This design comes from an exercise in tuning for small area on the open sky130 flow, not from production work. At most, simulation tests tie the RTL to the original design; equivalence was not proved. Some runs may be left out. An edit can pass the tests and still lose a function that they never use. The RTL of runs 2, 3 and 5 was laid out without a check of its function. The clock cells of runs 8 to 12 come from the design's own scripts or RTL, not from TritonCTS. The clock port is modelled as an ideal driver, which makes a skipped or thinned clock tree look cheaper than it is; a real chip needs a root buffer or a tree.

<file path="design.v">
module steering(
					PCLK,
					PENABLE,
					PSEL,
					PRESETN,
					PWRITE,
					PREADY,
					PSLVERR,
					PADDR,
					PWDATA,
					PRDATA,
                    SERVOMOTOR1,
                    SERVOMOTOR2,
                    SERVOMOTORPWM,
                    SAMPLEINT);
input PCLK,PENABLE, PSEL, PRESETN, PWRITE;
input wire [31:0] PWDATA;
input [7:0] PADDR;
output [31:0] PRDATA;
output PREADY, PSLVERR;
output reg SERVOMOTOR1, SERVOMOTOR2;
output SERVOMOTORPWM;
output SAMPLEINT;
reg active;
reg signed [10:0] des_pos, act_pos;
parameter Pterm = 10;
parameter Dterm = 55;
wire BUS_WRITE_EN, BUS_READ_EN;
assign BUS_WRITE_EN = (PENABLE && PWRITE && PSEL);
assign BUS_READ_EN = (!PWRITE && PSEL);  
assign PREADY = 1'b1;
assign PSLVERR = 1'b0;
assign PRDATA = 32'd0;
reg signed [31:0] E0, E1, E2, E3, E4;
reg signed [31:0] motor_power;
reg signed [31:0] PID;
wire clk1k_tick;
clk_div cd(PCLK, PRESETN, clk1k_tick, SAMPLEINT);
always @(posedge PCLK)
begin
    if (!PRESETN)
    begin
        active <= 0;
        des_pos <= 512;
        act_pos <= 0;
    end
    else if (BUS_WRITE_EN)
        begin
        if (PWDATA[20] == 1)
        begin
            act_pos[10] <= 0;
            act_pos[9:0] <= PWDATA[9:0];
        end
        else if (active)
        begin
            des_pos[10] <= 0;
            des_pos[9:0] <= PWDATA[9:0];
        end
        if (PWDATA[22] == 1)
        begin
            active <= 1;
        end
        if (PWDATA[23] == 1)
        begin
            active <= 0;
        end
    end
end
always @(posedge PCLK)
begin
    if (!PRESETN)
    begin
        E0 <= 0;
        E1 <= 0;
        E2 <= 0;
        E3 <= 0;
        E4 <= 0;
        PID <= 0;
        motor_power <= 0;
        SERVOMOTOR1 <= 0;
        SERVOMOTOR2 <= 0;
    end
    else if (clk1k_tick)
    begin
        E4 <= E3;
        E3 <= E2;
        E2 <= E1;
        E1 <= E0;
        E0 <= $signed(des_pos - act_pos);
        PID <= Dterm*(E0*4 - E1 - E2 - E3 - E4) + (Pterm*E0);
        if (PID[31] == 1 & active)
        begin
            SERVOMOTOR1 <= 1;
            SERVOMOTOR2 <= 0;
            motor_power <= -PID;
        end
        else if (PID[31] == 0 & active)
        begin
            SERVOMOTOR1 <= 0;
            SERVOMOTOR2 <= 1;
            motor_power <= PID;
        end
        else
        begin
            SERVOMOTOR1 <= 0;
            SERVOMOTOR2 <= 0;
            motor_power <= 0;
        end
    end
end
pwmsteer ps(motor_power, SERVOMOTORPWM, PCLK, PRESETN);
endmodule
module pwmsteer(input wire [31:0] power, output reg pwm_out, input clk, input rstn);
    reg [18:0] counter;
    reg [31:0] pulse;
    always @(posedge clk)
    begin
        if (!rstn)
        begin
            pulse <= 0;
            counter <= 0;
            pwm_out <= 0;
        end
        else
        begin
            if (power > 255)
            begin
                pulse <= 200000;
            end
            else
            begin
                pulse <= 784*power;  
            end
            if (counter >= 200000)  
            begin
                counter <= 0;
            end
            else
            begin
                counter <= counter + 1;
            end
            if (counter <= pulse)
            begin
                pwm_out <= 1;
            end
            else
            begin
                pwm_out <= 0;
            end
        end
    end
endmodule
module clk_div(input clk, input rstn, output tick, output reg interrupt);
    reg [31:0] count;
    reg sclk;
    assign tick = (count == 0);
    always @(posedge clk)
    begin
        if (!rstn)
        begin
            count <= 0;
            sclk <= 0;
            interrupt <= 0;
        end
        else
        begin
            if (count >= 100000)
            begin
                count <= 0;
            end
            else
            begin
                count <= count + 1;
            end
            if (count <= 50000)
            begin
                sclk <= 1;
                interrupt <= 1;
            end
            else
            begin
                sclk <= 0;
                interrupt <= 0;
            end
        end
    end
endmodule
</file>
<file path="run.sh">
#!/bin/bash
# synth_recipe.tcl (not shown) runs the flow's synth.tcl, then flattens the netlist and writes it again
# the make line also repeats each setting of config.mk as NAME=value (left out here)
make -C /OpenROAD-flow-scripts/flow DESIGN_CONFIG=/design/flow/config.mk WORK_HOME=/design/flow/orfs CLKGATE_MAP_FILE= SYNTH_SCRIPT=/design/flow/synth_recipe.tcl finish
</file>
<file path="config.mk">
export PLATFORM = sky130hd
export DESIGN_NAME = steering
export DESIGN_NICKNAME = steering
export VERILOG_FILES = /design/flow/design.v
export SDC_FILE = /design/flow/constraint.sdc
export NUM_CORES = 4
export LEC_CHECK = 0
export CAP_MARGIN = 20
export CORE_MARGIN = 2
export CORE_UTILIZATION = 40
export SLEW_MARGIN = 20
</file>
<file path="constraint.sdc">
create_clock -name core_clock -period 10.0 [get_ports {PCLK}]
set_input_delay 2.0000 -clock core_clock [delete_from_list [all_inputs] [get_ports {PCLK}]]
set_output_delay 2.0000 -clock core_clock [all_outputs]
set_load 0.01 [all_outputs]
</file>
==> impl_metrics.py, run 1 <==
metrics = {
    "drt": {
        "wl_met1_um": 16500,
        "wl_per_cell_um": 12.6,
        "drtAntennaViolNets": 0,
        "wirelength_um": 34200,
        "drt_pass1_iterations": 5,
        "dr_wl_met2_um": 16100,
        "first_iter_violations": 556,
        "top_layer": "met4",
        "vias_per_cell": 4.77,
        "drc_errors": 0,
    },
    "floorplan": {
        "rows": 76,
        "die_h_um": 213,
        "start_util_pct": 40.5,
        "n_tap_cell": 585,
        "die_width_um": 213,
        "die_area_mm2": 0.0452,
        "core_area_mm2": 0.0431,
    },
    "synth": {
        "ys.flop_type": "dfxtp_1",
        "synth-compound-area-share_pct": 12.6,
        "ys_async_sr_fraction_pct": 0,
        "yosys.area_share.simple_pct": 15.9,
        "synth_top_area_share_pct": 25.6,
        "synth-seq-area-share_pct": 25.6,
        "synth_xor_area_share_pct": 6.53,
        "synthTopCellsByCount": "inv_1, dfxtp_1, nand2_1",
        "syn_area_mm2": 0.0174,
        "yosys-top-cells-area": "dfxtp_1, ha_1, fa_1, inv_1, nand2_1",
        "syn_avg_cell_area_um2": 8.29,
        "ys_ff_latch": 223,
        "yosys_warnings": 3,
        "yosysUniqueCellTypes": 71,
        "yosysMostFrequentCell": "inv_1",
        "synthAdderAreaFrac_pct": 27.7,
        "synth.area.mux_share_pct": 0.696,
    },
    "finish": {
        "final_layout_size_suffix_gt1_share_pct": 3.84,
        "layout_commonest_cell": "inv_1",
        "fill_cells": 4260,
        "clk_share_pct": 5.12,
        "num_antenna_cells": 0,
        "seq_area_mm2": 0.00446,
        "fin_cells": 2720,
        "buffers": 29,
        "final_nets": 2478,
        "largest_class": "multi-input gates",
        "mostFrequentLayoutCells": "inv_1, dfxtp_1, nand2_1",
        "comb.multi_input.count": 1458,
        "buffer_area_share_pct": 1.43,
        "nNonClkInverters": 377,
        "areaGrowthSynthToFinish_pct": 9.79,
        "fin_util_pct": 44.4,
        "multi_input_area_mm2": 0.0113,
        "seq_share_pct": 23.3,
        "clock_buffers": 33,
    },
    "critical_path": {
        "cp_common_cell": "inv_1",
        "slowest_stage": "fa_1",
        "reg2reg_depth": 31,
        "cpPeakStageDelay_ns": 0.54,
        "r2r_slack_ns": 1.73,
        "r2r_end": "PID[27]",
        "crit_type": "reg2reg",
        "cp-start-kind": "flip-flop",
        "critPathArrivalTime_ns": 8.75,
        "r2r_start": "E1[1]",
        "critPathLaunch": "E1[1]",
        "setup.worst_path.end": "PID[27]",
        "worst-path-buf-inv": 7,
        "worst-path-stages": 31,
    },
    "timing": {
        "rsz0062_at_grt": "false",
        "maxSlewViolCount": 0,
        "max_slew_margin_pct": 33.6,
        "fin_crit_sh_pct": 82.7,
        "fmax_ghz": 0.121,
        "fin_crit_ns": 8.27,
        "tns_ns": 0,
        "skew_ns": 0.0211,
        "hold_viol": 0,
        "finalSetupViolations": 0,
    },
    "clocking": {
        "cts_root_buf": "clkbuf_16",
        "cts_tree": "built",
        "numCtsBuffers": 26,
        "clockBufferDepth": 3,
        "ctsResizeCount": 0,
        "clk_latency_ns": 0.56,
        "clk_pin_slew_worst_paths_ns": 0.06,
        "cts_sinks": 223,
        "hold_buffers": 0,
    },
    "grt": {
        "grt_max_degree": 92,
        "grt_use_met2_pct": 27.0,
        "grt_pass1_wl_um": 58800,
        "overflow": 0,
        "grt_usage_pct": 15.5,
        "antenna_found_initial": 0,
        "grtUsageMet1_pct": 20.4,
        "grt_pass1_vias": 12600,
        "met3_usage_pct": 2.03,
    },
    "place": {
        "placed_area_mm2": 0.0182,
        "dpl.hpwl_um": 26600,
        "place_congestion": 0.826,
        "post-place-ws_ns": 1.73,
        "place_inst": 2672,
    },
    "hold_path": {
        "min_path_type": "reg2reg",
        "min_from": "motor_power[28]",
        "hold_depth": 2,
        "min_to": "motor_power[28]",
    },
    "run": {
        "max-cap-violations": 0,
    },
    "status": {
        "status": "no timing/DRC/antenna violations",
    },
}
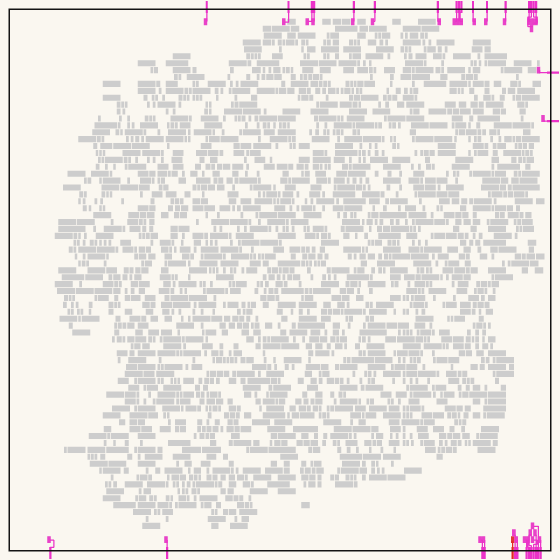
Figure 1: run 1, I/O nets highlighted.
| port | colour | bits | direction | edge | end cells | buffers | wire |
|---|---|---|---|---|---|---|---|
| `PREADY` | red | 1 | output | bottom | 1 | 0 | 3.40 µm |
| `PRDATA` | magenta | 32 | output | 17 top, 13 bottom, 2 right | 32 | 0 | 164 µm |
IO Pins: 83
number of port buffers: 21

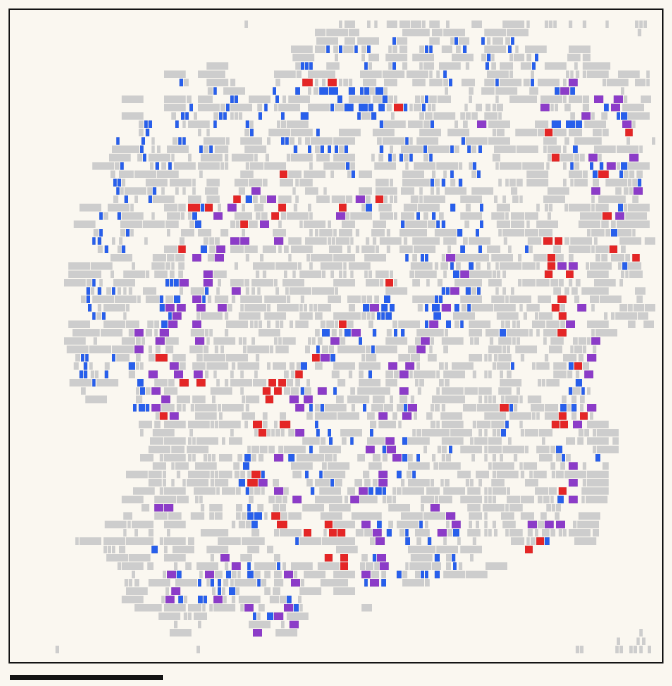
Figure 2: run 1, gate-type map.
The bar under the picture is 50 µm long.
| family | colour | cells | most used |
|---|---|---|---|
| XOR/XNOR gates | purple | 130 | xnor2_1 |
| NAND gates | blue | 320 | nand2_1 |
| AND-OR and OR-AND gates | red | 66 | a21o_1 |

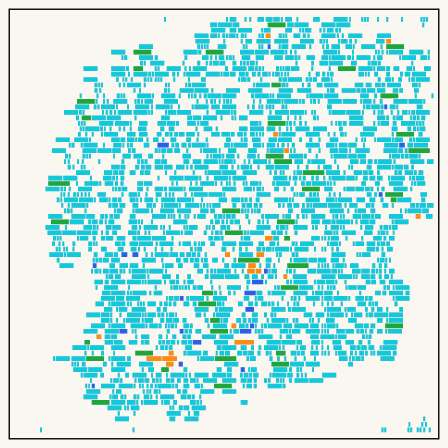
Figure 3: run 1, cells by drive strength.
| size | colour | cells |
|---|---|---|
| drive 6 and up | green | 42 |
| drive 2 | blue | 21 |
| drive 1 or less | cyan | 2053 |
| drive 3 to 4 | orange | 19 |
Setup WS post-layout: 1.73 ns
Design Area, Final: 0.0191 mm²

## Run 2: what changed since run 1
==> design.v (replaced) <==
module steering(
                    PCLK,
                    PENABLE,
                    PSEL,
                    PRESETN,
                    PWRITE,
                    PREADY,
                    PSLVERR,
                    PADDR,
                    PWDATA,
                    PRDATA,
                    SERVOMOTOR1,
                    SERVOMOTOR2,
                    SERVOMOTORPWM,
                    SAMPLEINT);
input PCLK, PENABLE, PSEL, PRESETN, PWRITE;
input wire [31:0] PWDATA;
input [7:0] PADDR;
output [31:0] PRDATA;
output PREADY, PSLVERR;
output reg SERVOMOTOR1, SERVOMOTOR2;
output SERVOMOTORPWM;
output SAMPLEINT;
assign PREADY = 1'b1;
assign PSLVERR = 1'b0;
assign PRDATA = 32'd0;
wire we = PENABLE & PWRITE & PSEL;
reg active;
reg [9:0] des_pos, act_pos;
always @(posedge PCLK)
begin
    if (!PRESETN)
    begin
        active <= 1'b0;
        des_pos <= 10'd512;
        act_pos <= 10'd0;
    end
    else if (we)
    begin
        if (PWDATA[20])
            act_pos <= PWDATA[9:0];
        else if (active)
            des_pos <= PWDATA[9:0];
        if (PWDATA[23])
            active <= 1'b0;
        else if (PWDATA[22])
            active <= 1'b1;
    end
end
localparam [16:0] S_0      = 17'hce3b;
localparam [16:0] S_50001  = 17'h05ab;
localparam [16:0] S_99990  = 17'hec59;
localparam [16:0] S_100000 = 17'h1671d;
reg [16:0] dc;
reg tick;
reg sint;
reg comp;
wire wrap = (dc == S_100000);
always @(posedge PCLK)
begin
    if (!PRESETN)
    begin
        dc <= S_0;
        tick <= 1'b1;
        sint <= 1'b0;
    end
    else
    begin
        dc <= {dc[15:0], dc[16] ^ dc[13] ^ wrap};
        tick <= wrap;
        if (tick)
            sint <= 1'b1;
        else if (dc == S_50001)
            sint <= 1'b0;
    end
end
assign SAMPLEINT = sint;
always @(posedge PCLK)
    comp <= (dc == S_99990) | (comp & ~tick);
reg [2:0] ns;
always @(posedge PCLK)
begin
    if (!PRESETN)
        ns <= 3'd0;
    else if (tick & ~&ns)
        ns <= ns + 3'd1;
end
reg [65:0] R;
wire [10:0] d = {1'b0, des_pos} - {1'b0, act_pos};
wire e0 = R[55] & comp & (ns >= 3'd2);
wire e1 = R[44] & comp & (ns >= 3'd3);
wire e2 = R[33] & comp & (ns >= 3'd4);
wire e3 = R[22] & comp & (ns >= 3'd5);
wire e4 = R[11] & comp & (ns >= 3'd6);
wire [2:0] pc = e1 + e2 + e3 + e4;
wire signed [7:0] up = (e0 ? 8'sd46 : 8'sd0) - $signed({5'd0, pc}) * 8'sd11;
wire signed [7:0] u = tick ? -up : up;    
reg signed [6:0] A;
wire signed [7:0] S = A + u;
always @(posedge PCLK)
    A <= {S[7] & comp, S[6:1]};    
always @(posedge PCLK)
begin
    R <= {R[0], R[65:1]};
    if (comp)
        R[10] <= S[0];
    if (tick)
        R[10:0] <= d;
end
wire neg = S[7];
wire [11:0] hi = {S[7:0], R[10:7]};
wire [5:0] x = R[6:1];
wire inr = ((&hi) & (|x)) | ~(|hi);    
wire [5:0] magv = inr ? (x ^ {6{neg}}) + {5'd0, neg} : 6'd63;
reg [5:0] mag;
always @(posedge PCLK)
begin
    if (!PRESETN)
    begin
        mag <= 6'd0;
        SERVOMOTOR1 <= 1'b0;
        SERVOMOTOR2 <= 1'b0;
    end
    else if (tick)
    begin
        mag <= active ? magv : 6'd0;
        SERVOMOTOR1 <= active & neg;
        SERVOMOTOR2 <= active & ~neg;
    end
end
reg [11:0] r;
reg [5:0] c;
reg Y, pwm;
wire pend = c[5] & c[4] & c[2] & r[6] & r[4];             
wire rend = (&r[11:8]) & r[6] & (&r[3:0]);               
always @(posedge PCLK)
begin
    if (!PRESETN)
    begin
        r <= 12'd1;
        c <= 6'd1;
        Y <= 1'b1;
        pwm <= 1'b0;
    end
    else
    begin
        if (pend)
        begin
            r <= 12'd0;
            c <= 6'd0;
        end
        else
        begin
            r <= rend ? 12'd0 : r + 12'd1;
            if (r == 12'd0)
                c <= c + 6'd1;
        end
        Y <= (c <= mag);
        pwm <= Y;
    end
end
assign SERVOMOTORPWM = pwm;
endmodule
--- a/config.mk
+++ b/config.mk
@@ -7,2 +7,3 @@
 export LEC_CHECK = 0
+export ABC_AREA = 1
 export CAP_MARGIN = 20
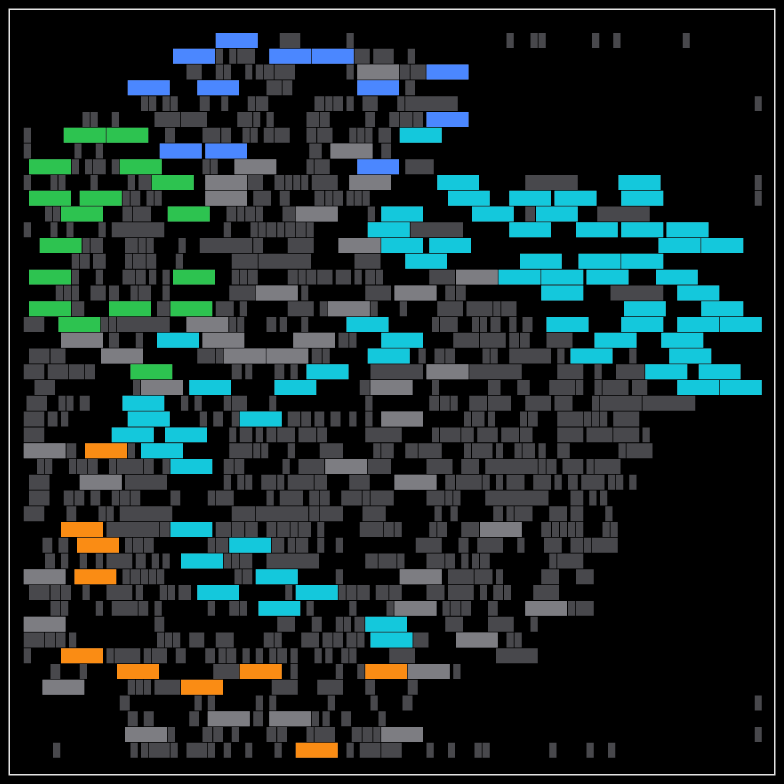
Figure 4: run 2, sequential cells coloured by netlist name.
Other sequential cells in the stronger grey, the rest of the logic in the fainter grey.
| name in the netlist | colour | sequential cells |
|---|---|---|
| `des_pos` | orange | 10 |
| `R` | cyan | 66 |
| `r` | blue | 12 |
| `dc` | green | 17 |
not coloured: 40
Core Util, Final: 46.1%
Seq area share: 39.5%
Seq. cell area: 0.00290 mm²

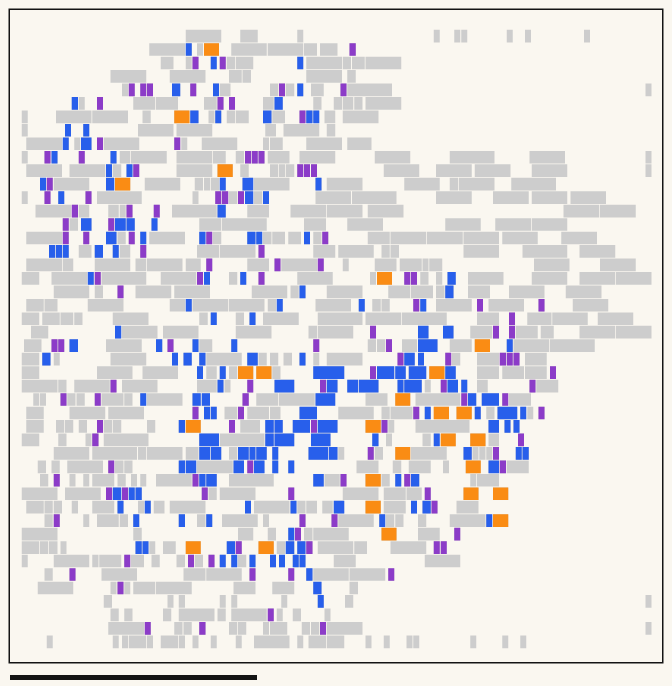
Figure 5: run 2, gate-type map.
The bar under the picture is 50 µm long.
| family | colour | cells | most used |
|---|---|---|---|
| NAND gates | blue | 171 | nand2_1 |
| inverters | purple | 126 | inv_1 |
| XOR/XNOR gates | orange | 26 | xor2_1 |

==> impl_metrics.py, run 2 <==
metrics = {
    "status": {
        "status": "no timing/DRC/antenna violations",
    },
    "place": {
        "post-place-ws_ns": 3.71,
        "port_buffers": 21,
        "dpl.hpwl_um": 8050,
        "placed_area_mm2": 0.00683,
        "place_inst": 995,
    },
    "timing": {
        "worst_slack_ns": 3.71,
        "hold_viol": 0,
        "rsz0062_at_grt": "false",
        "fin_crit_ns": 6.29,
        "finalSetupViolations": 0,
        "fin_crit_sh_pct": 62.9,
        "tns_ns": 0,
        "maxSlewViolCount": 0,
        "skew_ns": 0.00787,
        "max_slew_margin_pct": 44.2,
        "fmax_ghz": 0.159,
    },
    "synth": {
        "yosysMostFrequentCell": "dfxtp_1",
        "synth-compound-area-share_pct": 9.55,
        "yosys-top-cells-area": "dfxtp_1, ha_1, inv_1, nand2_1, buf_4",
        "synth.area.mux_share_pct": 0,
        "yosysUniqueCellTypes": 45,
        "ys.flop_type": "dfxtp_1",
        "synthAdderAreaFrac_pct": 10.2,
        "ys_async_sr_fraction_pct": 0,
        "ys_ff_latch": 145,
        "yosys_warnings": 1,
        "yosys.area_share.simple_pct": 19.9,
        "syn_area_mm2": 0.00653,
        "synth_top_area_cell": "dfxtp_1",
        "syn_avg_cell_area_um2": 8.49,
        "synth-seq-area-share_pct": 44.5,
        "synth_xor_area_share_pct": 3.49,
        "synthTopCellsByCount": "dfxtp_1, inv_1, nand2_1",
    },
    "floorplan": {
        "core_area_mm2": 0.0159,
        "pin_count": 83,
        "n_tap_cell": 216,
        "rows": 46,
        "start_util_pct": 40.9,
        "die_area_mm2": 0.0174,
        "die_h_um": 132,
    },
    "finish": {
        "fill_cells": 1569,
        "num_antenna_cells": 0,
        "buffer_area_share_pct": 3.17,
        "layout_commonest_cell": "dfxtp_1",
        "largest_class": "multi-input gates",
        "final_nets": 894,
        "finalInstanceArea_mm2": 0.00735,
        "mostFrequentLayoutCells": "dfxtp_1, inv_1, nand2_1",
        "areaGrowthSynthToFinish_pct": 12.6,
        "multi_input_area_mm2": 0.00295,
        "buffers": 24,
        "comb.multi_input.count": 484,
        "fin_cells": 1021,
        "final_layout_size_suffix_gt1_share_pct": 9.81,
        "clock_buffers": 20,
    },
    "drt": {
        "drt_pass1_iterations": 5,
        "wl_per_cell_um": 10.8,
        "wl_met1_um": 5680,
        "wirelength_um": 11000,
        "drc_errors": 0,
        "vias_per_cell": 4.46,
        "dr_wl_met2_um": 4870,
        "drtAntennaViolNets": 0,
        "top_layer": "met4",
        "first_iter_violations": 201,
    },
    "clocking": {
        "numCtsBuffers": 17,
        "cts_sinks": 145,
        "cts_root_buf": "clkbuf_16",
        "clockBufferDepth": 2,
        "ctsResizeCount": 0,
        "clk_latency_ns": 0.42,
        "cts_setup_buffers": 0,
        "clk_pin_slew_worst_paths_ns": 0.06,
    },
    "critical_path": {
        "r2r_end": "mag[2]",
        "cp_common_cell": "ha_1",
        "slowest_stage": "fa_1",
        "crit_type": "reg2reg",
        "critPathLaunch": "ns[1]",
        "reg2reg_depth": 29,
        "r2r_start": "ns[1]",
        "worst-path-buf-inv": 3,
        "critPathArrivalTime_ns": 6.57,
        "r2r_slack_ns": 3.71,
        "setup.worst_path.end": "mag[2]",
        "cp-start-kind": "flip-flop",
        "worst-path-stages": 29,
    },
    "hold_path": {
        "min_to": "R[65]",
        "min_from": "R[0]",
        "hold_depth": 0,
        "min_path_type": "reg2reg",
    },
    "grt": {
        "grtUsageMet1_pct": 18.3,
        "grt_usage_pct": 13.9,
        "grt_max_degree": 43,
        "grt_pass1_vias": 4449,
        "grt_use_met2_pct": 22.0,
        "antenna_found_initial": 0,
        "grt_pass1_wl_um": 19900,
    },
    "run": {
        "max-cap-violations": 0,
    },
}
## Run 3: what changed since run 2
--- a/design.v
+++ b/design.v
@@ -79,17 +79,12 @@
     comp <= (dc == S_99990) | (comp & ~tick);
-reg [2:0] ns;
-always @(posedge PCLK)
-begin
-    if (!PRESETN)
-        ns <= 3'd0;
-    else if (tick & ~&ns)
-        ns <= ns + 3'd1;
-end
+reg [11:0] r;
+reg [5:0] c;
+reg Y, pwm;
 reg [65:0] R;
 wire [10:0] d = {1'b0, des_pos} - {1'b0, act_pos};
-wire e0 = R[55] & comp & (ns >= 3'd2);
-wire e1 = R[44] & comp & (ns >= 3'd3);
-wire e2 = R[33] & comp & (ns >= 3'd4);
-wire e3 = R[22] & comp & (ns >= 3'd5);
-wire e4 = R[11] & comp & (ns >= 3'd6);
+wire e0 = R[55] & comp;
+wire e1 = R[44] & comp;
+wire e2 = R[33] & comp;
+wire e3 = R[22] & comp;
+wire e4 = R[11] & comp;
 wire [2:0] pc = e1 + e2 + e3 + e4;
@@ -101,2 +96,5 @@
     A <= {S[7] & comp, S[6:1]};    
+reg clr;
+always @(posedge PCLK)
+    clr <= ~PRESETN | (clr & ~(r == 12'd56));
 always @(posedge PCLK)
@@ -106,2 +104,4 @@
         R[10] <= S[0];
+    if (clr)
+        R[10] <= 1'b0;
     if (tick)
@@ -130,5 +130,2 @@
 end
-reg [11:0] r;
-reg [5:0] c;
-reg Y, pwm;
 wire pend = c[5] & c[4] & c[2] & r[6] & r[4];             
--- a/config.mk
+++ b/config.mk
@@ -10,3 +10,4 @@
 export CORE_MARGIN = 2
-export CORE_UTILIZATION = 40
+export CORE_UTILIZATION = 70
+export CTS_BUF_LIST = sky130_fd_sc_hd__clkbuf_8
 export SLEW_MARGIN = 20
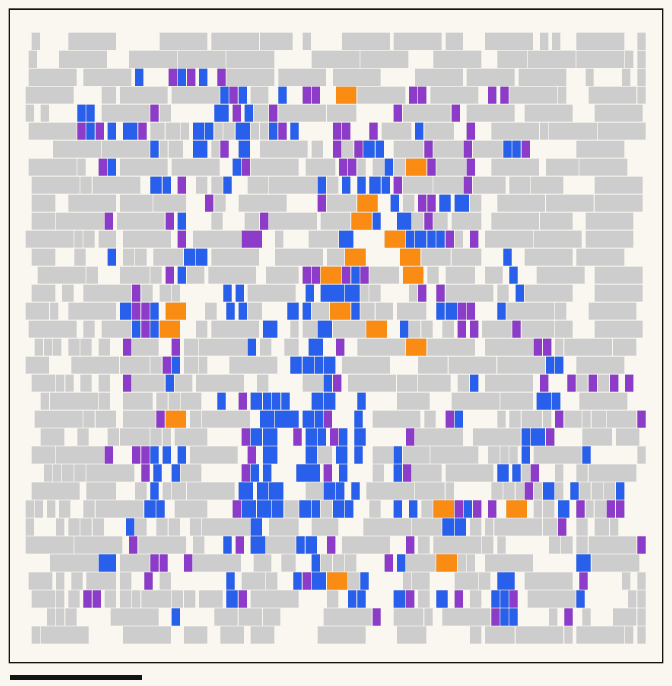
Figure 6: run 3, gate-type map.
The bar under the picture is 20 µm long.
| family | colour | cells | most used |
|---|---|---|---|
| inverters | purple | 129 | inv_1 |
| NAND gates | blue | 182 | nand2_1 |
| XOR/XNOR gates | orange | 19 | xor2_1 |

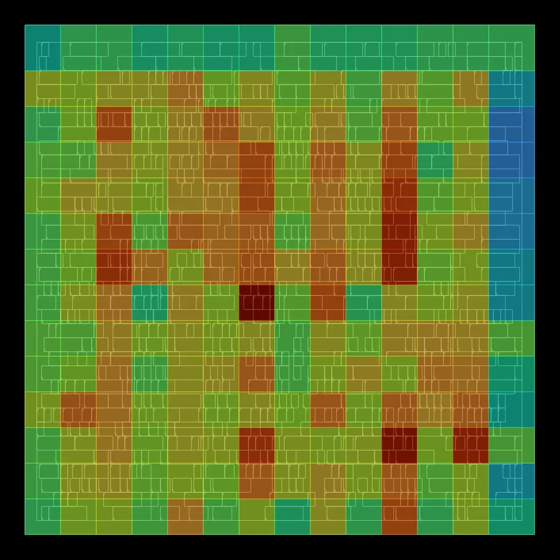
Figure 7: run 3, congestion heat map.
GRT Overall Usage: 23.3%
met3 Use GR: 4.40%

==> impl_metrics.py, run 3 <==
metrics = {
    "grt": {
        "grt_use_met2_pct": 42.5,
        "grtUsageMet1_pct": 27.1,
        "grt_max_degree": 44,
        "grt_pass1_wl_um": 18600,
        "overflow": 0,
        "grt_pass1_vias": 4500,
        "antenna_found_initial": 0,
    },
    "critical_path": {
        "critPathArrivalTime_ns": 6.18,
        "r2r_start": "comp",
        "cpPeakStageDelay_ns": 0.54,
        "r2r_slack_ns": 4.11,
        "cp-start-kind": "flip-flop",
        "critPathLaunch": "comp",
        "slowest_stage": "fa_1",
        "setup.worst_path.end": "mag[4]",
    },
    "synth": {
        "synth_top_area_share_pct": 45.7,
        "syn_area_mm2": 0.00626,
        "synth_top_area_cell": "dfxtp_1",
        "synth_xor_area_share_pct": 2.66,
        "ys.flop_type": "dfxtp_1",
        "yosysMostFrequentCell": "dfxtp_1",
        "yosys-top-cells-area": "dfxtp_1, ha_1, inv_1, nand2_1, buf_4",
        "syn_avg_cell_area_um2": 8.23,
        "ys_ff_latch": 143,
        "synth.area.mux_share_pct": 0,
        "ys_async_sr_fraction_pct": 0,
        "synthTopCellsByCount": "dfxtp_1, inv_1, nand2_1",
        "synth-seq-area-share_pct": 45.7,
        "synth-compound-area-share_pct": 9.31,
    },
    "place": {
        "post-place-ws_ns": 4.12,
        "placed_area_mm2": 0.00639,
        "place_inst": 875,
        "dpl.hpwl_um": 7970,
    },
    "floorplan": {
        "die_area_mm2": 0.00972,
        "die_h_um": 98.6,
        "start_util_pct": 72.1,
        "core_area_mm2": 0.00868,
        "rows": 34,
        "die_width_um": 98.6,
    },
    "finish": {
        "finalInstanceArea_mm2": 0.00675,
        "fill_cells": 644,
        "nNonClkInverters": 129,
        "clock_buffers": 17,
        "multi_input_area_mm2": 0.00269,
        "final_layout_size_suffix_gt1_share_pct": 6.88,
        "seq_share_pct": 42.4,
        "largest_class": "registers",
        "seq_area_mm2": 0.00286,
        "final_nets": 878,
        "buffer_area_share_pct": 3.22,
        "clk_share_pct": 5.28,
        "areaGrowthSynthToFinish_pct": 7.86,
        "comb.multi_input.count": 473,
        "buffers": 22,
        "fin_util_pct": 77.8,
        "mostFrequentLayoutCells": "dfxtp_1, inv_1, nand2_1",
    },
    "timing": {
        "fin_crit_sh_pct": 58.9,
        "skew_ns": 0.0192,
        "fmax_ghz": 0.170,
        "hold_viol": 0,
        "maxSlewViolCount": 0,
        "fin_crit_ns": 5.89,
        "worst_slack_ns": 4.11,
        "rsz0062_at_grt": "false",
        "finalSetupViolations": 0,
    },
    "clocking": {
        "hold_buffers": 0,
        "cts_setup_buffers": 0,
        "cts_root_buf": "clkbuf_8",
        "numCtsBuffers": 17,
        "clk_latency_ns": 0.43,
        "cts_sinks": 143,
        "ctsResizeCount": 0,
    },
    "drt": {
        "dr_wl_met2_um": 5460,
        "wl_per_cell_um": 12.0,
        "top_layer": "met4",
        "first_iter_violations": 177,
        "wl_met1_um": 4950,
    },
    "hold_path": {
        "hold_depth": 0,
        "min_path_type": "reg2reg",
    },
    "status": {
        "status": "no timing/DRC/antenna violations",
    },
}
## Run 4: what changed since run 3
--- a/design.v
+++ b/design.v
@@ -79,22 +79,24 @@
     comp <= (dc == S_99990) | (comp & ~tick);
-reg [11:0] r;
-reg [5:0] c;
-reg Y, pwm;
+reg [2:0] ns;
+always @(posedge PCLK)
+begin
+    if (!PRESETN)
+        ns <= 3'd0;
+    else if (tick & ~&ns)
+        ns <= ns + 3'd1;
+end
 reg [65:0] R;
 wire [10:0] d = {1'b0, des_pos} - {1'b0, act_pos};
-wire e0 = R[55] & comp;
-wire e1 = R[44] & comp;
-wire e2 = R[33] & comp;
-wire e3 = R[22] & comp;
-wire e4 = R[11] & comp;
+wire e0 = R[55] & comp & (ns >= 3'd2);
+wire e1 = R[44] & comp & (ns >= 3'd3);
+wire e2 = R[33] & comp & (ns >= 3'd4);
+wire e3 = R[22] & comp & (ns >= 3'd5);
+wire e4 = R[11] & comp & (ns >= 3'd6);
 wire [2:0] pc = e1 + e2 + e3 + e4;
-wire signed [7:0] up = (e0 ? 8'sd46 : 8'sd0) - $signed({5'd0, pc}) * 8'sd11;
-wire signed [7:0] u = tick ? -up : up;    
-reg signed [6:0] A;
-wire signed [7:0] S = A + u;
+wire signed [9:0] up = (e0 ? 10'sd230 : 10'sd0) - $signed({7'd0, pc}) * 10'sd55;
+wire signed [9:0] u = tick ? -up : up;    
+reg signed [8:0] A;
+wire signed [9:0] S = A + u;
 always @(posedge PCLK)
-    A <= {S[7] & comp, S[6:1]};    
-reg clr;
-always @(posedge PCLK)
-    clr <= ~PRESETN | (clr & ~(r == 12'd56));
+    A <= {S[9] & comp, S[8:1]};    
 always @(posedge PCLK)
@@ -104,4 +106,2 @@
         R[10] <= S[0];
-    if (clr)
-        R[10] <= 1'b0;
     if (tick)
@@ -109,8 +109,9 @@
 end
-wire neg = S[7];
-wire [11:0] hi = {S[7:0], R[10:7]};
-wire [5:0] x = R[6:1];
-wire inr = ((&hi) & (|x)) | ~(|hi);    
-wire [5:0] magv = inr ? (x ^ {6{neg}}) + {5'd0, neg} : 6'd63;
-reg [5:0] mag;
+wire neg = S[9];
+wire [11:0] hi = {S[9:0], R[10], R[9]};
+wire inr = (&hi) | ~(|hi);            
+wire [7:0] x = R[8:1];
+wire [7:0] xn = (x ^ {8{neg}}) + {7'd0, neg};
+wire [8:0] magv = inr ? {neg & ~(|x), xn} : 9'd256;
+reg [8:0] mag;
 always @(posedge PCLK)
@@ -119,3 +120,3 @@
     begin
-        mag <= 6'd0;
+        mag <= 9'd0;
         SERVOMOTOR1 <= 1'b0;
@@ -125,3 +126,3 @@
     begin
-        mag <= active ? magv : 6'd0;
+        mag <= active ? magv : 9'd0;
         SERVOMOTOR1 <= active & neg;
@@ -130,4 +131,7 @@
 end
-wire pend = c[5] & c[4] & c[2] & r[6] & r[4];             
-wire rend = (&r[11:8]) & r[6] & (&r[3:0]);               
+reg [9:0] r;
+reg [8:0] c;
+reg Y, pwm;
+wire pend = c[8] & r[6] & r[4];           
+wire rend = r[9] & r[8] & (&r[3:0]);      
 always @(posedge PCLK)
@@ -136,4 +140,4 @@
     begin
-        r <= 12'd1;
-        c <= 6'd1;
+        r <= 10'd1;
+        c <= 9'd1;
         Y <= 1'b1;
@@ -145,4 +149,4 @@
         begin
-            r <= 12'd0;
-            c <= 6'd0;
+            r <= 10'd0;
+            c <= 9'd0;
         end
@@ -150,5 +154,5 @@
         begin
-            r <= rend ? 12'd0 : r + 12'd1;
-            if (r == 12'd0)
-                c <= c + 6'd1;
+            r <= rend ? 10'd0 : r + 10'd1;
+            if (r == 10'd0)
+                c <= c + 9'd1;
         end
--- a/config.mk
+++ b/config.mk
@@ -7,7 +7,5 @@
 export LEC_CHECK = 0
-export ABC_AREA = 1
 export CAP_MARGIN = 20
 export CORE_MARGIN = 2
-export CORE_UTILIZATION = 70
-export CTS_BUF_LIST = sky130_fd_sc_hd__clkbuf_8
+export CORE_UTILIZATION = 40
 export SLEW_MARGIN = 20
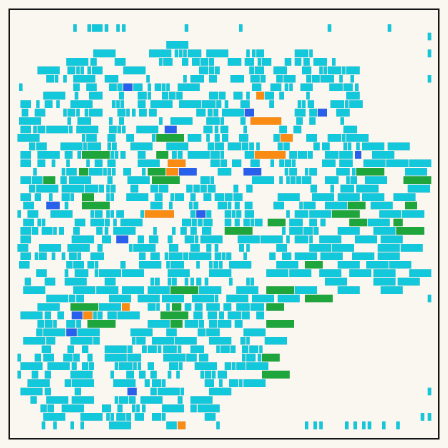
Figure 8: run 4, cells by drive strength.
| size | colour | cells |
|---|---|---|
| drive 6 and up | green | 32 |
| drive 2 | blue | 13 |
| drive 3 to 4 | orange | 10 |
| drive 1 or less | cyan | 738 |
Setup WS post-layout: 1.55 ns
Design Area, Final: 0.00810 mm²
Area Overhead vs Synth: 13.2%
bufs w/o clock: 25

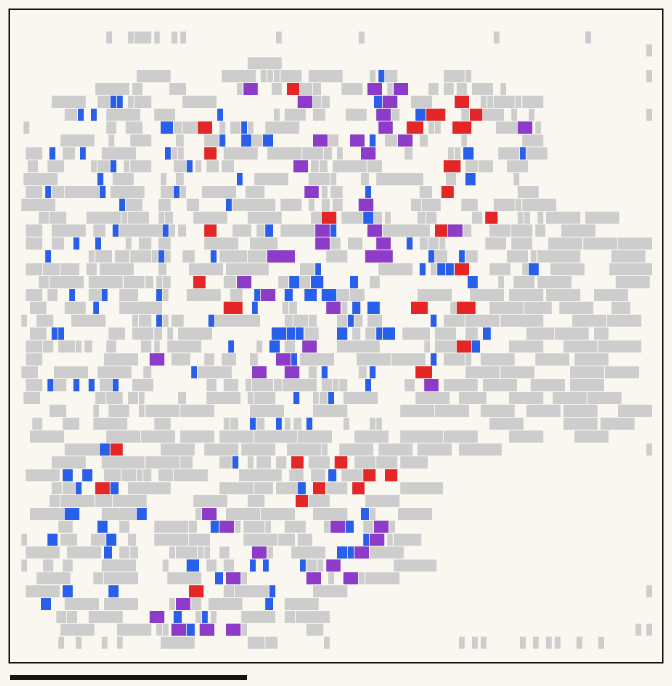
Figure 9: run 4, gate-type map.
The bar under the picture is 50 µm long.
| family | colour | cells | most used |
|---|---|---|---|
| AND-OR and OR-AND gates | red | 31 | o21a_1 |
| NAND gates | blue | 127 | nand2_1 |
| XOR/XNOR gates | purple | 47 | xnor2_1 |
non-filler cells, final: 1018
multi-input logic portion of the cell area: 45.8%
most common cell after layout, fill and taps aside: dfxtp_1

==> impl_metrics.py, run 4 <==
metrics = {
    "synth": {
        "yosys_warnings": 1,
        "syn_avg_cell_area_um2": 9.46,
        "ys_async_sr_fraction_pct": 0,
        "synthTopCellsByCount": "dfxtp_1, nand2_1, inv_1",
        "ys_ff_latch": 151,
        "yosys-top-cells-area": "dfxtp_1, ha_1, nand2_1, buf_4, xnor2_1",
        "synthAdderAreaFrac_pct": 11.2,
        "synth_xor_area_share_pct": 5.96,
        "syn_area_mm2": 0.00715,
        "yosysUniqueCellTypes": 67,
    },
    "place": {
        "place_inst": 985,
    },
    "status": {
        "status": "no timing/DRC/antenna violations",
    },
    "finish": {
        "clk_share_pct": 7.65,
        "nNonClkInverters": 59,
        "final_layout_size_suffix_gt1_share_pct": 6.94,
        "buffer_area_share_pct": 3.01,
        "fin_util_pct": 46.5,
        "seq_share_pct": 37.3,
        "mostFrequentLayoutCells": "dfxtp_1, nand2_1, inv_1",
        "fill_cells": 1681,
        "comb.multi_input.count": 526,
        "clock_buffers": 17,
    },
    "grt": {
        "grt_max_degree": 54,
        "met3_usage_pct": 3.97,
        "grt_pass1_vias": 4521,
        "overflow": 0,
        "grt_usage_pct": 13.9,
    },
    "clocking": {
        "clk_pin_slew_worst_paths_ns": 0.07,
        "cts_sinks": 151,
        "cts_setup_buffers": 0,
        "hold_buffers": 0,
        "clk_latency_ns": 0.43,
        "cts_root_buf": "clkbuf_16",
    },
    "floorplan": {
        "die_width_um": 138,
        "rows": 48,
        "start_util_pct": 41.1,
        "die_area_mm2": 0.0190,
        "core_area_mm2": 0.0174,
        "n_tap_cell": 225,
    },
    "timing": {
        "fin_crit_ns": 8.45,
        "finalSetupViolations": 0,
        "tns_ns": 0,
        "hold_viol": 0,
        "fin_crit_sh_pct": 84.5,
        "rsz0062_at_grt": "false",
        "skew_ns": 0.0157,
    },
    "drt": {
        "drt_pass1_iterations": 4,
        "dr_wl_met2_um": 5530,
        "drtAntennaViolNets": 0,
        "first_iter_violations": 209,
        "wl_met1_um": 6210,
        "wirelength_um": 12300,
    },
    "critical_path": {
        "cp_common_cell": "ha_1",
        "setup.worst_path.end": "mag[6]",
        "cp-start-kind": "flip-flop",
        "cpPeakStageDelay_ns": 0.60,
    },
    "hold_path": {
        "min_from": "R[25]",
    },
}
--- run 5 (changed files replaced; the others as in run 4) ---
==> design.v <==
module steering(
                    PCLK,
                    PENABLE,
                    PSEL,
                    PRESETN,
                    PWRITE,
                    PREADY,
                    PSLVERR,
                    PADDR,
                    PWDATA,
                    PRDATA,
                    SERVOMOTOR1,
                    SERVOMOTOR2,
                    SERVOMOTORPWM,
                    SAMPLEINT);
input PCLK, PENABLE, PSEL, PRESETN, PWRITE;
input wire [31:0] PWDATA;
input [7:0] PADDR;
output [31:0] PRDATA;
output PREADY, PSLVERR;
output reg SERVOMOTOR1, SERVOMOTOR2;
output SERVOMOTORPWM;
output SAMPLEINT;
assign PREADY = 1'b1;
assign PSLVERR = 1'b0;
assign PRDATA = 32'd0;
wire we = PENABLE & PWRITE & PSEL;
reg active;
reg [9:0] des_pos, act_pos;
always @(posedge PCLK)
begin
    if (!PRESETN)
    begin
        active <= 1'b0;
        des_pos <= 10'd512;
        act_pos <= 10'd0;
    end
    else if (we)
    begin
        if (PWDATA[20])
            act_pos <= PWDATA[9:0];
        else if (active)
            des_pos <= PWDATA[9:0];
        if (PWDATA[23])
            active <= 1'b0;
        else if (PWDATA[22])
            active <= 1'b1;
    end
end
localparam [16:0] S_0      = 17'hce3b;
localparam [16:0] S_50001  = 17'h05ab;
localparam [16:0] S_99990  = 17'hec59;
localparam [16:0] S_100000 = 17'h1671d;
reg [16:0] dc;
reg tick;
reg sint;
reg comp;
wire wrap = (dc == S_100000);
always @(posedge PCLK)
begin
    if (!PRESETN)
    begin
        dc <= S_0;
        tick <= 1'b1;
        sint <= 1'b0;
    end
    else
    begin
        dc <= {dc[15:0], dc[16] ^ dc[13] ^ wrap};
        tick <= wrap;
        if (tick)
            sint <= 1'b1;
        else if (dc == S_50001)
            sint <= 1'b0;
    end
end
assign SAMPLEINT = sint;
always @(posedge PCLK)
    comp <= (dc == S_99990) | (comp & ~tick);
reg [11:0] r;
reg [5:0] c;
reg Y, pwm;
reg [65:0] R;
wire [10:0] dcy;
wire [9:0] nact = ~act_pos;
assign dcy[0] = 1'b1;
assign dcy[10:1] = (des_pos & nact) | (dcy[9:0] & (des_pos ^ nact));
wire [10:0] d = {~dcy[10], des_pos ^ nact ^ dcy[9:0]};
wire e0 = R[55] & comp;
wire e1 = R[44] & comp;
wire e2 = R[33] & comp;
wire e3 = R[22] & comp;
wire e4 = R[11] & comp;
wire h1s = e1 ^ e2, h1c = e1 & e2;
wire h2s = e3 ^ e4, h2c = e3 & e4;
wire [2:0] pc = {h1c & h2c, (h1c ^ h2c) | (h1s & h2s), h1s ^ h2s};
reg [7:0] u;
always @(*)
begin
    case ({tick, e0, pc})
        5'b00000: u = 8'd0;
        5'b00001: u = -8'd11;
        5'b00010: u = -8'd22;
        5'b00011: u = -8'd33;
        5'b00100: u = -8'd44;
        5'b01000: u = 8'd46;
        5'b01001: u = 8'd35;
        5'b01010: u = 8'd24;
        5'b01011: u = 8'd13;
        5'b01100: u = 8'd2;
        5'b10000: u = 8'd0;
        5'b10001: u = 8'd11;
        5'b10010: u = 8'd22;
        5'b10011: u = 8'd33;
        5'b10100: u = 8'd44;
        5'b11000: u = -8'd46;
        5'b11001: u = -8'd35;
        5'b11010: u = -8'd24;
        5'b11011: u = -8'd13;
        5'b11100: u = -8'd2;
        default: u = 8'd0;
    endcase
end
reg [6:0] A;
wire [7:0] Ax = {A[6], A};
wire [8:0] scy;
assign scy[0] = 1'b0;
assign scy[8:1] = (Ax & u) | (scy[7:0] & (Ax ^ u));
wire [7:0] S = Ax ^ u ^ scy[7:0];
always @(posedge PCLK)
    A <= {S[7] & comp, S[6:1]};    
reg clr;
always @(posedge PCLK)
    clr <= ~PRESETN | (clr & ~(r == 12'd56));
always @(posedge PCLK)
begin
    R <= {R[0], R[65:1]};
    if (comp)
        R[10] <= S[0];
    if (clr)
        R[10] <= 1'b0;
    if (tick)
        R[10:0] <= d;
end
wire neg = S[7];
wire [11:0] hi = {S[7:0], R[10:7]};
wire [5:0] x = R[6:1];
wire inr = ((&hi) & (|x)) | ~(|hi);    
wire [5:0] xi = x ^ {6{neg}};
wire [6:0] ncy;
assign ncy[0] = neg;
assign ncy[6:1] = xi & ncy[5:0];
wire [5:0] magv = inr ? (xi ^ ncy[5:0]) : 6'd63;
reg [5:0] mag;
always @(posedge PCLK)
begin
    if (!PRESETN)
    begin
        mag <= 6'd0;
        SERVOMOTOR1 <= 1'b0;
        SERVOMOTOR2 <= 1'b0;
    end
    else if (tick)
    begin
        mag <= active ? magv : 6'd0;
        SERVOMOTOR1 <= active & neg;
        SERVOMOTOR2 <= active & ~neg;
    end
end
wire pend = c[5] & c[4] & c[2] & r[6] & r[4];             
wire rend = (&r[11:8]) & r[6] & (&r[3:0]);               
wire [12:0] rcy;
assign rcy[0] = 1'b1;
assign rcy[12:1] = r & rcy[11:0];
wire [11:0] rinc = r ^ rcy[11:0];
wire [6:0] ccy;
assign ccy[0] = 1'b1;
assign ccy[6:1] = c & ccy[5:0];
wire [5:0] cinc = c ^ ccy[5:0];
wire [6:0] cley;
wire [5:0] nc = ~c;
assign cley[0] = 1'b1;
assign cley[6:1] = (mag & nc) | (cley[5:0] & (mag ^ nc));
always @(posedge PCLK)
begin
    if (!PRESETN)
    begin
        r <= 12'd1;
        c <= 6'd1;
        Y <= 1'b1;
        pwm <= 1'b0;
    end
    else
    begin
        if (pend)
        begin
            r <= 12'd0;
            c <= 6'd0;
        end
        else
        begin
            r <= rend ? 12'd0 : rinc;
            if (r == 12'd0)
                c <= cinc;
        end
        Y <= cley[6];
        pwm <= Y;
    end
end
assign SERVOMOTORPWM = pwm;
endmodule
==> config.mk <==
export PLATFORM = sky130hd
export DESIGN_NAME = steering
export DESIGN_NICKNAME = steering
export VERILOG_FILES = /design/flow/design.v
export SDC_FILE = /design/flow/constraint.sdc
export NUM_CORES = 4
export LEC_CHECK = 0
export ABC_AREA = 1
export CAP_MARGIN = 20
export CORE_MARGIN = 2
export CORE_UTILIZATION = 70
export CTS_BUF_LIST = sky130_fd_sc_hd__clkbuf_8
export SLEW_MARGIN = 20
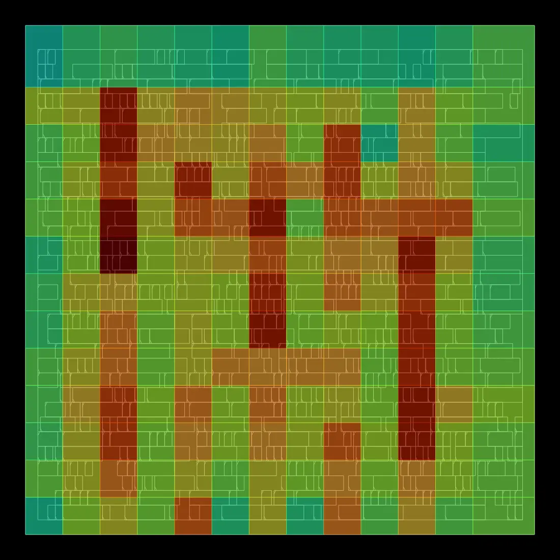
Figure 10: run 5, congestion heat map.
layer with the highest usage: met2
mean routed wirelength per cell: 13.1 µm
Core Util, Final: 80.3%

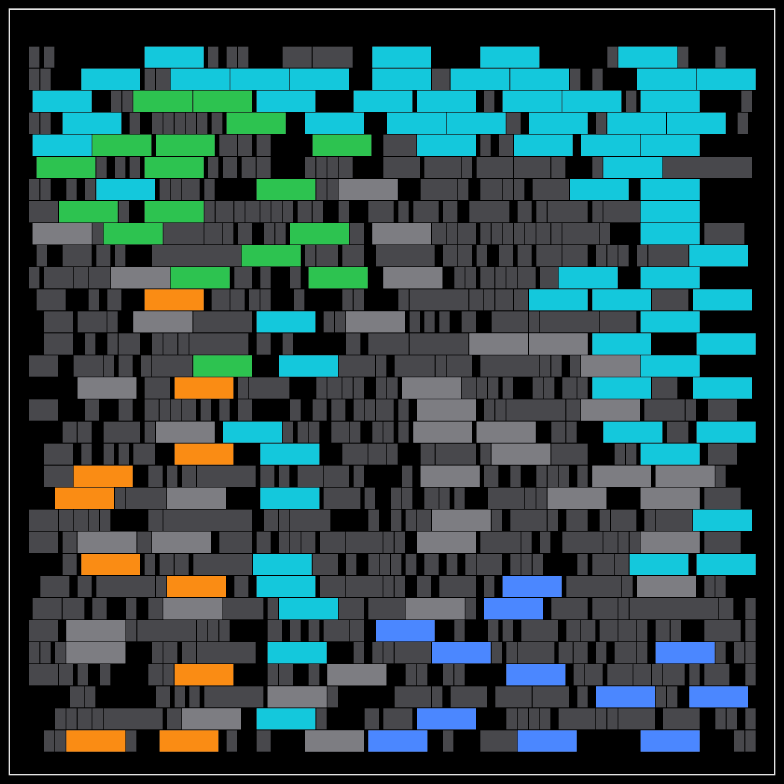
Figure 11: run 5, sequential cells coloured by netlist name.
Other sequential cells in the stronger grey, the rest of the logic in the fainter grey.
| name in the netlist | colour | sequential cells |
|---|---|---|
| `des_pos` | orange | 10 |
| `r` | blue | 12 |
| `dc` | green | 17 |
| `R` | cyan | 66 |
not coloured: 38
Seq area share: 45.7%
Seq. cell area: 0.00286 mm²

==> impl_metrics.py, run 5 <==
metrics = {
    "timing": {
        "hold_viol": 0,
        "fmax_ghz": 0.155,
        "max_slew_margin_pct": 39.1,
        "fin_crit_ns": 6.45,
        "skew_ns": 0.0132,
        "tns_ns": 0,
    },
    "clocking": {
        "clk_latency_ns": 0.44,
        "clk_pin_slew_worst_paths_ns": 0.08,
        "ctsResizeCount": 0,
        "numCtsBuffers": 17,
        "cts_sinks": 143,
        "cts_root_buf": "clkbuf_8",
    },
    "critical_path": {
        "critPathArrivalTime_ns": 6.76,
        "worst-path-buf-inv": 4,
        "cp-start-kind": "flip-flop",
        "reg2reg_depth": 28,
        "r2r_start": "comp",
        "worst-path-stages": 28,
        "r2r_end": "mag[5]",
        "setup.worst_path.end": "mag[5]",
        "cpPeakStageDelay_ns": 0.54,
    },
    "finish": {
        "fin_cells": 768,
        "comb.multi_input.count": 375,
        "clk_share_pct": 7.08,
        "finalInstanceArea_mm2": 0.00627,
        "multi_input_area_mm2": 0.00226,
        "mostFrequentLayoutCells": "dfxtp_1, nand2_1, inv_1",
        "areaGrowthSynthToFinish_pct": 10.1,
        "buffer_area_share_pct": 3.47,
        "final_nets": 750,
        "num_antenna_cells": 0,
    },
    "synth": {
        "yosys-top-cells-area": "dfxtp_1, ha_1, nand2_1, inv_1, fa_1",
        "yosys_warnings": 1,
        "synth.area.mux_share_pct": 0,
        "yosys.area_share.simple_pct": 14.3,
        "syn_area_mm2": 0.00570,
        "synthAdderAreaFrac_pct": 13.4,
        "yosysUniqueCellTypes": 39,
        "synth-seq-area-share_pct": 50.2,
        "synthTopCellsByCount": "dfxtp_1, nand2_1, inv_1",
        "synth_xor_area_share_pct": 1.38,
    },
    "floorplan": {
        "core_area_mm2": 0.00781,
        "die_h_um": 94.2,
        "start_util_pct": 73.0,
    },
    "drt": {
        "dr_wl_met2_um": 4940,
        "drt_pass1_iterations": 7,
        "first_iter_violations": 137,
        "wirelength_um": 10000,
    },
    "place": {
        "place_congestion": 0.865,
        "place_inst": 736,
        "placed_area_mm2": 0.00583,
        "post-place-ws_ns": 3.62,
        "port_buffers": 21,
    },
    "grt": {
        "grtUsageMet1_pct": 29.5,
        "antenna_found_initial": 0,
        "grt_pass1_vias": 3858,
    },
    "hold_path": {
        "hold_depth": 0,
        "min_to": "R[42]",
        "min_path_type": "reg2reg",
    },
    "status": {
        "status": "no timing/DRC/antenna violations",
    },
}
## Run 6: what changed since run 5
--- a/design.v
+++ b/design.v
@@ -133,3 +133,3 @@
 always @(posedge PCLK)
-    clr <= ~PRESETN | (clr & ~(r == 12'd56));
+    clr <= ~PRESETN | (clr & ~(r == 12'hf3b));    
 always @(posedge PCLK)
@@ -146,31 +146,24 @@
 wire [11:0] hi = {S[7:0], R[10:7]};
+wire hz = ~(|hi);                      
+wire ho = &hi;                         
 wire [5:0] x = R[6:1];
-wire inr = ((&hi) & (|x)) | ~(|hi);    
-wire [5:0] xi = x ^ {6{neg}};
-wire [6:0] ncy;
-assign ncy[0] = neg;
-assign ncy[6:1] = xi & ncy[5:0];
-wire [5:0] magv = inr ? (xi ^ ncy[5:0]) : 6'd63;
-reg [5:0] mag;
-always @(posedge PCLK)
-begin
-    if (!PRESETN)
-    begin
-        mag <= 6'd0;
-        SERVOMOTOR1 <= 1'b0;
-        SERVOMOTOR2 <= 1'b0;
-    end
-    else if (tick)
-    begin
-        mag <= active ? magv : 6'd0;
-        SERVOMOTOR1 <= active & neg;
-        SERVOMOTOR2 <= active & ~neg;
-    end
-end
-wire pend = c[5] & c[4] & c[2] & r[6] & r[4];             
-wire rend = (&r[11:8]) & r[6] & (&r[3:0]);               
-wire [12:0] rcy;
-assign rcy[0] = 1'b1;
-assign rcy[12:1] = r & rcy[11:0];
-wire [11:0] rinc = r ^ rcy[11:0];
+wire acte = active & PRESETN;
+reg [5:0] m;
+reg mc;
+always @(posedge PCLK)
+begin
+    if (tick | ~PRESETN)
+    begin
+        m <= {6{~acte}} | ({6{hz}} & ~x) | ({6{ho}} & x);
+        mc <= ~acte | hz;
+        SERVOMOTOR1 <= acte & neg;
+        SERVOMOTOR2 <= acte & ~neg;
+    end
+end
+localparam [11:0] R_0    = 12'h807;
+localparam [11:0] R_79   = 12'h5cd;
+localparam [11:0] R_3919 = 12'h403;
+wire rend = (r == R_3919);
+wire pend = c[5] & c[4] & c[1] & c[0] & (r == R_79);    
+wire cz = c[5] & c[4] & c[3];                           
 wire [6:0] ccy;
@@ -180,5 +173,4 @@
 wire [6:0] cley;
-wire [5:0] nc = ~c;
-assign cley[0] = 1'b1;
-assign cley[6:1] = (mag & nc) | (cley[5:0] & (mag ^ nc));
+assign cley[0] = mc;
+assign cley[6:1] = (m & c) | (cley[5:0] & (m ^ c));
 always @(posedge PCLK)
@@ -187,4 +179,4 @@
     begin
-        r <= 12'd1;
-        c <= 6'd1;
+        r <= R_0;
+        c <= 6'd0;
         Y <= 1'b1;
@@ -196,4 +188,4 @@
         begin
-            r <= 12'd0;
-            c <= 6'd0;
+            r <= R_3919;
+            c <= 6'd63;
         end
@@ -201,7 +193,7 @@
         begin
-            r <= rend ? 12'd0 : rinc;
-            if (r == 12'd0)
+            r <= {r[10:0], r[11] ^ r[4] ^ r[1] ^ r[0] ^ rend};
+            if (rend)
                 c <= cinc;
         end
-        Y <= cley[6];
+        Y <= cz | ~cley[6];
         pwm <= Y;
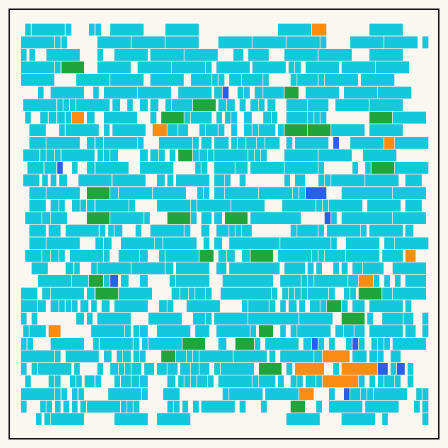
Figure 12: run 6, cells by drive strength.
| size | colour | cells |
|---|---|---|
| drive 1 or less | cyan | 568 |
| drive 3 to 4 | orange | 12 |
| drive 2 | blue | 11 |
| drive 6 and up | green | 26 |

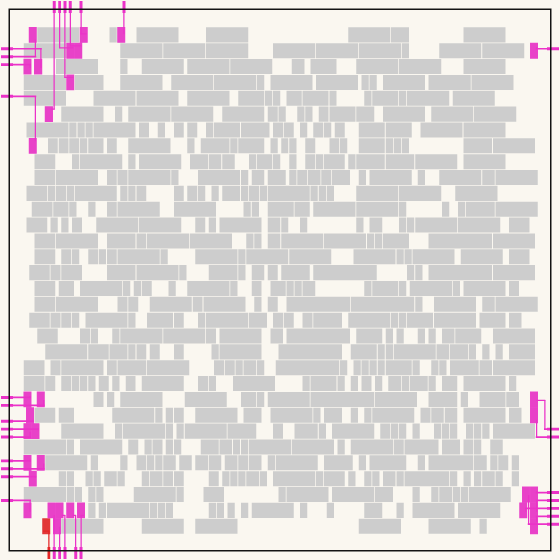
Figure 13: run 6, I/O nets highlighted.
| port | colour | bits | direction | edge | end cells | buffers | wire |
|---|---|---|---|---|---|---|---|
| `PREADY` | red | 1 | output | bottom | 1 | 0 | 3.80 µm |
| `PRDATA` | magenta | 32 | output | 13 left, 8 right, 6 top, 5 bottom | 32 | 0 | 188 µm |

==> impl_metrics.py, run 6 <==
metrics = {
    "synth": {
        "synth_top_area_share_pct": 49.1,
        "synth.area.mux_share_pct": 0,
        "ys.flop_type": "dfxtp_1",
        "syn_area_mm2": 0.00550,
        "yosys-top-cells-area": "dfxtp_1, fa_1, nand2_1, inv_1, ha_1",
        "syn_avg_cell_area_um2": 9.54,
        "yosysUniqueCellTypes": 42,
        "synth_top_area_cell": "dfxtp_1",
        "ys_ff_latch": 144,
        "synth-compound-area-share_pct": 8.41,
        "ys_async_sr_fraction_pct": 0,
        "synthTopCellsByCount": "dfxtp_1, nand2_1, inv_1",
        "synth-seq-area-share_pct": 54.0,
        "synthAdderAreaFrac_pct": 10.8,
        "yosysMostFrequentCell": "dfxtp_1",
        "yosys.area_share.simple_pct": 14.7,
    },
    "timing": {
        "skew_ns": 0.0108,
        "max_slew_margin_pct": 46.0,
        "finalSetupViolations": 0,
        "fin_crit_sh_pct": 62.1,
        "fin_crit_ns": 6.21,
        "fmax_ghz": 0.161,
        "maxSlewViolCount": 0,
        "worst_slack_ns": 3.79,
        "hold_viol": 0,
        "rsz0062_at_grt": "false",
        "tns_ns": 0,
    },
    "critical_path": {
        "reg2reg_depth": 20,
        "r2r_slack_ns": 3.79,
        "cp_common_cell": "fa_1",
        "cp-start-kind": "flip-flop",
        "crit_fanout": 8,
        "cpPeakStageDelay_ns": 0.58,
        "worst-path-stages": 20,
        "slowest_stage": "fa_1",
        "worst-path-buf-inv": 3,
        "critPathArrivalTime_ns": 6.46,
        "r2r_start": "comp",
        "r2r_end": "m[5]",
        "crit_type": "reg2reg",
    },
    "finish": {
        "seq_area_mm2": 0.00297,
        "final_layout_size_suffix_gt1_share_pct": 7.94,
        "comb.multi_input.count": 331,
        "largest_class": "registers",
        "fin_cells": 719,
        "mostFrequentLayoutCells": "dfxtp_1, nand2_1, inv_1",
        "multi_input_area_mm2": 0.00201,
        "multi_input_area_share_pct": 33.3,
        "seq_share_pct": 49.4,
        "nFlopsAndLatches": 144,
        "top_register": "R",
        "layout_commonest_cell": "dfxtp_1",
        "fin_util_pct": 78.4,
        "areaGrowthSynthToFinish_pct": 9.43,
        "final_nets": 687,
        "buffers": 22,
        "buffer_area_share_pct": 3.61,
        "finalInstanceArea_mm2": 0.00602,
        "nNonClkInverters": 88,
        "clock_buffers": 17,
        "num_antenna_cells": 0,
    },
    "floorplan": {
        "n_tap_cell": 102,
        "die_area_mm2": 0.00859,
        "rows": 32,
        "pin_count": 83,
        "core_area_mm2": 0.00769,
        "die_width_um": 92.7,
        "start_util_pct": 71.6,
        "die_h_um": 92.7,
    },
    "drt": {
        "wirelength_um": 9150,
        "dr_wl_met2_um": 4310,
        "vias_per_cell": 5.08,
        "drtAntennaViolNets": 0,
        "drc_errors": 0,
        "wl_per_cell_um": 12.7,
        "first_iter_violations": 224,
    },
    "grt": {
        "overflow": 0,
        "antenna_found_initial": 0,
        "grt_max_degree": 48,
        "grt_use_met2_pct": 37.3,
        "grt_pass1_wl_um": 15500,
        "grt_pass1_vias": 3490,
        "grt_usage_pct": 23.4,
        "grtUsageMet1_pct": 30.6,
        "met3_usage_pct": 6.59,
    },
    "clocking": {
        "cts_setup_buffers": 0,
        "hold_buffers": 0,
        "cts_sinks": 144,
        "clockBufferDepth": 2,
        "numCtsBuffers": 17,
        "cts_root_buf": "clkbuf_8",
        "clk_pin_slew_worst_paths_ns": 0.08,
        "clk_latency_ns": 0.44,
        "ctsResizeCount": 0,
    },
    "place": {
        "place_congestion": 0.827,
        "place_inst": 687,
        "placed_area_mm2": 0.00567,
        "dpl.hpwl_um": 6310,
        "post-place-ws_ns": 3.93,
    },
    "hold_path": {
        "hold_depth": 0,
        "min_path_type": "reg2reg",
        "min_from": "R[41]",
        "min_to": "R[40]",
    },
    "status": {
        "status": "no timing/DRC/antenna violations",
    },
    "run": {
        "max-cap-violations": 0,
    },
}
## Run 7: what changed since run 6
==> flow/run.sh (new file) <==
#!/bin/bash
# Standard ORFS layout (standard.sh) with three knobs changed:
# no dummy loads in the clock tree, buf_1 as the port buffer, and one tie cell per
# constant value instead of one per constant port. Each tool's output goes to the
# ORFS logs under orfs/logs; make's own output goes to flow_make.log.
set -euo pipefail
bash standard.sh \
  "CTS_ARGS=-sink_clustering_enable -repair_clock_nets -dont_use_dummy_load -buf_list sky130_fd_sc_hd__clkbuf_8" \
  "BUFFER_PORTS_ARGS=-buffer_cell sky130_fd_sc_hd__buf_1" \
  "SKIP_REPAIR_TIE_FANOUT=1" \
  finish > flow_make.log 2>&1
==> standard.sh (new file) <==
#!/bin/bash
# synth_recipe.tcl (not shown) runs the flow's synth.tcl, then flattens the netlist and writes it again
# the make line also repeats each setting of config.mk as NAME=value (left out here)
make -C /OpenROAD-flow-scripts/flow DESIGN_CONFIG=/design/flow/config.mk WORK_HOME=/design/flow/orfs CLKGATE_MAP_FILE= SYNTH_SCRIPT=/design/flow/synth_recipe.tcl "${@:-finish}"
removed: run.sh
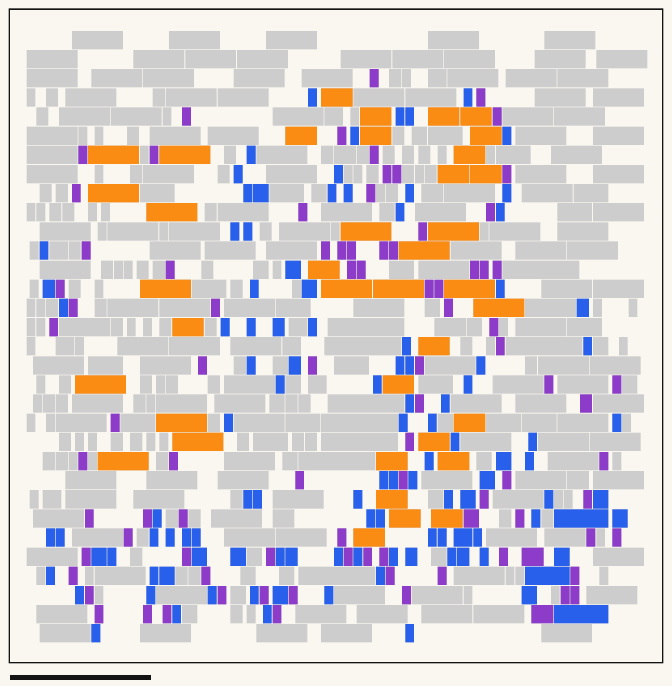
Figure 14: run 7, gate-type map.
The bar under the picture is 20 µm long.
| family | colour | cells | most used |
|---|---|---|---|
| adder and majority cells | orange | 38 | ha_1 |
| NAND gates | blue | 110 | nand2_1 |
| inverters | purple | 88 | inv_1 |

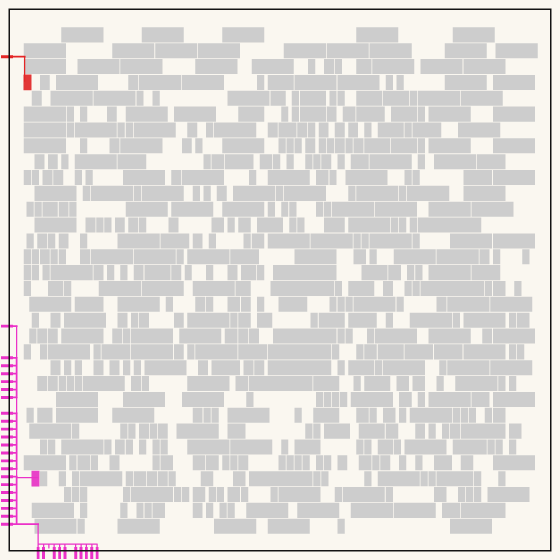
Figure 15: run 7, I/O nets highlighted.
| port | colour | bits | direction | edge | end cells | buffers | wire |
|---|---|---|---|---|---|---|---|
| `PRDATA` | magenta | 32 | output | 22 left, 10 bottom | 1 | 0 | 77.7 µm |
| `PREADY` | red | 1 | output | left | 1 | 0 | 6.30 µm |

==> impl_metrics.py, run 7 <==
metrics = {
    "drt": {
        "wirelength_um": 8950,
        "wl_per_cell_um": 13.3,
        "drt_pass1_iterations": 5,
        "vias_per_cell": 5.23,
        "top_layer": "met4",
        "drc_errors": 0,
        "wl_met1_um": 4090,
        "first_iter_violations": 121,
        "drtAntennaViolNets": 0,
    },
    "synth": {
        "syn_area_mm2": 0.00550,
        "yosysUniqueCellTypes": 42,
        "synth.area.mux_share_pct": 0,
        "syn_avg_cell_area_um2": 9.54,
        "synth-seq-area-share_pct": 54.0,
        "yosysMostFrequentCell": "dfxtp_1",
        "yosys.area_share.simple_pct": 14.7,
        "synth-compound-area-share_pct": 8.41,
        "synthTopCellsByCount": "dfxtp_1, nand2_1, inv_1",
        "synth_top_area_cell": "dfxtp_1",
        "ys.flop_type": "dfxtp_1",
        "yosys-top-cells-area": "dfxtp_1, fa_1, nand2_1, inv_1, ha_1",
        "ys_async_sr_fraction_pct": 0,
    },
    "run": {
        "max-cap-violations": 0,
    },
    "finish": {
        "buffers": 22,
        "clock_buffers": 17,
        "finalInstanceArea_mm2": 0.00565,
        "largest_class": "registers",
        "comb.multi_input.count": 299,
        "seq_area_mm2": 0.00297,
        "nFlopsAndLatches": 144,
        "multi_input_area_mm2": 0.00189,
        "mostFrequentLayoutCells": "dfxtp_1, nand2_1, inv_1",
        "top_register": "R",
        "fin_cells": 672,
        "multi_input_area_share_pct": 33.4,
        "final_layout_size_suffix_gt1_share_pct": 6.14,
        "fill_cells": 583,
        "seq_share_pct": 52.6,
    },
    "hold_path": {
        "min_path_type": "reg2reg",
        "min_to": "R[30]",
        "hold_depth": 0,
    },
    "critical_path": {
        "worst-path-buf-inv": 3,
        "critPathArrivalTime_ns": 6.34,
        "cp_common_cell": "fa_1",
        "cp-start-kind": "flip-flop",
        "slowest_stage": "fa_1",
    },
    "timing": {
        "maxSlewViolCount": 0,
        "finalSetupViolations": 0,
        "max_slew_margin_pct": 44.0,
        "fin_crit_sh_pct": 61.1,
        "worst_slack_ns": 3.89,
        "rsz0062_at_grt": "false",
        "tns_ns": 0,
    },
    "floorplan": {
        "pin_count": 83,
        "die_h_um": 92.7,
        "start_util_pct": 71.6,
        "n_tap_cell": 102,
        "die_area_mm2": 0.00859,
    },
    "place": {
        "placed_area_mm2": 0.00542,
        "place_inst": 655,
        "dpl.hpwl_um": 6290,
    },
    "clocking": {
        "numCtsBuffers": 17,
        "cts_root_buf": "clkbuf_8",
        "clk_latency_ns": 0.42,
        "hold_buffers": 0,
        "ctsResizeCount": 0,
        "clockBufferDepth": 2,
        "cts_setup_buffers": 0,
        "clk_pin_slew_worst_paths_ns": 0.08,
    },
    "grt": {
        "met3_usage_pct": 6.35,
        "grt_pass1_wl_um": 15200,
        "grt_use_met2_pct": 38.1,
        "grtUsageMet1_pct": 28.5,
    },
    "status": {
        "status": "no timing/DRC/antenna violations",
    },
}
## Run 8: what changed since run 7
==> flow/run.sh (replaced) <==
#!/bin/bash
# Standard ORFS layout (standard.sh) with these changes:
#  - buf_1 as the port buffer, and one tie cell per constant value instead of one per port;
#  - the clock tree is built by flow/mycts.tcl (one root buffer, six leaf buffers over
#    balanced k-means clusters of the flip-flops) instead of TritonCTS's H-tree.
# Each step's output goes to a log of its own: ORFS's logs under orfs/logs, make's output
# to flow_make_*.log and the clock tree step to cts_stage.log.
set -euo pipefail
here=$(pwd)
knobs=("BUFFER_PORTS_ARGS=-buffer_cell sky130_fd_sc_hd__buf_1" "SKIP_REPAIR_TIE_FANOUT=1")
bash standard.sh "${knobs[@]}" place > flow_make_place.log 2>&1
res=$here/orfs/results/$FLOW_PLATFORM/steering/base
logs=$here/orfs/logs/$FLOW_PLATFORM/steering/base
RES_DIR=$res MYCTS_DIR=$here/flow MYCTS_NLEAF=6 MYCTS_LEAF=sky130_fd_sc_hd__buf_12 \
  MYCTS_ROOT=sky130_fd_sc_hd__clkbuf_8 \
  openroad -no_init -exit $here/flow/cts_stage.tcl > cts_stage.log 2>&1
cp cts_stage.log $logs/4_1_cts.log
cp $res/4_1_cts.odb $res/4_cts.odb
touch $res/4_cts.sdc
bash standard.sh "${knobs[@]}" finish > flow_make_finish.log 2>&1
==> flow/cts_stage.tcl (new file) <==
# Replaces ORFS's clock tree step: reads the placed design, builds the clock tree with
# mycts.tcl, legalizes the new buffers and writes what ORFS's CTS step writes.
set R $::env(RES_DIR)
read_liberty $::env(FLOW_HOME)/platforms/sky130hd/lib/sky130_fd_sc_hd__tt_025C_1v80.lib
read_db $R/3_place.odb
read_sdc $R/3_place.sdc
source $::env(FLOW_HOME)/platforms/sky130hd/setRC.tcl
source $::env(MYCTS_DIR)/mycts.tcl
set_propagated_clock [all_clocks]
detailed_placement
check_placement -verbose
estimate_parasitics -placement
report_clock_skew
report_worst_slack -min
report_worst_slack -max
set worst 0
foreach pin [get_pins -hierarchical */CLK] { set s [get_property $pin slew_max]; if {$s > $worst} {set worst $s} }
puts "worst flip-flop clock pin slew (placement estimate): $worst"
write_db $R/4_1_cts.odb
write_sdc -no_timestamp $R/4_cts.sdc
==> flow/mycts.tcl (new file) <==
# Clock tree built by hand: one root clock buffer next to the clock port's sinks' centre,
# driving NLEAF leaf clock buffers, each at the centre of a k-means cluster of flip-flops.
proc env_or { name default } { if { [info exists ::env($name)] && $::env($name) ne "" } { return $::env($name) } { return $default } }
set nleaf [env_or MYCTS_NLEAF 5]
set leafcell [env_or MYCTS_LEAF sky130_fd_sc_hd__clkbuf_8]
set rootcell [env_or MYCTS_ROOT sky130_fd_sc_hd__clkbuf_8]
set block [ord::get_db_block]
set db [ord::get_db]
set clk [$block findNet PCLK]
set sinks {}
foreach it [$clk getITerms] {
  set inst [$it getInst]
  set bb [$inst getBBox]
  set x [expr {([$bb xMin] + [$bb xMax]) / 2.0}]
  set y [expr {([$bb yMin] + [$bb yMax]) / 2.0}]
  lappend sinks [list $it $x $y]
}
set n [llength $sinks]
puts "mycts: $n sinks, $nleaf leaves"
set sorted [lsort -real -index 1 $sinks]
set cx {}; set cy {}
for {set k 0} {$k < $nleaf} {incr k} {
  set s [lindex $sorted [expr {int(($k + 0.5) * $n / $nleaf)}]]
  lappend cx [lindex $s 1]; lappend cy [lindex $s 2]
}
set cap [expr {int(ceil(double($n) / $nleaf))}]
for {set iter 0} {$iter < 30} {incr iter} {
  # capacity-limited assignment: closest (sink, centre) pairs first, at most cap sinks a centre
  set pairs {}
  set i 0
  foreach s $sinks {
    for {set k 0} {$k < $nleaf} {incr k} {
      lappend pairs [list [expr {abs([lindex $s 1] - [lindex $cx $k]) + abs([lindex $s 2] - [lindex $cy $k])}] $i $k]
    }
    incr i
  }
  set pairs [lsort -real -index 0 $pairs]
  for {set k 0} {$k < $nleaf} {incr k} { set sx($k) 0.0; set sy($k) 0.0; set cnt($k) 0 }
  array unset asg
  set left $n
  foreach p $pairs {
    set i [lindex $p 1]; set k [lindex $p 2]
    if {[info exists asg($i)] || $cnt($k) >= $cap} continue
    set asg($i) $k
    incr cnt($k)
    set s [lindex $sinks $i]
    set sx($k) [expr {$sx($k) + [lindex $s 1]}]
    set sy($k) [expr {$sy($k) + [lindex $s 2]}]
    incr left -1
    if {$left == 0} break
  }
  set cx {}; set cy {}
  for {set k 0} {$k < $nleaf} {incr k} {
    lappend cx [expr {$sx($k) / $cnt($k)}]; lappend cy [expr {$sy($k) / $cnt($k)}]
  }
}
set assign {}
for {set i 0} {$i < $n} {incr i} { lappend assign $asg($i) }
for {set k 0} {$k < $nleaf} {incr k} { puts "mycts: leaf $k: $cnt($k) sinks" }
set leafm [$db findMaster $leafcell]
set rootm [$db findMaster $rootcell]
# root buffer at the mean of the leaf centres
set rx 0.0; set ry 0.0
for {set k 0} {$k < $nleaf} {incr k} { set rx [expr {$rx + [lindex $cx $k]}]; set ry [expr {$ry + [lindex $cy $k]}] }
set rx [expr {int($rx / $nleaf)}]; set ry [expr {int($ry / $nleaf)}]
set root [odb::dbInst_create $block $rootm clkbuf_root]
$root setLocation $rx $ry
$root setPlacementStatus PLACED
set rootnet [odb::dbNet_create $block clknet_root]
$rootnet setSigType CLOCK
[$root findITerm A] connect $clk
[$root findITerm X] connect $rootnet
for {set k 0} {$k < $nleaf} {incr k} {
  set b [odb::dbInst_create $block $leafm clkbuf_leaf_$k]
  $b setLocation [expr {int([lindex $cx $k])}] [expr {int([lindex $cy $k])}]
  $b setPlacementStatus PLACED
  set ln [odb::dbNet_create $block clknet_leaf_$k]
  $ln setSigType CLOCK
  [$b findITerm A] connect $rootnet
  [$b findITerm X] connect $ln
  set leafnet($k) $ln
}
set i 0
foreach s $sinks {
  set it [lindex $s 0]
  set k [lindex $assign $i]
  $it disconnect
  $it connect $leafnet($k)
  incr i
}
$clk setSigType CLOCK
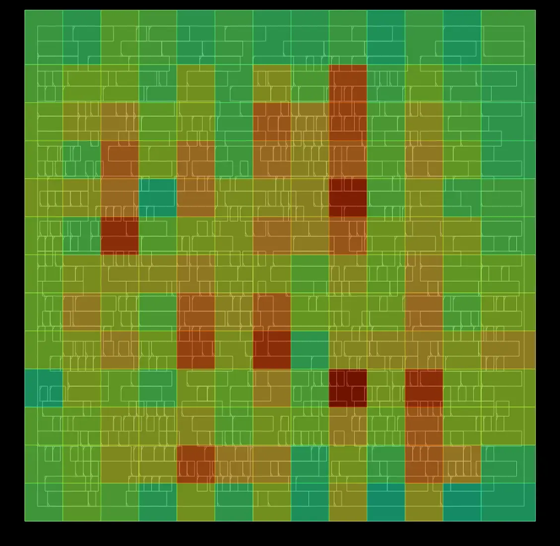
Figure 16: run 8, congestion heat map.
routing usage on met1: 29.5%
met2 Track Usage GR: 36.4%
met3 Use GR: 2.28%
mean routed wirelength per cell: 13.3 µm
Core Util, Final: 72.2%

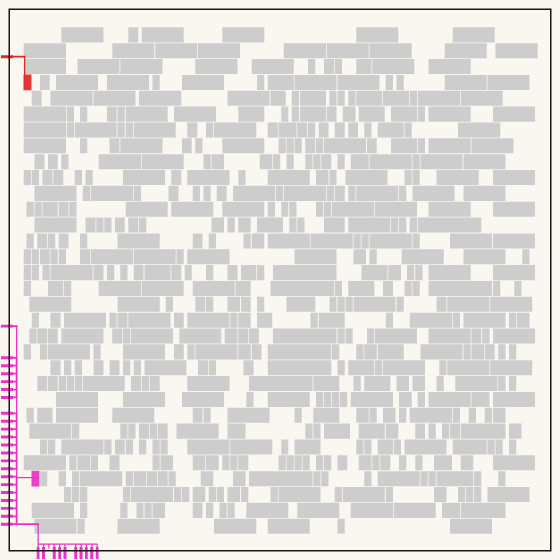
Figure 17: run 8, I/O nets highlighted.
| port | colour | bits | direction | edge | end cells | buffers | wire |
|---|---|---|---|---|---|---|---|
| `PREADY` | red | 1 | output | left | 1 | 0 | 6.30 µm |
| `PRDATA` | magenta | 32 | output | 22 left, 10 bottom | 1 | 0 | 77.7 µm |

==> impl_metrics.py, run 8 <==
metrics = {
    "finish": {
        "multi_input_area_share_pct": 34.0,
        "multi_input_area_mm2": 0.00189,
        "num_antenna_cells": 0,
        "final_layout_size_suffix_gt1_share_pct": 4.46,
        "fin_cells": 662,
        "areaGrowthSynthToFinish_pct": 0.841,
        "fill_cells": 602,
        "nFlopsAndLatches": 144,
        "seq_share_pct": 53.6,
        "top_register": "R",
    },
    "synth": {
        "synth-compound-area-share_pct": 8.41,
        "synth_xor_area_share_pct": 0.159,
        "yosys.area_share.simple_pct": 14.7,
        "syn_avg_cell_area_um2": 9.54,
        "synth.area.mux_share_pct": 0,
        "yosysMostFrequentCell": "dfxtp_1",
        "yosys_warnings": 1,
        "ys_ff_latch": 144,
        "ys_async_sr_fraction_pct": 0,
        "synthAdderAreaFrac_pct": 10.8,
        "yosysUniqueCellTypes": 42,
    },
    "floorplan": {
        "die_area_mm2": 0.00859,
        "core_area_mm2": 0.00769,
        "start_util_pct": 71.6,
        "pin_count": 83,
        "n_tap_cell": 102,
        "rows": 32,
    },
    "drt": {
        "drt_pass1_iterations": 4,
        "wirelength_um": 8790,
        "first_iter_violations": 131,
        "dr_wl_met2_um": 4140,
        "wl_met1_um": 4170,
        "drtAntennaViolNets": 0,
        "top_layer": "met4",
    },
    "timing": {
        "rsz0062_at_grt": "false",
        "hold_viol": 0,
        "maxSlewViolCount": 0,
        "skew_ns": 0.0174,
        "fin_crit_ns": 6.16,
        "fmax_ghz": 0.162,
        "max_slew_margin_pct": 43.8,
        "finalSetupViolations": 0,
    },
    "grt": {
        "grt_pass1_wl_um": 15100,
        "grt_pass1_vias": 3330,
    },
    "critical_path": {
        "cpPeakStageDelay_ns": 0.57,
        "slowest_stage": "fa_1",
        "crit_type": "reg2reg",
        "r2r_slack_ns": 3.84,
        "crit_fanout": 8,
        "r2r_end": "m[5]",
        "critPathArrivalTime_ns": 6.36,
        "worst-path-buf-inv": 3,
    },
    "place": {
        "placed_area_mm2": 0.00542,
        "dpl.hpwl_um": 6290,
        "port_buffers": 21,
    },
    "status": {
        "status": "no timing/DRC/antenna violations",
    },
    "hold_path": {
        "min_to": "R[36]",
    },
    "run": {
        "max-cap-violations": 0,
    },
}
## Run 9: what changed since run 8
--- a/design.v
+++ b/design.v
@@ -93,5 +93,4 @@
 wire e4 = R[11] & comp;
-wire h1s = e1 ^ e2, h1c = e1 & e2;
-wire h2s = e3 ^ e4, h2c = e3 & e4;
-wire [2:0] pc = {h1c & h2c, (h1c ^ h2c) | (h1s & h2s), h1s ^ h2s};
+wire o12 = e1 | e2, a12 = e1 & e2, o34 = e3 | e4, a34 = e3 & e4;
+wire [3:0] th = {a12 & a34, (a12 & o34) | (a34 & o12), a12 | a34 | (o12 & o34), o12 | o34};
 reg [7:0] u;
@@ -99,24 +98,24 @@
 begin
-    case ({tick, e0, pc})
-        5'b00000: u = 8'd0;
-        5'b00001: u = -8'd11;
-        5'b00010: u = -8'd22;
-        5'b00011: u = -8'd33;
-        5'b00100: u = -8'd44;
-        5'b01000: u = 8'd46;
-        5'b01001: u = 8'd35;
-        5'b01010: u = 8'd24;
-        5'b01011: u = 8'd13;
-        5'b01100: u = 8'd2;
-        5'b10000: u = 8'd0;
-        5'b10001: u = 8'd11;
-        5'b10010: u = 8'd22;
-        5'b10011: u = 8'd33;
-        5'b10100: u = 8'd44;
-        5'b11000: u = -8'd46;
-        5'b11001: u = -8'd35;
-        5'b11010: u = -8'd24;
-        5'b11011: u = -8'd13;
-        5'b11100: u = -8'd2;
-        default: u = 8'd0;
+    case ({tick, e0, th})
+        6'b000000: u = 8'h00;
+        6'b000001: u = 8'hf5;
+        6'b000011: u = 8'hea;
+        6'b000111: u = 8'hdf;
+        6'b001111: u = 8'hd4;
+        6'b010000: u = 8'h2e;
+        6'b010001: u = 8'h23;
+        6'b010011: u = 8'h18;
+        6'b010111: u = 8'h0d;
+        6'b011111: u = 8'h02;
+        6'b100000: u = 8'h00;
+        6'b100001: u = 8'h0b;
+        6'b100011: u = 8'h16;
+        6'b100111: u = 8'h21;
+        6'b101111: u = 8'h2c;
+        6'b110000: u = 8'hd2;
+        6'b110001: u = 8'hdd;
+        6'b110011: u = 8'he8;
+        6'b110111: u = 8'hf3;
+        6'b111111: u = 8'hfe;
+        default: u = 8'h00;
     endcase
--- a/flow/cts_stage.tcl
+++ b/flow/cts_stage.tcl
@@ -7,2 +7,19 @@
 source $::env(FLOW_HOME)/platforms/sky130hd/setRC.tcl
+# Synthesis sized some gates up for fanout; take every combinational gate back to its
+# smallest drive strength and let repair_design size up only what the slew and
+# capacitance limits need.
+set db [ord::get_db]
+set nsw 0
+foreach inst [[ord::get_db_block] getInsts] {
+  set mname [[$inst getMaster] getName]
+  if {![regexp {^sky130_fd_sc_hd__([a-z0-9]+)_([0-9]+)$} $mname -> base drive]} continue
+  if {$drive <= 1} continue
+  if {[regexp {^(df|edf|sdf|sedf|dl|buf|clkbuf|clkdly|dly|conb|tap|fill|decap)} $base]} continue
+  foreach d {1 0} {
+    set nm [$db findMaster sky130_fd_sc_hd__${base}_$d]
+    if {$nm ne "NULL"} { $inst swapMaster $nm; incr nsw; break }
+  }
+}
+puts "downsized $nsw gates"
+repair_design -slew_margin 20 -cap_margin 20
 source $::env(MYCTS_DIR)/mycts.tcl
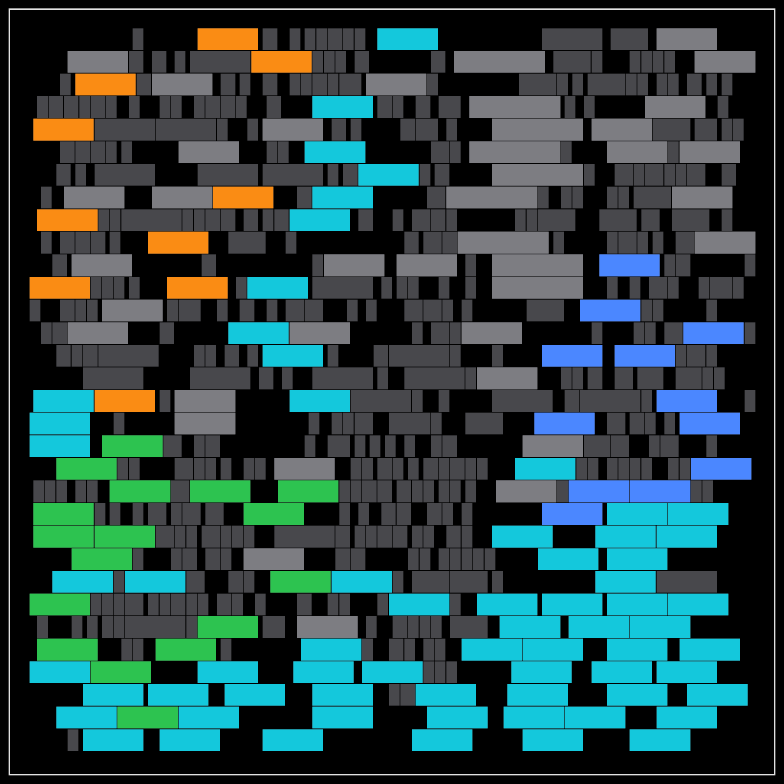
Figure 18: run 9, sequential cells coloured by netlist name.
Other sequential cells in the stronger grey, the rest of the logic in the fainter grey.
| name in the netlist | colour | sequential cells |
|---|---|---|
| `dc` | green | 17 |
| `des_pos` | orange | 10 |
| `R` | cyan | 66 |
| `r` | blue | 12 |
not coloured: 39

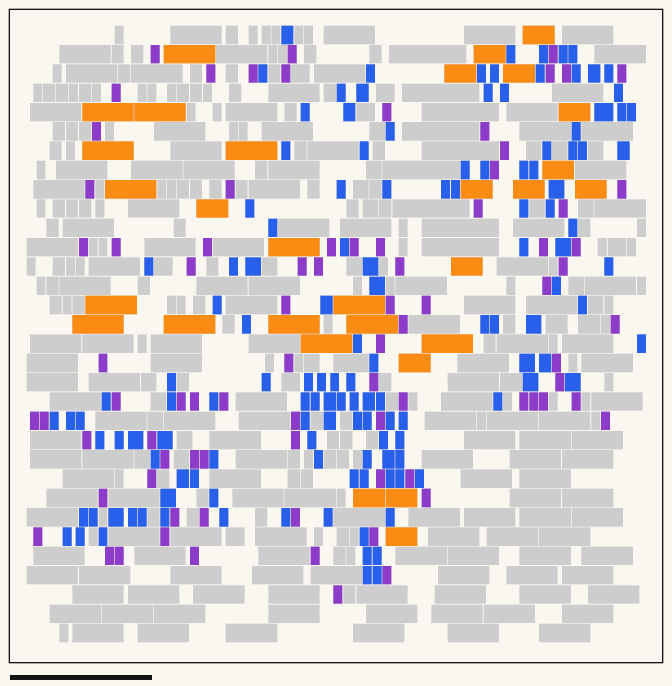
Figure 19: run 9, gate-type map.
The bar under the picture is 20 µm long.
| family | colour | cells |
|---|---|---|
| adder and majority cells | orange | 30 |
| inverters | purple | 82 |
| NAND gates | blue | 135 |
non-filler cells, final: 672
multi-input logic portion of the cell area: 32.9%

==> impl_metrics.py, run 9 <==
metrics = {
    "status": {
        "status": "no timing/DRC/antenna violations",
    },
    "grt": {
        "grt_use_met2_pct": 36.2,
        "grtUsageMet1_pct": 30.1,
        "grt_pass1_wl_um": 14900,
        "grt_pass1_vias": 3272,
        "overflow": 0,
        "grt_usage_pct": 21.0,
        "met3_usage_pct": 1.89,
        "grt_max_degree": 48,
        "antenna_found_initial": 0,
        "grt_busiest_layer": "met2",
    },
    "finish": {
        "mostFrequentLayoutCells": "dfxtp_1, nand2_1, inv_1",
        "nFlopsAndLatches": 144,
        "fill_cells": 600,
        "top_regs": "R (66), dc (17), r (12)",
        "areaGrowthSynthToFinish_pct": 0.0231,
        "final_nets": 647,
        "final_layout_size_suffix_gt1_share_pct": 1.40,
        "largest_reg_flops": 66,
        "num_antenna_cells": 0,
        "seq_area_mm2": 0.00297,
        "largest_class": "registers",
        "nNonClkInverters": 82,
        "seq_share_pct": 54.9,
        "layout_commonest_cell": "dfxtp_1",
        "finalInstanceArea_mm2": 0.00541,
        "comb.multi_input.count": 315,
        "top_register": "R",
        "multi_input_area_mm2": 0.00178,
        "fin_util_pct": 71.1,
    },
    "floorplan": {
        "die_width_um": 91.9,
        "die_h_um": 91.9,
        "core_area_mm2": 0.00761,
        "n_tap_cell": 102,
        "rows": 32,
        "start_util_pct": 71.1,
        "pin_count": 83,
        "die_area_mm2": 0.00845,
    },
    "clocking": {
        "clk_latency_ns": 0.38,
        "clk_pin_slew_worst_paths_ns": 0.10,
    },
    "synth": {
        "ys_async_sr_fraction_pct": 0,
        "synth_top_area_share_pct": 50.0,
        "synth_top_area_cell": "dfxtp_1",
        "syn_area_mm2": 0.00541,
        "ys.flop_type": "dfxtp_1",
        "yosys-top-cells-area": "dfxtp_1, nand2_1, fa_1, inv_1, edfxtp_1",
        "synth.area.mux_share_pct": 0,
        "synth_top_family_by_area": "simple AND/OR/NAND/NOR gates",
        "synth_cells": 585,
        "yosys.area_share.simple_pct": 16.6,
        "synth_xor_area_share_pct": 0.324,
        "synth-seq-area-share_pct": 54.9,
        "synthTopCellsByCount": "dfxtp_1, nand2_1, inv_1",
        "yosys_warnings": 1,
        "yosysMostFrequentCell": "dfxtp_1",
        "yosysUniqueCellTypes": 39,
        "synthAdderAreaFrac_pct": 9.02,
        "ys_ff_latch": 144,
        "synth_edf_count": 9,
        "synth-compound-area-share_pct": 7.82,
        "syn_avg_cell_area_um2": 9.25,
    },
    "timing": {
        "worst_slack_ns": 4.71,
        "tightest_slew_ns": 0.867,
        "maxSlewViolCount": 0,
        "max_slew_margin_pct": 41.8,
        "tns_ns": 0,
        "fmax_ghz": 0.189,
        "hold_slack_ns": 0.323,
        "fin_crit_ns": 5.29,
        "hold_viol": 0,
        "fin_crit_sh_pct": 52.9,
        "rsz0062_at_grt": "false",
        "finalSetupViolations": 0,
        "skew_ns": 0.0116,
    },
    "drt": {
        "vias_per_cell": 5.19,
        "drt_pass1_iterations": 5,
        "wl_met1_um": 4080,
        "top_layer": "met4",
        "dr_wl_met2_um": 4000,
        "first_iter_violations": 189,
        "wl_met3_um": 373,
        "wirelength_um": 8570,
        "vias": 3488,
        "drtAntennaViolNets": 0,
        "drc_errors": 0,
        "wl_per_cell_um": 12.8,
    },
    "place": {
        "port_buffers": 21,
        "place_congestion": 0.920,
        "post-place-ws_ns": 4.92,
        "placed_area_mm2": 0.00533,
        "place_inst": 665,
        "dpl.hpwl_um": 6110,
    },
    "critical_path": {
        "worst-path-stages": 25,
        "end_kind": "flip-flop",
        "critPathLaunch": "comp",
        "critPathArrivalTime_ns": 5.50,
        "reg2reg_depth": 25,
        "slowest_stage": "fa_1",
        "crit_required_ns": 10.21,
        "r2r_end": "m[2]",
        "cpPeakStageDelay_ns": 0.44,
        "crit_fanout": 7,
        "setup.worst_path.end": "m[2]",
        "worst-path-buf-inv": 6,
        "r2r_slack_ns": 4.71,
        "crit_family": "adder cells",
        "crit_type": "reg2reg",
        "cp-start-kind": "flip-flop",
        "r2r_start": "comp",
    },
    "hold_path": {
        "min_path_type": "reg2reg",
        "min_to": "R[17]",
        "hold_depth": 0,
        "min_from": "R[18]",
    },
    "run": {
        "max-cap-violations": 0,
    },
}
## Run 10: what changed since run 9
==> flow/run.sh (replaced) <==
#!/bin/bash
# Standard ORFS layout (standard.sh) with these changes:
#  - after the floorplan, flow/rmp_stage.tcl re-maps the combinational logic for area
#    with OpenROAD's restructure (registers untouched) and merges the tie cells;
#  - buf_1 as the port buffer, and one tie cell per constant value instead of one per port;
#  - the clock tree is built by flow/mycts.tcl (one root buffer, six leaf buffers over
#    balanced k-means clusters of the flip-flops) instead of TritonCTS's H-tree, after
#    taking gates back to their smallest drive strength (repair_design then sizes up
#    what the slew and capacitance limits need).
# Each step's output goes to a log of its own: ORFS's logs under orfs/logs, make's output
# to flow_make_*.log, the restructure step to rmp_stage.log (ABC's to rmp_work/abc.log)
# and the clock tree step to cts_stage.log.
set -euo pipefail
here=$(pwd)
knobs=("BUFFER_PORTS_ARGS=-buffer_cell sky130_fd_sc_hd__buf_1" "SKIP_REPAIR_TIE_FANOUT=1")
res=$here/orfs/results/$FLOW_PLATFORM/steering/base
logs=$here/orfs/logs/$FLOW_PLATFORM/steering/base
bash standard.sh "${knobs[@]}" floorplan > flow_make_floorplan.log 2>&1
python3 $here/flow/filter_lib.py $FLOW_HOME/platforms/sky130hd/lib/sky130_fd_sc_hd__tt_025C_1v80.lib \
  $here/rmp_lib.lib > filter_lib.log 2>&1
RES_DIR=$res RMP_LIB=$here/rmp_lib.lib RMP_WORK=$here/rmp_work \
  openroad -no_init -exit $here/flow/rmp_stage.tcl > rmp_stage.log 2>&1
bash standard.sh "${knobs[@]}" place > flow_make_place.log 2>&1
RES_DIR=$res MYCTS_DIR=$here/flow MYCTS_NLEAF=6 MYCTS_LEAF=sky130_fd_sc_hd__buf_12 \
  MYCTS_ROOT=sky130_fd_sc_hd__clkbuf_8 \
  openroad -no_init -exit $here/flow/cts_stage.tcl > cts_stage.log 2>&1
cp cts_stage.log $logs/4_1_cts.log
cp $res/4_1_cts.odb $res/4_cts.odb
touch $res/4_cts.sdc
bash standard.sh "${knobs[@]}" finish > flow_make_finish.log 2>&1
==> flow/filter_lib.py (new file) <==
# Copies a Liberty file without the cells the platform marks don't-use (probe_p_8,
# probec_p_8 and the lpflow_ cells), for the area restructuring step's own ABC run.
import re, sys
src, dst = sys.argv[1], sys.argv[2]
text = open(src).read()
out = []
i = 0
pat = re.compile(r'\n\s*cell\s*\(\s*"?([A-Za-z0-9_]+)"?\s*\)\s*\{')
while True:
    m = pat.search(text, i)
    if not m:
        out.append(text[i:])
        break
    name = m.group(1)
    start = m.start()
    depth = 0
    j = m.end() - 1
    while True:
        c = text[j]
        if c == '{':
            depth += 1
        elif c == '}':
            depth -= 1
            if depth == 0:
                break
        j += 1
    drop = re.search(r'__(probe_p_8|probec_p_8|lpflow_)', name) is not None
    out.append(text[i:start])
    if not drop:
        out.append(text[start:j + 1])
    i = j + 1
open(dst, 'w').write(''.join(out))
==> flow/rmp_stage.tcl (new file) <==
# Area recovery on the floorplanned netlist: OpenROAD's restructure (ABC) re-maps the
# combinational logic for area; registers are left as synthesis made them. Then the
# tie cells it makes are merged into one, and the result replaces 2_floorplan.odb.
set R $::env(RES_DIR)
read_liberty $::env(FLOW_HOME)/platforms/sky130hd/lib/sky130_fd_sc_hd__tt_025C_1v80.lib
read_db $R/2_floorplan.odb
read_sdc $R/2_floorplan.sdc
source $::env(FLOW_HOME)/platforms/sky130hd/setRC.tcl
proc comb_area {} {
  set a 0.0
  foreach inst [[ord::get_db_block] getInsts] {
    set m [$inst getMaster]
    if {[string match "*tapvpwrvgnd*" [$m getName]]} continue
    set a [expr {$a + [$m getWidth] * [$m getHeight] / 1e6}]
  }
  return $a
}
puts "cell area before restructure: [comb_area]"
report_worst_slack -max
file mkdir $::env(RMP_WORK)
restructure -target area -liberty_file $::env(RMP_LIB) \
  -tielo_port sky130_fd_sc_hd__conb_1/LO -tiehi_port sky130_fd_sc_hd__conb_1/HI \
  -work_dir $::env(RMP_WORK) -abc_logfile $::env(RMP_WORK)/abc.log
puts "cell area after restructure: [comb_area]"
# merge the tie cells into one
set block [ord::get_db_block]
set keep ""
foreach inst [$block getInsts] {
  if {[[$inst getMaster] getName] ne "sky130_fd_sc_hd__conb_1"} continue
  if {$keep eq ""} { set keep $inst; continue }
  foreach pin {LO HI} {
    set it [$inst findITerm $pin]
    set n [$it getNet]
    if {$n eq "NULL"} continue
    set kit [$keep findITerm $pin]
    set kn [$kit getNet]
    if {$kn eq "NULL"} {
      $it disconnect
      $kit connect $n
      continue
    }
    foreach lt [$n getITerms] { if {$lt ne $it} { $lt disconnect; $lt connect $kn } }
    foreach bt [$n getBTerms] { $bt connect $kn }
    $it disconnect
    odb::dbNet_destroy $n
  }
  odb::dbInst_destroy $inst
}
set nt 0
foreach inst [$block getInsts] { if {[[$inst getMaster] getName] eq "sky130_fd_sc_hd__conb_1"} { incr nt } }
puts "tie cells: $nt"
puts "cell area after merging ties: [comb_area]"
report_worst_slack -max
report_worst_slack -min
write_db $R/2_floorplan.odb
--- a/config.mk
+++ b/config.mk
@@ -10,4 +10,3 @@
 export CORE_MARGIN = 2
-export CORE_UTILIZATION = 70
-export CTS_BUF_LIST = sky130_fd_sc_hd__clkbuf_8
+export CORE_UTILIZATION = 80
 export SLEW_MARGIN = 20
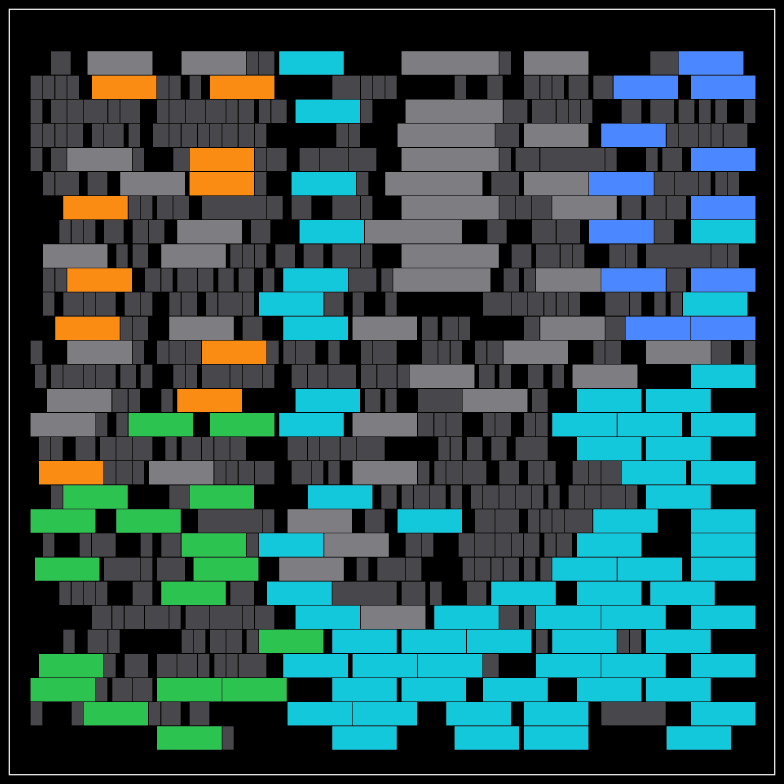
Figure 20: run 10, sequential cells coloured by netlist name.
Other sequential cells in the stronger grey, the rest of the logic in the fainter grey.
| name in the netlist | colour | sequential cells |
|---|---|---|
| `r` | blue | 12 |
| `dc` | green | 17 |
| `des_pos` | orange | 10 |
| `R` | cyan | 66 |

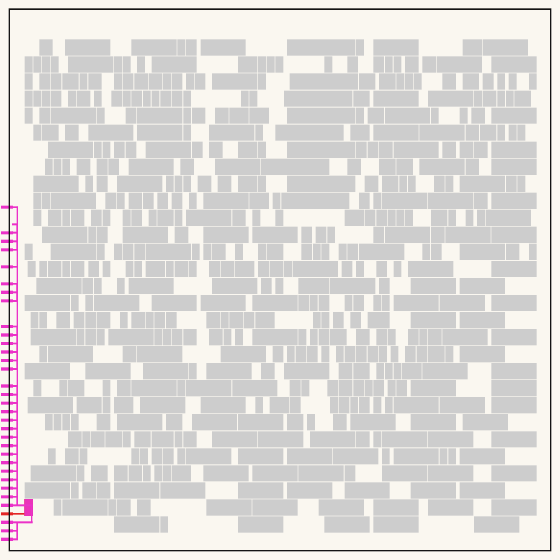
Figure 21: run 10, I/O nets highlighted.
| port | colour | bits | direction | edge | end cells | buffers | wire |
|---|---|---|---|---|---|---|---|
| `PRDATA` | magenta | 32 | output | left | 1 | 0 | 83.1 µm |
| `PREADY` | red | 1 | output | left | 1 | 0 | 2.90 µm |

==> impl_metrics.py, run 10 <==
metrics = {
    "finish": {
        "top_register": "R",
        "final_nets": 584,
        "final_layout_size_suffix_gt1_share_pct": 1.87,
        "layout_commonest_cell": "dfxtp_1",
        "seq_share_pct": 58.1,
        "fill_cells": 434,
        "largest_class": "registers",
        "comb.multi_input.count": 299,
        "largest_reg_flops": 66,
        "finalInstanceArea_mm2": 0.00511,
        "multi_input_area_share_pct": 30.8,
        "nFlopsAndLatches": 144,
        "fin_cells": 613,
        "multi_input_area_mm2": 0.00158,
        "areaGrowthSynthToFinish_pct": -5.48,
        "num_antenna_cells": 0,
        "seq_area_mm2": 0.00297,
        "nNonClkInverters": 62,
        "mostFrequentLayoutCells": "dfxtp_1, nor2_1, clkinv_1",
        "top_regs": "R (66), dc (17), r (12)",
        "fin_util_pct": 79.2,
    },
    "critical_path": {
        "slowest_stage": "dfxtp_1",
        "reg2reg_depth": 20,
        "critPathArrivalTime_ns": 5.40,
        "crit_family": "compound AO/OA/AOI/OAI gates",
        "setup.worst_path.end": "m[1]",
        "crit_fanout": 20,
        "cpPeakStageDelay_ns": 0.75,
        "crit_required_ns": 10.21,
        "end_kind": "flip-flop",
        "cp-start-kind": "flip-flop",
        "worst-path-buf-inv": 2,
        "worstPathCellList": "clkinv_1, o21ai_0, o22ai_1, nand2_1, o21ai_0, nor2_1, o21ai_0, nor2_1, o21ai_0, nor2_1, o21ai_0, nor2_1, nor2_1, a21oi_1, nor2_1, o21ai_0, clkinv_1, nor4_1, nand3_1, o221ai_1",
        "crit_type": "reg2reg",
        "r2r_start": "tick",
        "r2r_end": "m[1]",
        "worst-path-stages": 20,
        "r2r_slack_ns": 4.80,
        "critPathLaunch": "tick",
    },
    "grt": {
        "grt_pass1_vias": 3380,
        "grt_busiest_layer": "met2",
        "overflow": 0,
        "grtUsageMet1_pct": 31.1,
        "grt_max_degree": 34,
        "met3_usage_pct": 2.00,
        "antenna_found_initial": 0,
        "grt_pass1_wl_um": 14900,
        "grt_use_met2_pct": 45.0,
        "grt_usage_pct": 24.1,
    },
    "clocking": {
        "clk_latency_ns": 0.37,
        "clk_pin_slew_worst_paths_ns": 0.09,
    },
    "synth": {
        "yosysUniqueCellTypes": 39,
        "syn_area_mm2": 0.00541,
        "synth.area.mux_share_pct": 0,
        "synth-seq-area-share_pct": 54.9,
        "synth-compound-area-share_pct": 7.82,
        "synth_top_family_by_area": "simple AND/OR/NAND/NOR gates",
        "ys.flop_type": "dfxtp_1",
        "synth_top_area_share_pct": 50.0,
        "yosys-top-cells-area": "dfxtp_1, nand2_1, fa_1, inv_1, edfxtp_1",
        "synth_top_area_cell": "dfxtp_1",
        "synth_xor_area_share_pct": 0.324,
        "syn_avg_cell_area_um2": 9.25,
        "ys_ff_latch": 144,
        "synthTopCellsByCount": "dfxtp_1, nand2_1, inv_1",
        "yosys_warnings": 1,
        "ys_async_sr_fraction_pct": 0,
        "yosys.area_share.simple_pct": 16.6,
        "synth_cells": 585,
        "synth_edf_count": 9,
        "yosysMostFrequentCell": "dfxtp_1",
        "synthAdderAreaFrac_pct": 9.02,
    },
    "timing": {
        "fin_crit_sh_pct": 52.0,
        "hold_viol": 0,
        "skew_ns": 0.00802,
        "rsz0062_at_grt": "false",
        "finalSetupViolations": 0,
        "fin_crit_ns": 5.20,
        "maxSlewViolCount": 0,
        "tns_ns": 0,
        "fmax_ghz": 0.192,
        "tightest_slew_ns": 0.861,
        "worst_slack_ns": 4.80,
        "hold_slack_ns": 0.334,
        "max_slew_margin_pct": 42.1,
    },
    "drt": {
        "drtAntennaViolNets": 0,
        "vias": 3603,
        "first_iter_violations": 187,
        "wirelength_um": 8980,
        "drc_errors": 0,
        "dr_wl_met2_um": 4480,
        "top_layer": "met4",
        "drt_pass1_iterations": 5,
        "vias_per_cell": 5.88,
        "wl_per_cell_um": 14.7,
        "wl_met3_um": 502,
        "wl_met1_um": 3870,
    },
    "place": {
        "place_congestion": 0.851,
        "post-place-ws_ns": 4.92,
        "placed_area_mm2": 0.00498,
        "dpl.hpwl_um": 6080,
        "place_inst": 606,
        "port_buffers": 21,
    },
    "floorplan": {
        "rows": 29,
        "core_area_mm2": 0.00646,
        "n_tap_cell": 77,
        "die_area_mm2": 0.00744,
        "die_h_um": 86.2,
        "start_util_pct": 83.8,
        "die_width_um": 86.2,
        "pin_count": 83,
    },
    "hold_path": {
        "min_to": "R[55]",
        "hold_depth": 0,
        "min_from": "R[56]",
        "min_path_type": "reg2reg",
    },
    "status": {
        "status": "no timing/DRC/antenna violations",
    },
    "run": {
        "max-cap-violations": 0,
    },
}
## Run 11: what changed since run 10
--- a/config.mk
+++ b/config.mk
@@ -10,3 +10,3 @@
 export CORE_MARGIN = 2
-export CORE_UTILIZATION = 80
+export CORE_UTILIZATION = 85
 export SLEW_MARGIN = 20
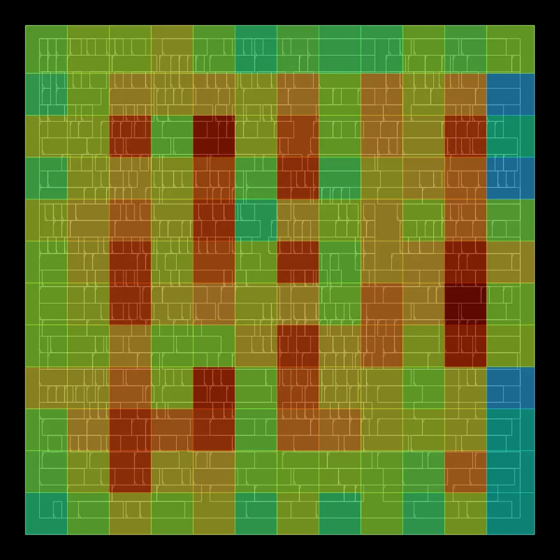
Figure 22: run 11, congestion heat map.
GRT Overall Usage: 26.5%
Core Util, Final: 81.9%

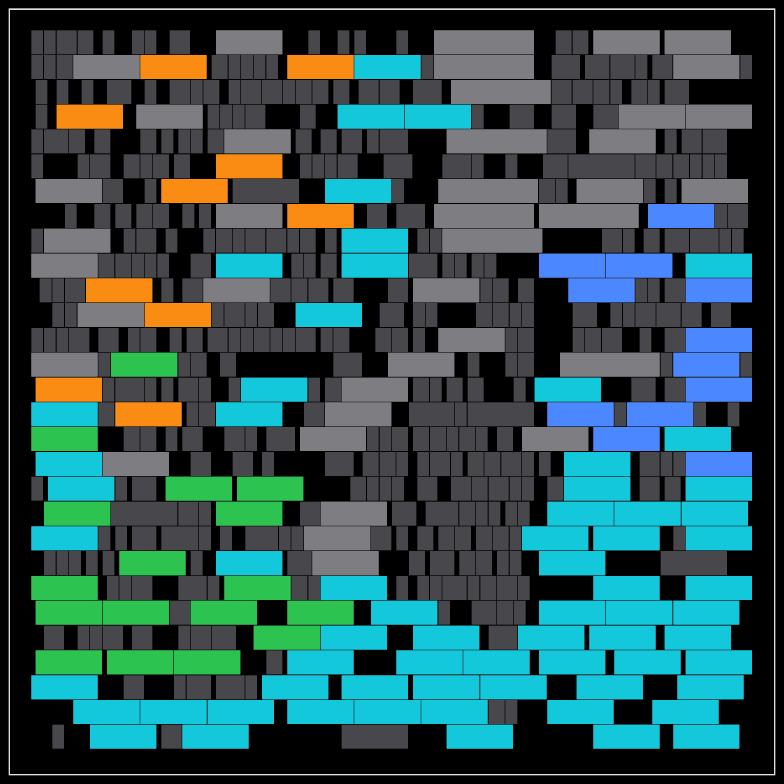
Figure 23: run 11, sequential cells coloured by netlist name.
Other sequential cells in the stronger grey, the rest of the logic in the fainter grey.
| name in the netlist | colour | sequential cells |
|---|---|---|
| `des_pos` | orange | 10 |
| `r` | blue | 12 |
| `dc` | green | 17 |
| `R` | cyan | 66 |
not coloured: 39
Seq. cell area: 0.00297 mm²
Seq area share: 58.1%

==> impl_metrics.py, run 11 <==
metrics = {
    "synth": {
        "ys_async_sr_fraction_pct": 0,
        "yosys.area_share.simple_pct": 16.6,
        "synthAdderAreaFrac_pct": 9.02,
        "yosys_warnings": 1,
        "synthTopCellsByCount": "dfxtp_1, nand2_1, inv_1",
        "synth_top_family_by_area": "simple AND/OR/NAND/NOR gates",
        "ys_ff_latch": 144,
        "yosysMostFrequentCell": "dfxtp_1",
        "synth_top_area_cell": "dfxtp_1",
        "synth_xor_area_share_pct": 0.324,
        "synth-seq-area-share_pct": 54.9,
        "yosys-top-cells-area": "dfxtp_1, nand2_1, fa_1, inv_1, edfxtp_1",
        "syn_avg_cell_area_um2": 9.25,
        "synth_cells": 585,
        "ys.flop_type": "dfxtp_1",
        "synth_top_area_share_pct": 50.0,
        "yosysUniqueCellTypes": 39,
        "synth-compound-area-share_pct": 7.82,
        "synth_edf_count": 9,
        "synth.area.mux_share_pct": 0,
        "syn_area_mm2": 0.00541,
    },
    "timing": {
        "max_slew_margin_pct": 36.6,
        "tightest_slew_ns": 0.942,
        "fin_crit_sh_pct": 50.5,
        "maxSlewViolCount": 0,
        "tns_ns": 0,
        "fmax_ghz": 0.198,
        "worst_slack_ns": 4.95,
        "skew_ns": 0.0149,
        "fin_crit_ns": 5.05,
        "hold_slack_ns": 0.317,
        "rsz0062_at_grt": "false",
        "finalSetupViolations": 0,
        "hold_viol": 0,
    },
    "drt": {
        "drt_pass1_iterations": 5,
        "dr_wl_met2_um": 4650,
        "wirelength_um": 9220,
        "top_layer": "met4",
        "drc_errors": 0,
        "vias_per_cell": 5.94,
        "wl_met1_um": 4010,
        "drtAntennaViolNets": 0,
        "wl_met3_um": 434,
        "first_iter_violations": 252,
        "vias": 3640,
        "wl_per_cell_um": 15.0,
    },
    "critical_path": {
        "crit_type": "reg2reg",
        "r2r_start": "tick",
        "worst-path-buf-inv": 2,
        "crit_fanout": 20,
        "cp-start-kind": "flip-flop",
        "crit_family": "compound AO/OA/AOI/OAI gates",
        "critPathLaunch": "tick",
        "end_kind": "flip-flop",
        "reg2reg_depth": 20,
        "r2r_slack_ns": 4.95,
        "slowest_stage": "dfxtp_1",
        "worstPathCellList": "clkinv_1, o21ai_0, o22ai_1, nand2_1, o21ai_0, nor2_1, o21ai_0, nor2_1, o21ai_0, nor2_1, o21ai_0, nor2_1, nor2_1, a21oi_1, nor2_1, o21ai_0, clkinv_1, nor4_1, nand3_1, o221ai_1",
        "cpPeakStageDelay_ns": 0.72,
        "setup.worst_path.end": "m[5]",
        "r2r_end": "m[5]",
        "worst-path-stages": 20,
        "crit_required_ns": 10.20,
        "critPathArrivalTime_ns": 5.25,
    },
    "floorplan": {
        "pin_count": 83,
        "n_tap_cell": 77,
        "die_h_um": 83.8,
        "die_area_mm2": 0.00702,
        "rows": 29,
        "start_util_pct": 86.7,
        "core_area_mm2": 0.00624,
        "die_width_um": 83.8,
    },
    "grt": {
        "antenna_found_initial": 0,
        "grt_pass1_wl_um": 15600,
        "grt_pass1_vias": 3452,
        "grt_max_degree": 34,
        "overflow": 0,
        "grtUsageMet1_pct": 35.4,
        "grt_busiest_layer": "met2",
        "grt_use_met2_pct": 48.1,
        "met3_usage_pct": 2.37,
    },
    "place": {
        "dpl.hpwl_um": 6330,
        "post-place-ws_ns": 5.14,
        "place_congestion": 0.866,
        "place_inst": 606,
        "port_buffers": 21,
        "placed_area_mm2": 0.00498,
    },
    "hold_path": {
        "min_to": "R[59]",
        "hold_depth": 0,
        "min_path_type": "reg2reg",
        "min_from": "R[60]",
    },
    "finish": {
        "comb.multi_input.count": 299,
        "largest_class": "registers",
        "largest_reg_flops": 66,
        "layout_commonest_cell": "dfxtp_1",
        "top_regs": "R (66), dc (17), r (12)",
        "final_nets": 584,
        "fin_cells": 613,
        "multi_input_area_mm2": 0.00158,
        "num_antenna_cells": 0,
        "nFlopsAndLatches": 144,
        "top_register": "R",
        "areaGrowthSynthToFinish_pct": -5.48,
        "nNonClkInverters": 62,
        "multi_input_area_share_pct": 30.8,
        "finalInstanceArea_mm2": 0.00511,
        "final_layout_size_suffix_gt1_share_pct": 1.87,
        "mostFrequentLayoutCells": "dfxtp_1, nor2_1, clkinv_1",
        "fill_cells": 392,
    },
    "clocking": {
        "clk_latency_ns": 0.38,
        "clk_pin_slew_worst_paths_ns": 0.10,
    },
    "status": {
        "status": "no timing/DRC/antenna violations",
    },
    "run": {
        "max-cap-violations": 0,
    },
}
## Run 12: what changed since run 11
--- a/config.mk
+++ b/config.mk
@@ -10,3 +10,4 @@
 export CORE_MARGIN = 2
-export CORE_UTILIZATION = 85
+export CORE_UTILIZATION = 70
+export GPL_TIMING_DRIVEN = 0
 export SLEW_MARGIN = 20
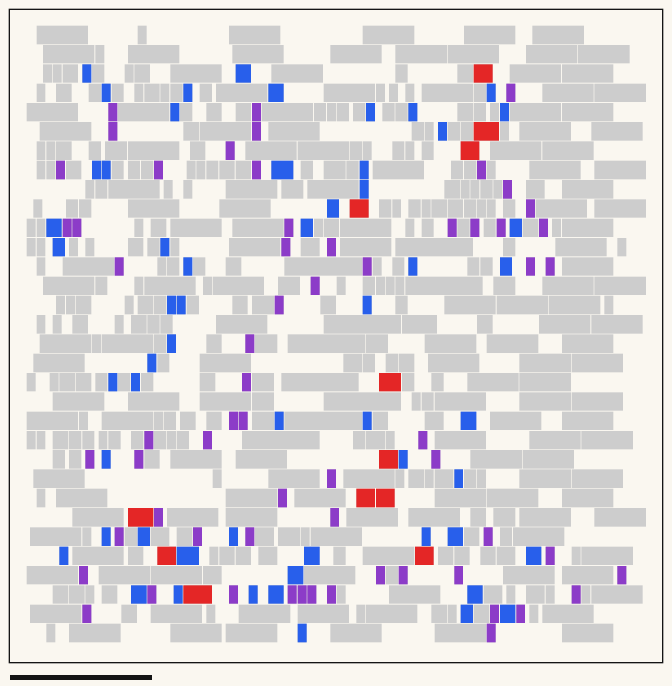
Figure 24: run 12, gate-type map.
The bar under the picture is 20 µm long.
| family | colour | cells | most used |
|---|---|---|---|
| inverters | purple | 62 | clkinv_1 |
| AND-OR and OR-AND gates | red | 12 | o21a_1 |
| NAND gates | blue | 56 | nand2_1 |

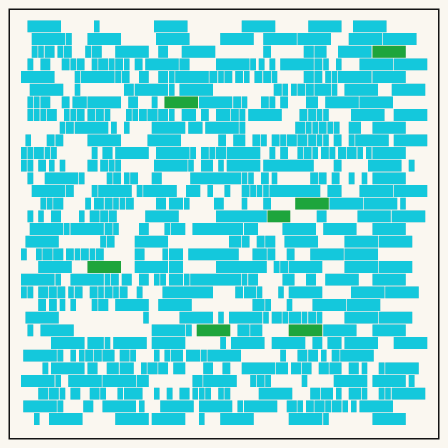
Figure 25: run 12, cells by drive strength.
| size | colour | cells |
|---|---|---|
| drive 1 or less | cyan | 527 |
| drive 6 and up | green | 7 |

==> impl_metrics.py, run 12 <==
metrics = {
    "clocking": {
        "clk_latency_ns": 0.37,
    },
    "grt": {
        "grt_usage_pct": 20.1,
        "grt_pass1_wl_um": 14400,
        "overflow": 0,
        "antenna_found_initial": 0,
        "grt_busiest_layer": "met2",
        "grtUsageMet1_pct": 27.5,
        "grt_pass1_vias": 3288,
        "grt_max_degree": 35,
    },
    "timing": {
        "tns_ns": 0,
        "fin_crit_ns": 5.06,
        "hold_viol": 0,
        "hold_slack_ns": 0.325,
        "worst_slack_ns": 4.94,
        "skew_ns": 0.00835,
        "rsz0062_at_grt": "false",
        "finalSetupViolations": 0,
        "fin_crit_sh_pct": 50.6,
        "fmax_ghz": 0.198,
        "max_slew_margin_pct": 30.2,
        "tightest_slew_ns": 1.04,
    },
    "critical_path": {
        "critPathArrivalTime_ns": 5.27,
        "r2r_start": "tick",
        "r2r_end": "m[5]",
        "slowest_stage": "dfxtp_1",
        "crit_family": "compound AO/OA/AOI/OAI gates",
        "setup.worst_path.end": "m[5]",
        "r2r_slack_ns": 4.94,
        "crit_type": "reg2reg",
        "crit_required_ns": 10.20,
        "end_kind": "flip-flop",
        "critPathLaunch": "tick",
        "cp-start-kind": "flip-flop",
        "cpPeakStageDelay_ns": 0.73,
        "worstPathCellList": "clkinv_1, o21ai_0, o22ai_1, nand2_1, o21ai_0, nor2_1, o21ai_0, nor2_1, o21ai_0, nor2_1, o21ai_0, nor2_1, nor2_1, a21oi_1, nor2_1, o21ai_0, clkinv_1, nor4_1, nand3_1, o221ai_1",
        "crit_fanout": 20,
        "worst-path-stages": 20,
        "worst-path-buf-inv": 2,
        "reg2reg_depth": 20,
    },
    "drt": {
        "top_layer": "met4",
        "vias": 3534,
        "wl_per_cell_um": 13.3,
        "drtAntennaViolNets": 0,
        "dr_wl_met2_um": 3950,
        "wl_met3_um": 329,
        "wirelength_um": 8460,
        "drt_pass1_iterations": 4,
        "drc_errors": 0,
    },
    "finish": {
        "largest_reg_flops": 66,
        "comb.multi_input.count": 299,
        "final_layout_size_suffix_gt1_share_pct": 1.31,
        "seq_area_mm2": 0.00297,
        "finalInstanceArea_mm2": 0.00513,
        "fin_util_pct": 67.4,
        "layout_commonest_cell": "dfxtp_1",
        "largest_class": "registers",
        "top_regs": "R (66), dc (17), r (12)",
        "fin_cells": 636,
        "num_antenna_cells": 0,
        "multi_input_area_mm2": 0.00158,
        "nNonClkInverters": 62,
        "multi_input_area_share_pct": 30.8,
        "fill_cells": 641,
        "seq_share_pct": 58.0,
        "mostFrequentLayoutCells": "dfxtp_1, nor2_1, clkinv_1",
    },
    "floorplan": {
        "n_tap_cell": 102,
        "pin_count": 83,
        "core_area_mm2": 0.00761,
        "die_area_mm2": 0.00845,
        "rows": 32,
    },
    "place": {
        "place_inst": 629,
        "post-place-ws_ns": 4.92,
        "placed_area_mm2": 0.00499,
        "place_congestion": 0.825,
        "port_buffers": 21,
        "dpl.hpwl_um": 5850,
    },
    "synth": {
        "syn_area_mm2": 0.00541,
        "synth-compound-area-share_pct": 7.82,
        "ys_async_sr_fraction_pct": 0,
        "synth_top_area_share_pct": 50.0,
        "syn_avg_cell_area_um2": 9.25,
        "synthTopCellsByCount": "dfxtp_1, nand2_1, inv_1",
        "synthAdderAreaFrac_pct": 9.02,
        "synth_cells": 585,
        "synth.area.mux_share_pct": 0,
        "ys.flop_type": "dfxtp_1",
        "synth_xor_area_share_pct": 0.324,
        "yosys.area_share.simple_pct": 16.6,
        "yosysMostFrequentCell": "dfxtp_1",
        "synth_edf_count": 9,
    },
    "status": {
        "status": "no timing/DRC/antenna violations",
    },
    "hold_path": {
        "min_to": "R[55]",
        "min_from": "R[56]",
        "hold_depth": 0,
        "min_path_type": "reg2reg",
    },
    "run": {
        "max-cap-violations": 0,
    },
}

## Gallery

Cells by drive strength.
shot_01.png
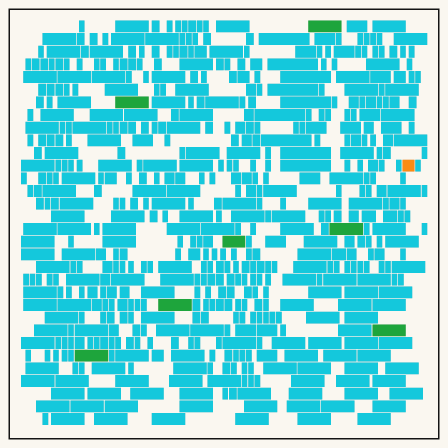
shot_02.png
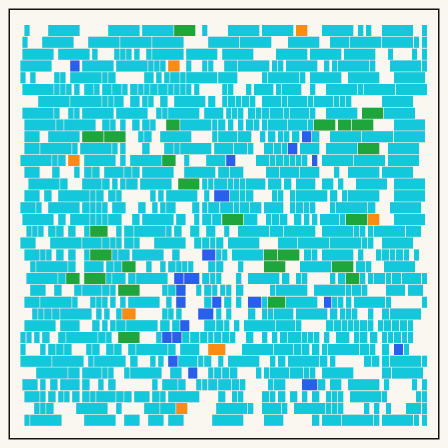
shot_03.png
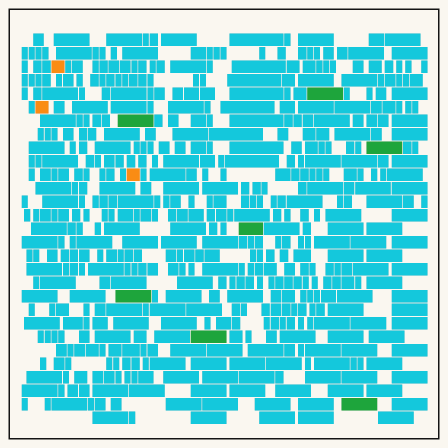
shot_04.png
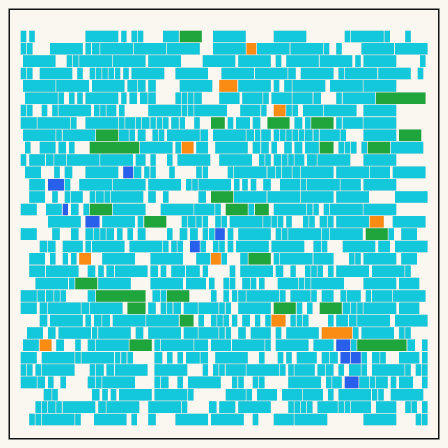
shot_05.png
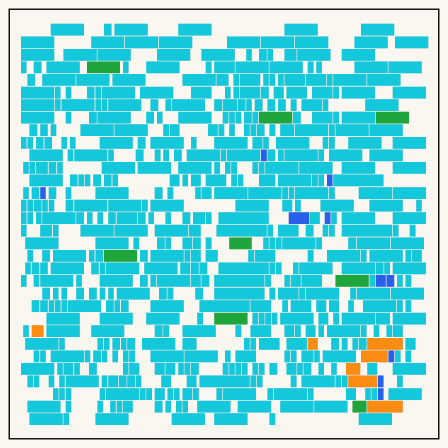
shot_06.png
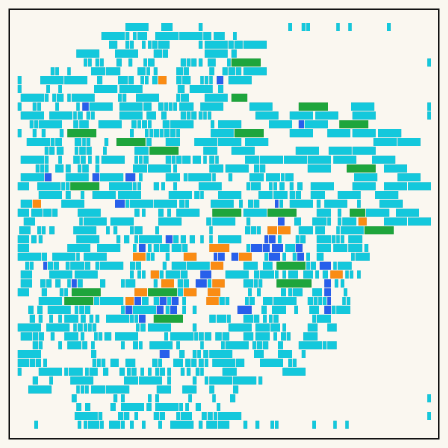
For run 3, see shot_02.png.
For run 8, see shot_05.png.
For run 10, see shot_03.png.
For run 9, see shot_01.png.
For run 5, see shot_04.png.
For run 2, see shot_06.png.


## Gallery

Gate-type map.
The bar under the picture is 20 µm long.
(a)
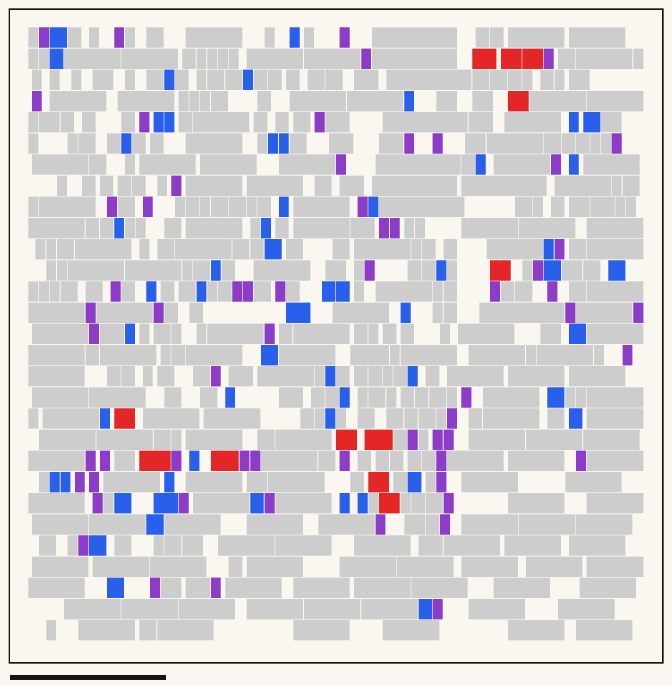
(b)
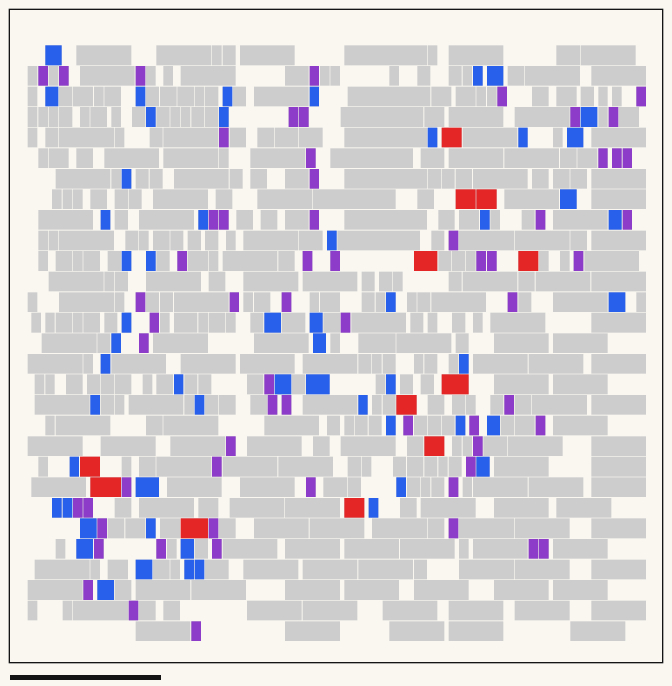
(c)
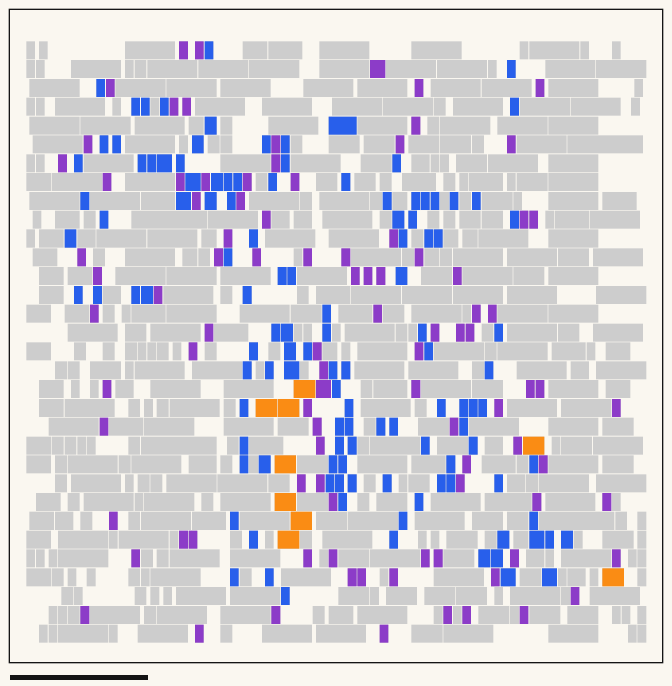
(d)
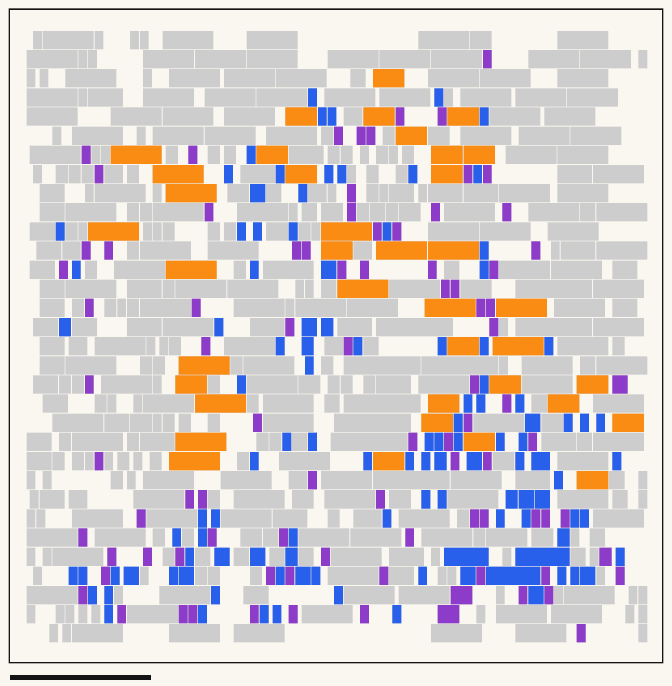
(b): run 10
(c): run 5
(d): run 6
(a): run 11

[re-timing with driven ports]
No port has a modelled driver above. Below, the same layouts with a new extraction and two added sets of constraints. Step 1 (the two cells are an assumption about what drives the block):
set clk [get_ports {PCLK}]
set_driving_cell -lib_cell sky130_fd_sc_hd__clkbuf_16 $clk
set_driving_cell -lib_cell sky130_fd_sc_hd__buf_2 [delete_from_list [all_inputs] $clk]
Step 2 times the ports against the registers' clock, not the clock port: input delays grow and output delays shrink by t, the midpoint of the rising clock arrivals with the driver on. Slacks: ideal ports / drivers / drivers and shift; pairs: ideal ports / drivers.
run	t, ns	setup WS [ns]	latest minus earliest clock arrival (ns)	slew at the worst register clock pin (ns)	worst data-port slew with drivers (ns)
run 1	0.597	1.735 / 1.735 / 1.735	0.021 / 0.021	0.07 / 0.07	0.06
run 2	0.453	3.710 / 3.710 / 3.710	0.008 / 0.009	0.06 / 0.06	0.04
run 3	0.455	4.109 / 4.109 / 4.109	0.020 / 0.020	0.10 / 0.10	0.04
run 4	0.466	1.554 / 1.554 / 1.554	0.017 / 0.017	0.08 / 0.08	0.03
run 5	0.468	3.550 / 3.550 / 3.550	0.014 / 0.014	0.09 / 0.09	0.03
run 6	0.468	3.794 / 3.794 / 3.794	0.011 / 0.012	0.09 / 0.09	0.03
run 7	0.437	3.889 / 3.889 / 3.889	0.034 / 0.034	0.08 / 0.08	0.03
run 8	0.403	3.842 / 3.842 / 3.842	0.017 / 0.018	0.10 / 0.10	0.03
run 9	0.400	4.711 / 4.711 / 4.711	0.016 / 0.016	0.10 / 0.10	0.04
run 10	0.395	4.803 / 4.803 / 4.803	0.009 / 0.009	0.09 / 0.09	0.03
run 11	0.403	4.951 / 4.951 / 4.951	0.015 / 0.015	0.10 / 0.10	0.04
run 12	0.396	4.938 / 4.938 / 4.938	0.009 / 0.010	0.10 / 0.10	0.03
After both steps setup and hold are still met in every run listed.
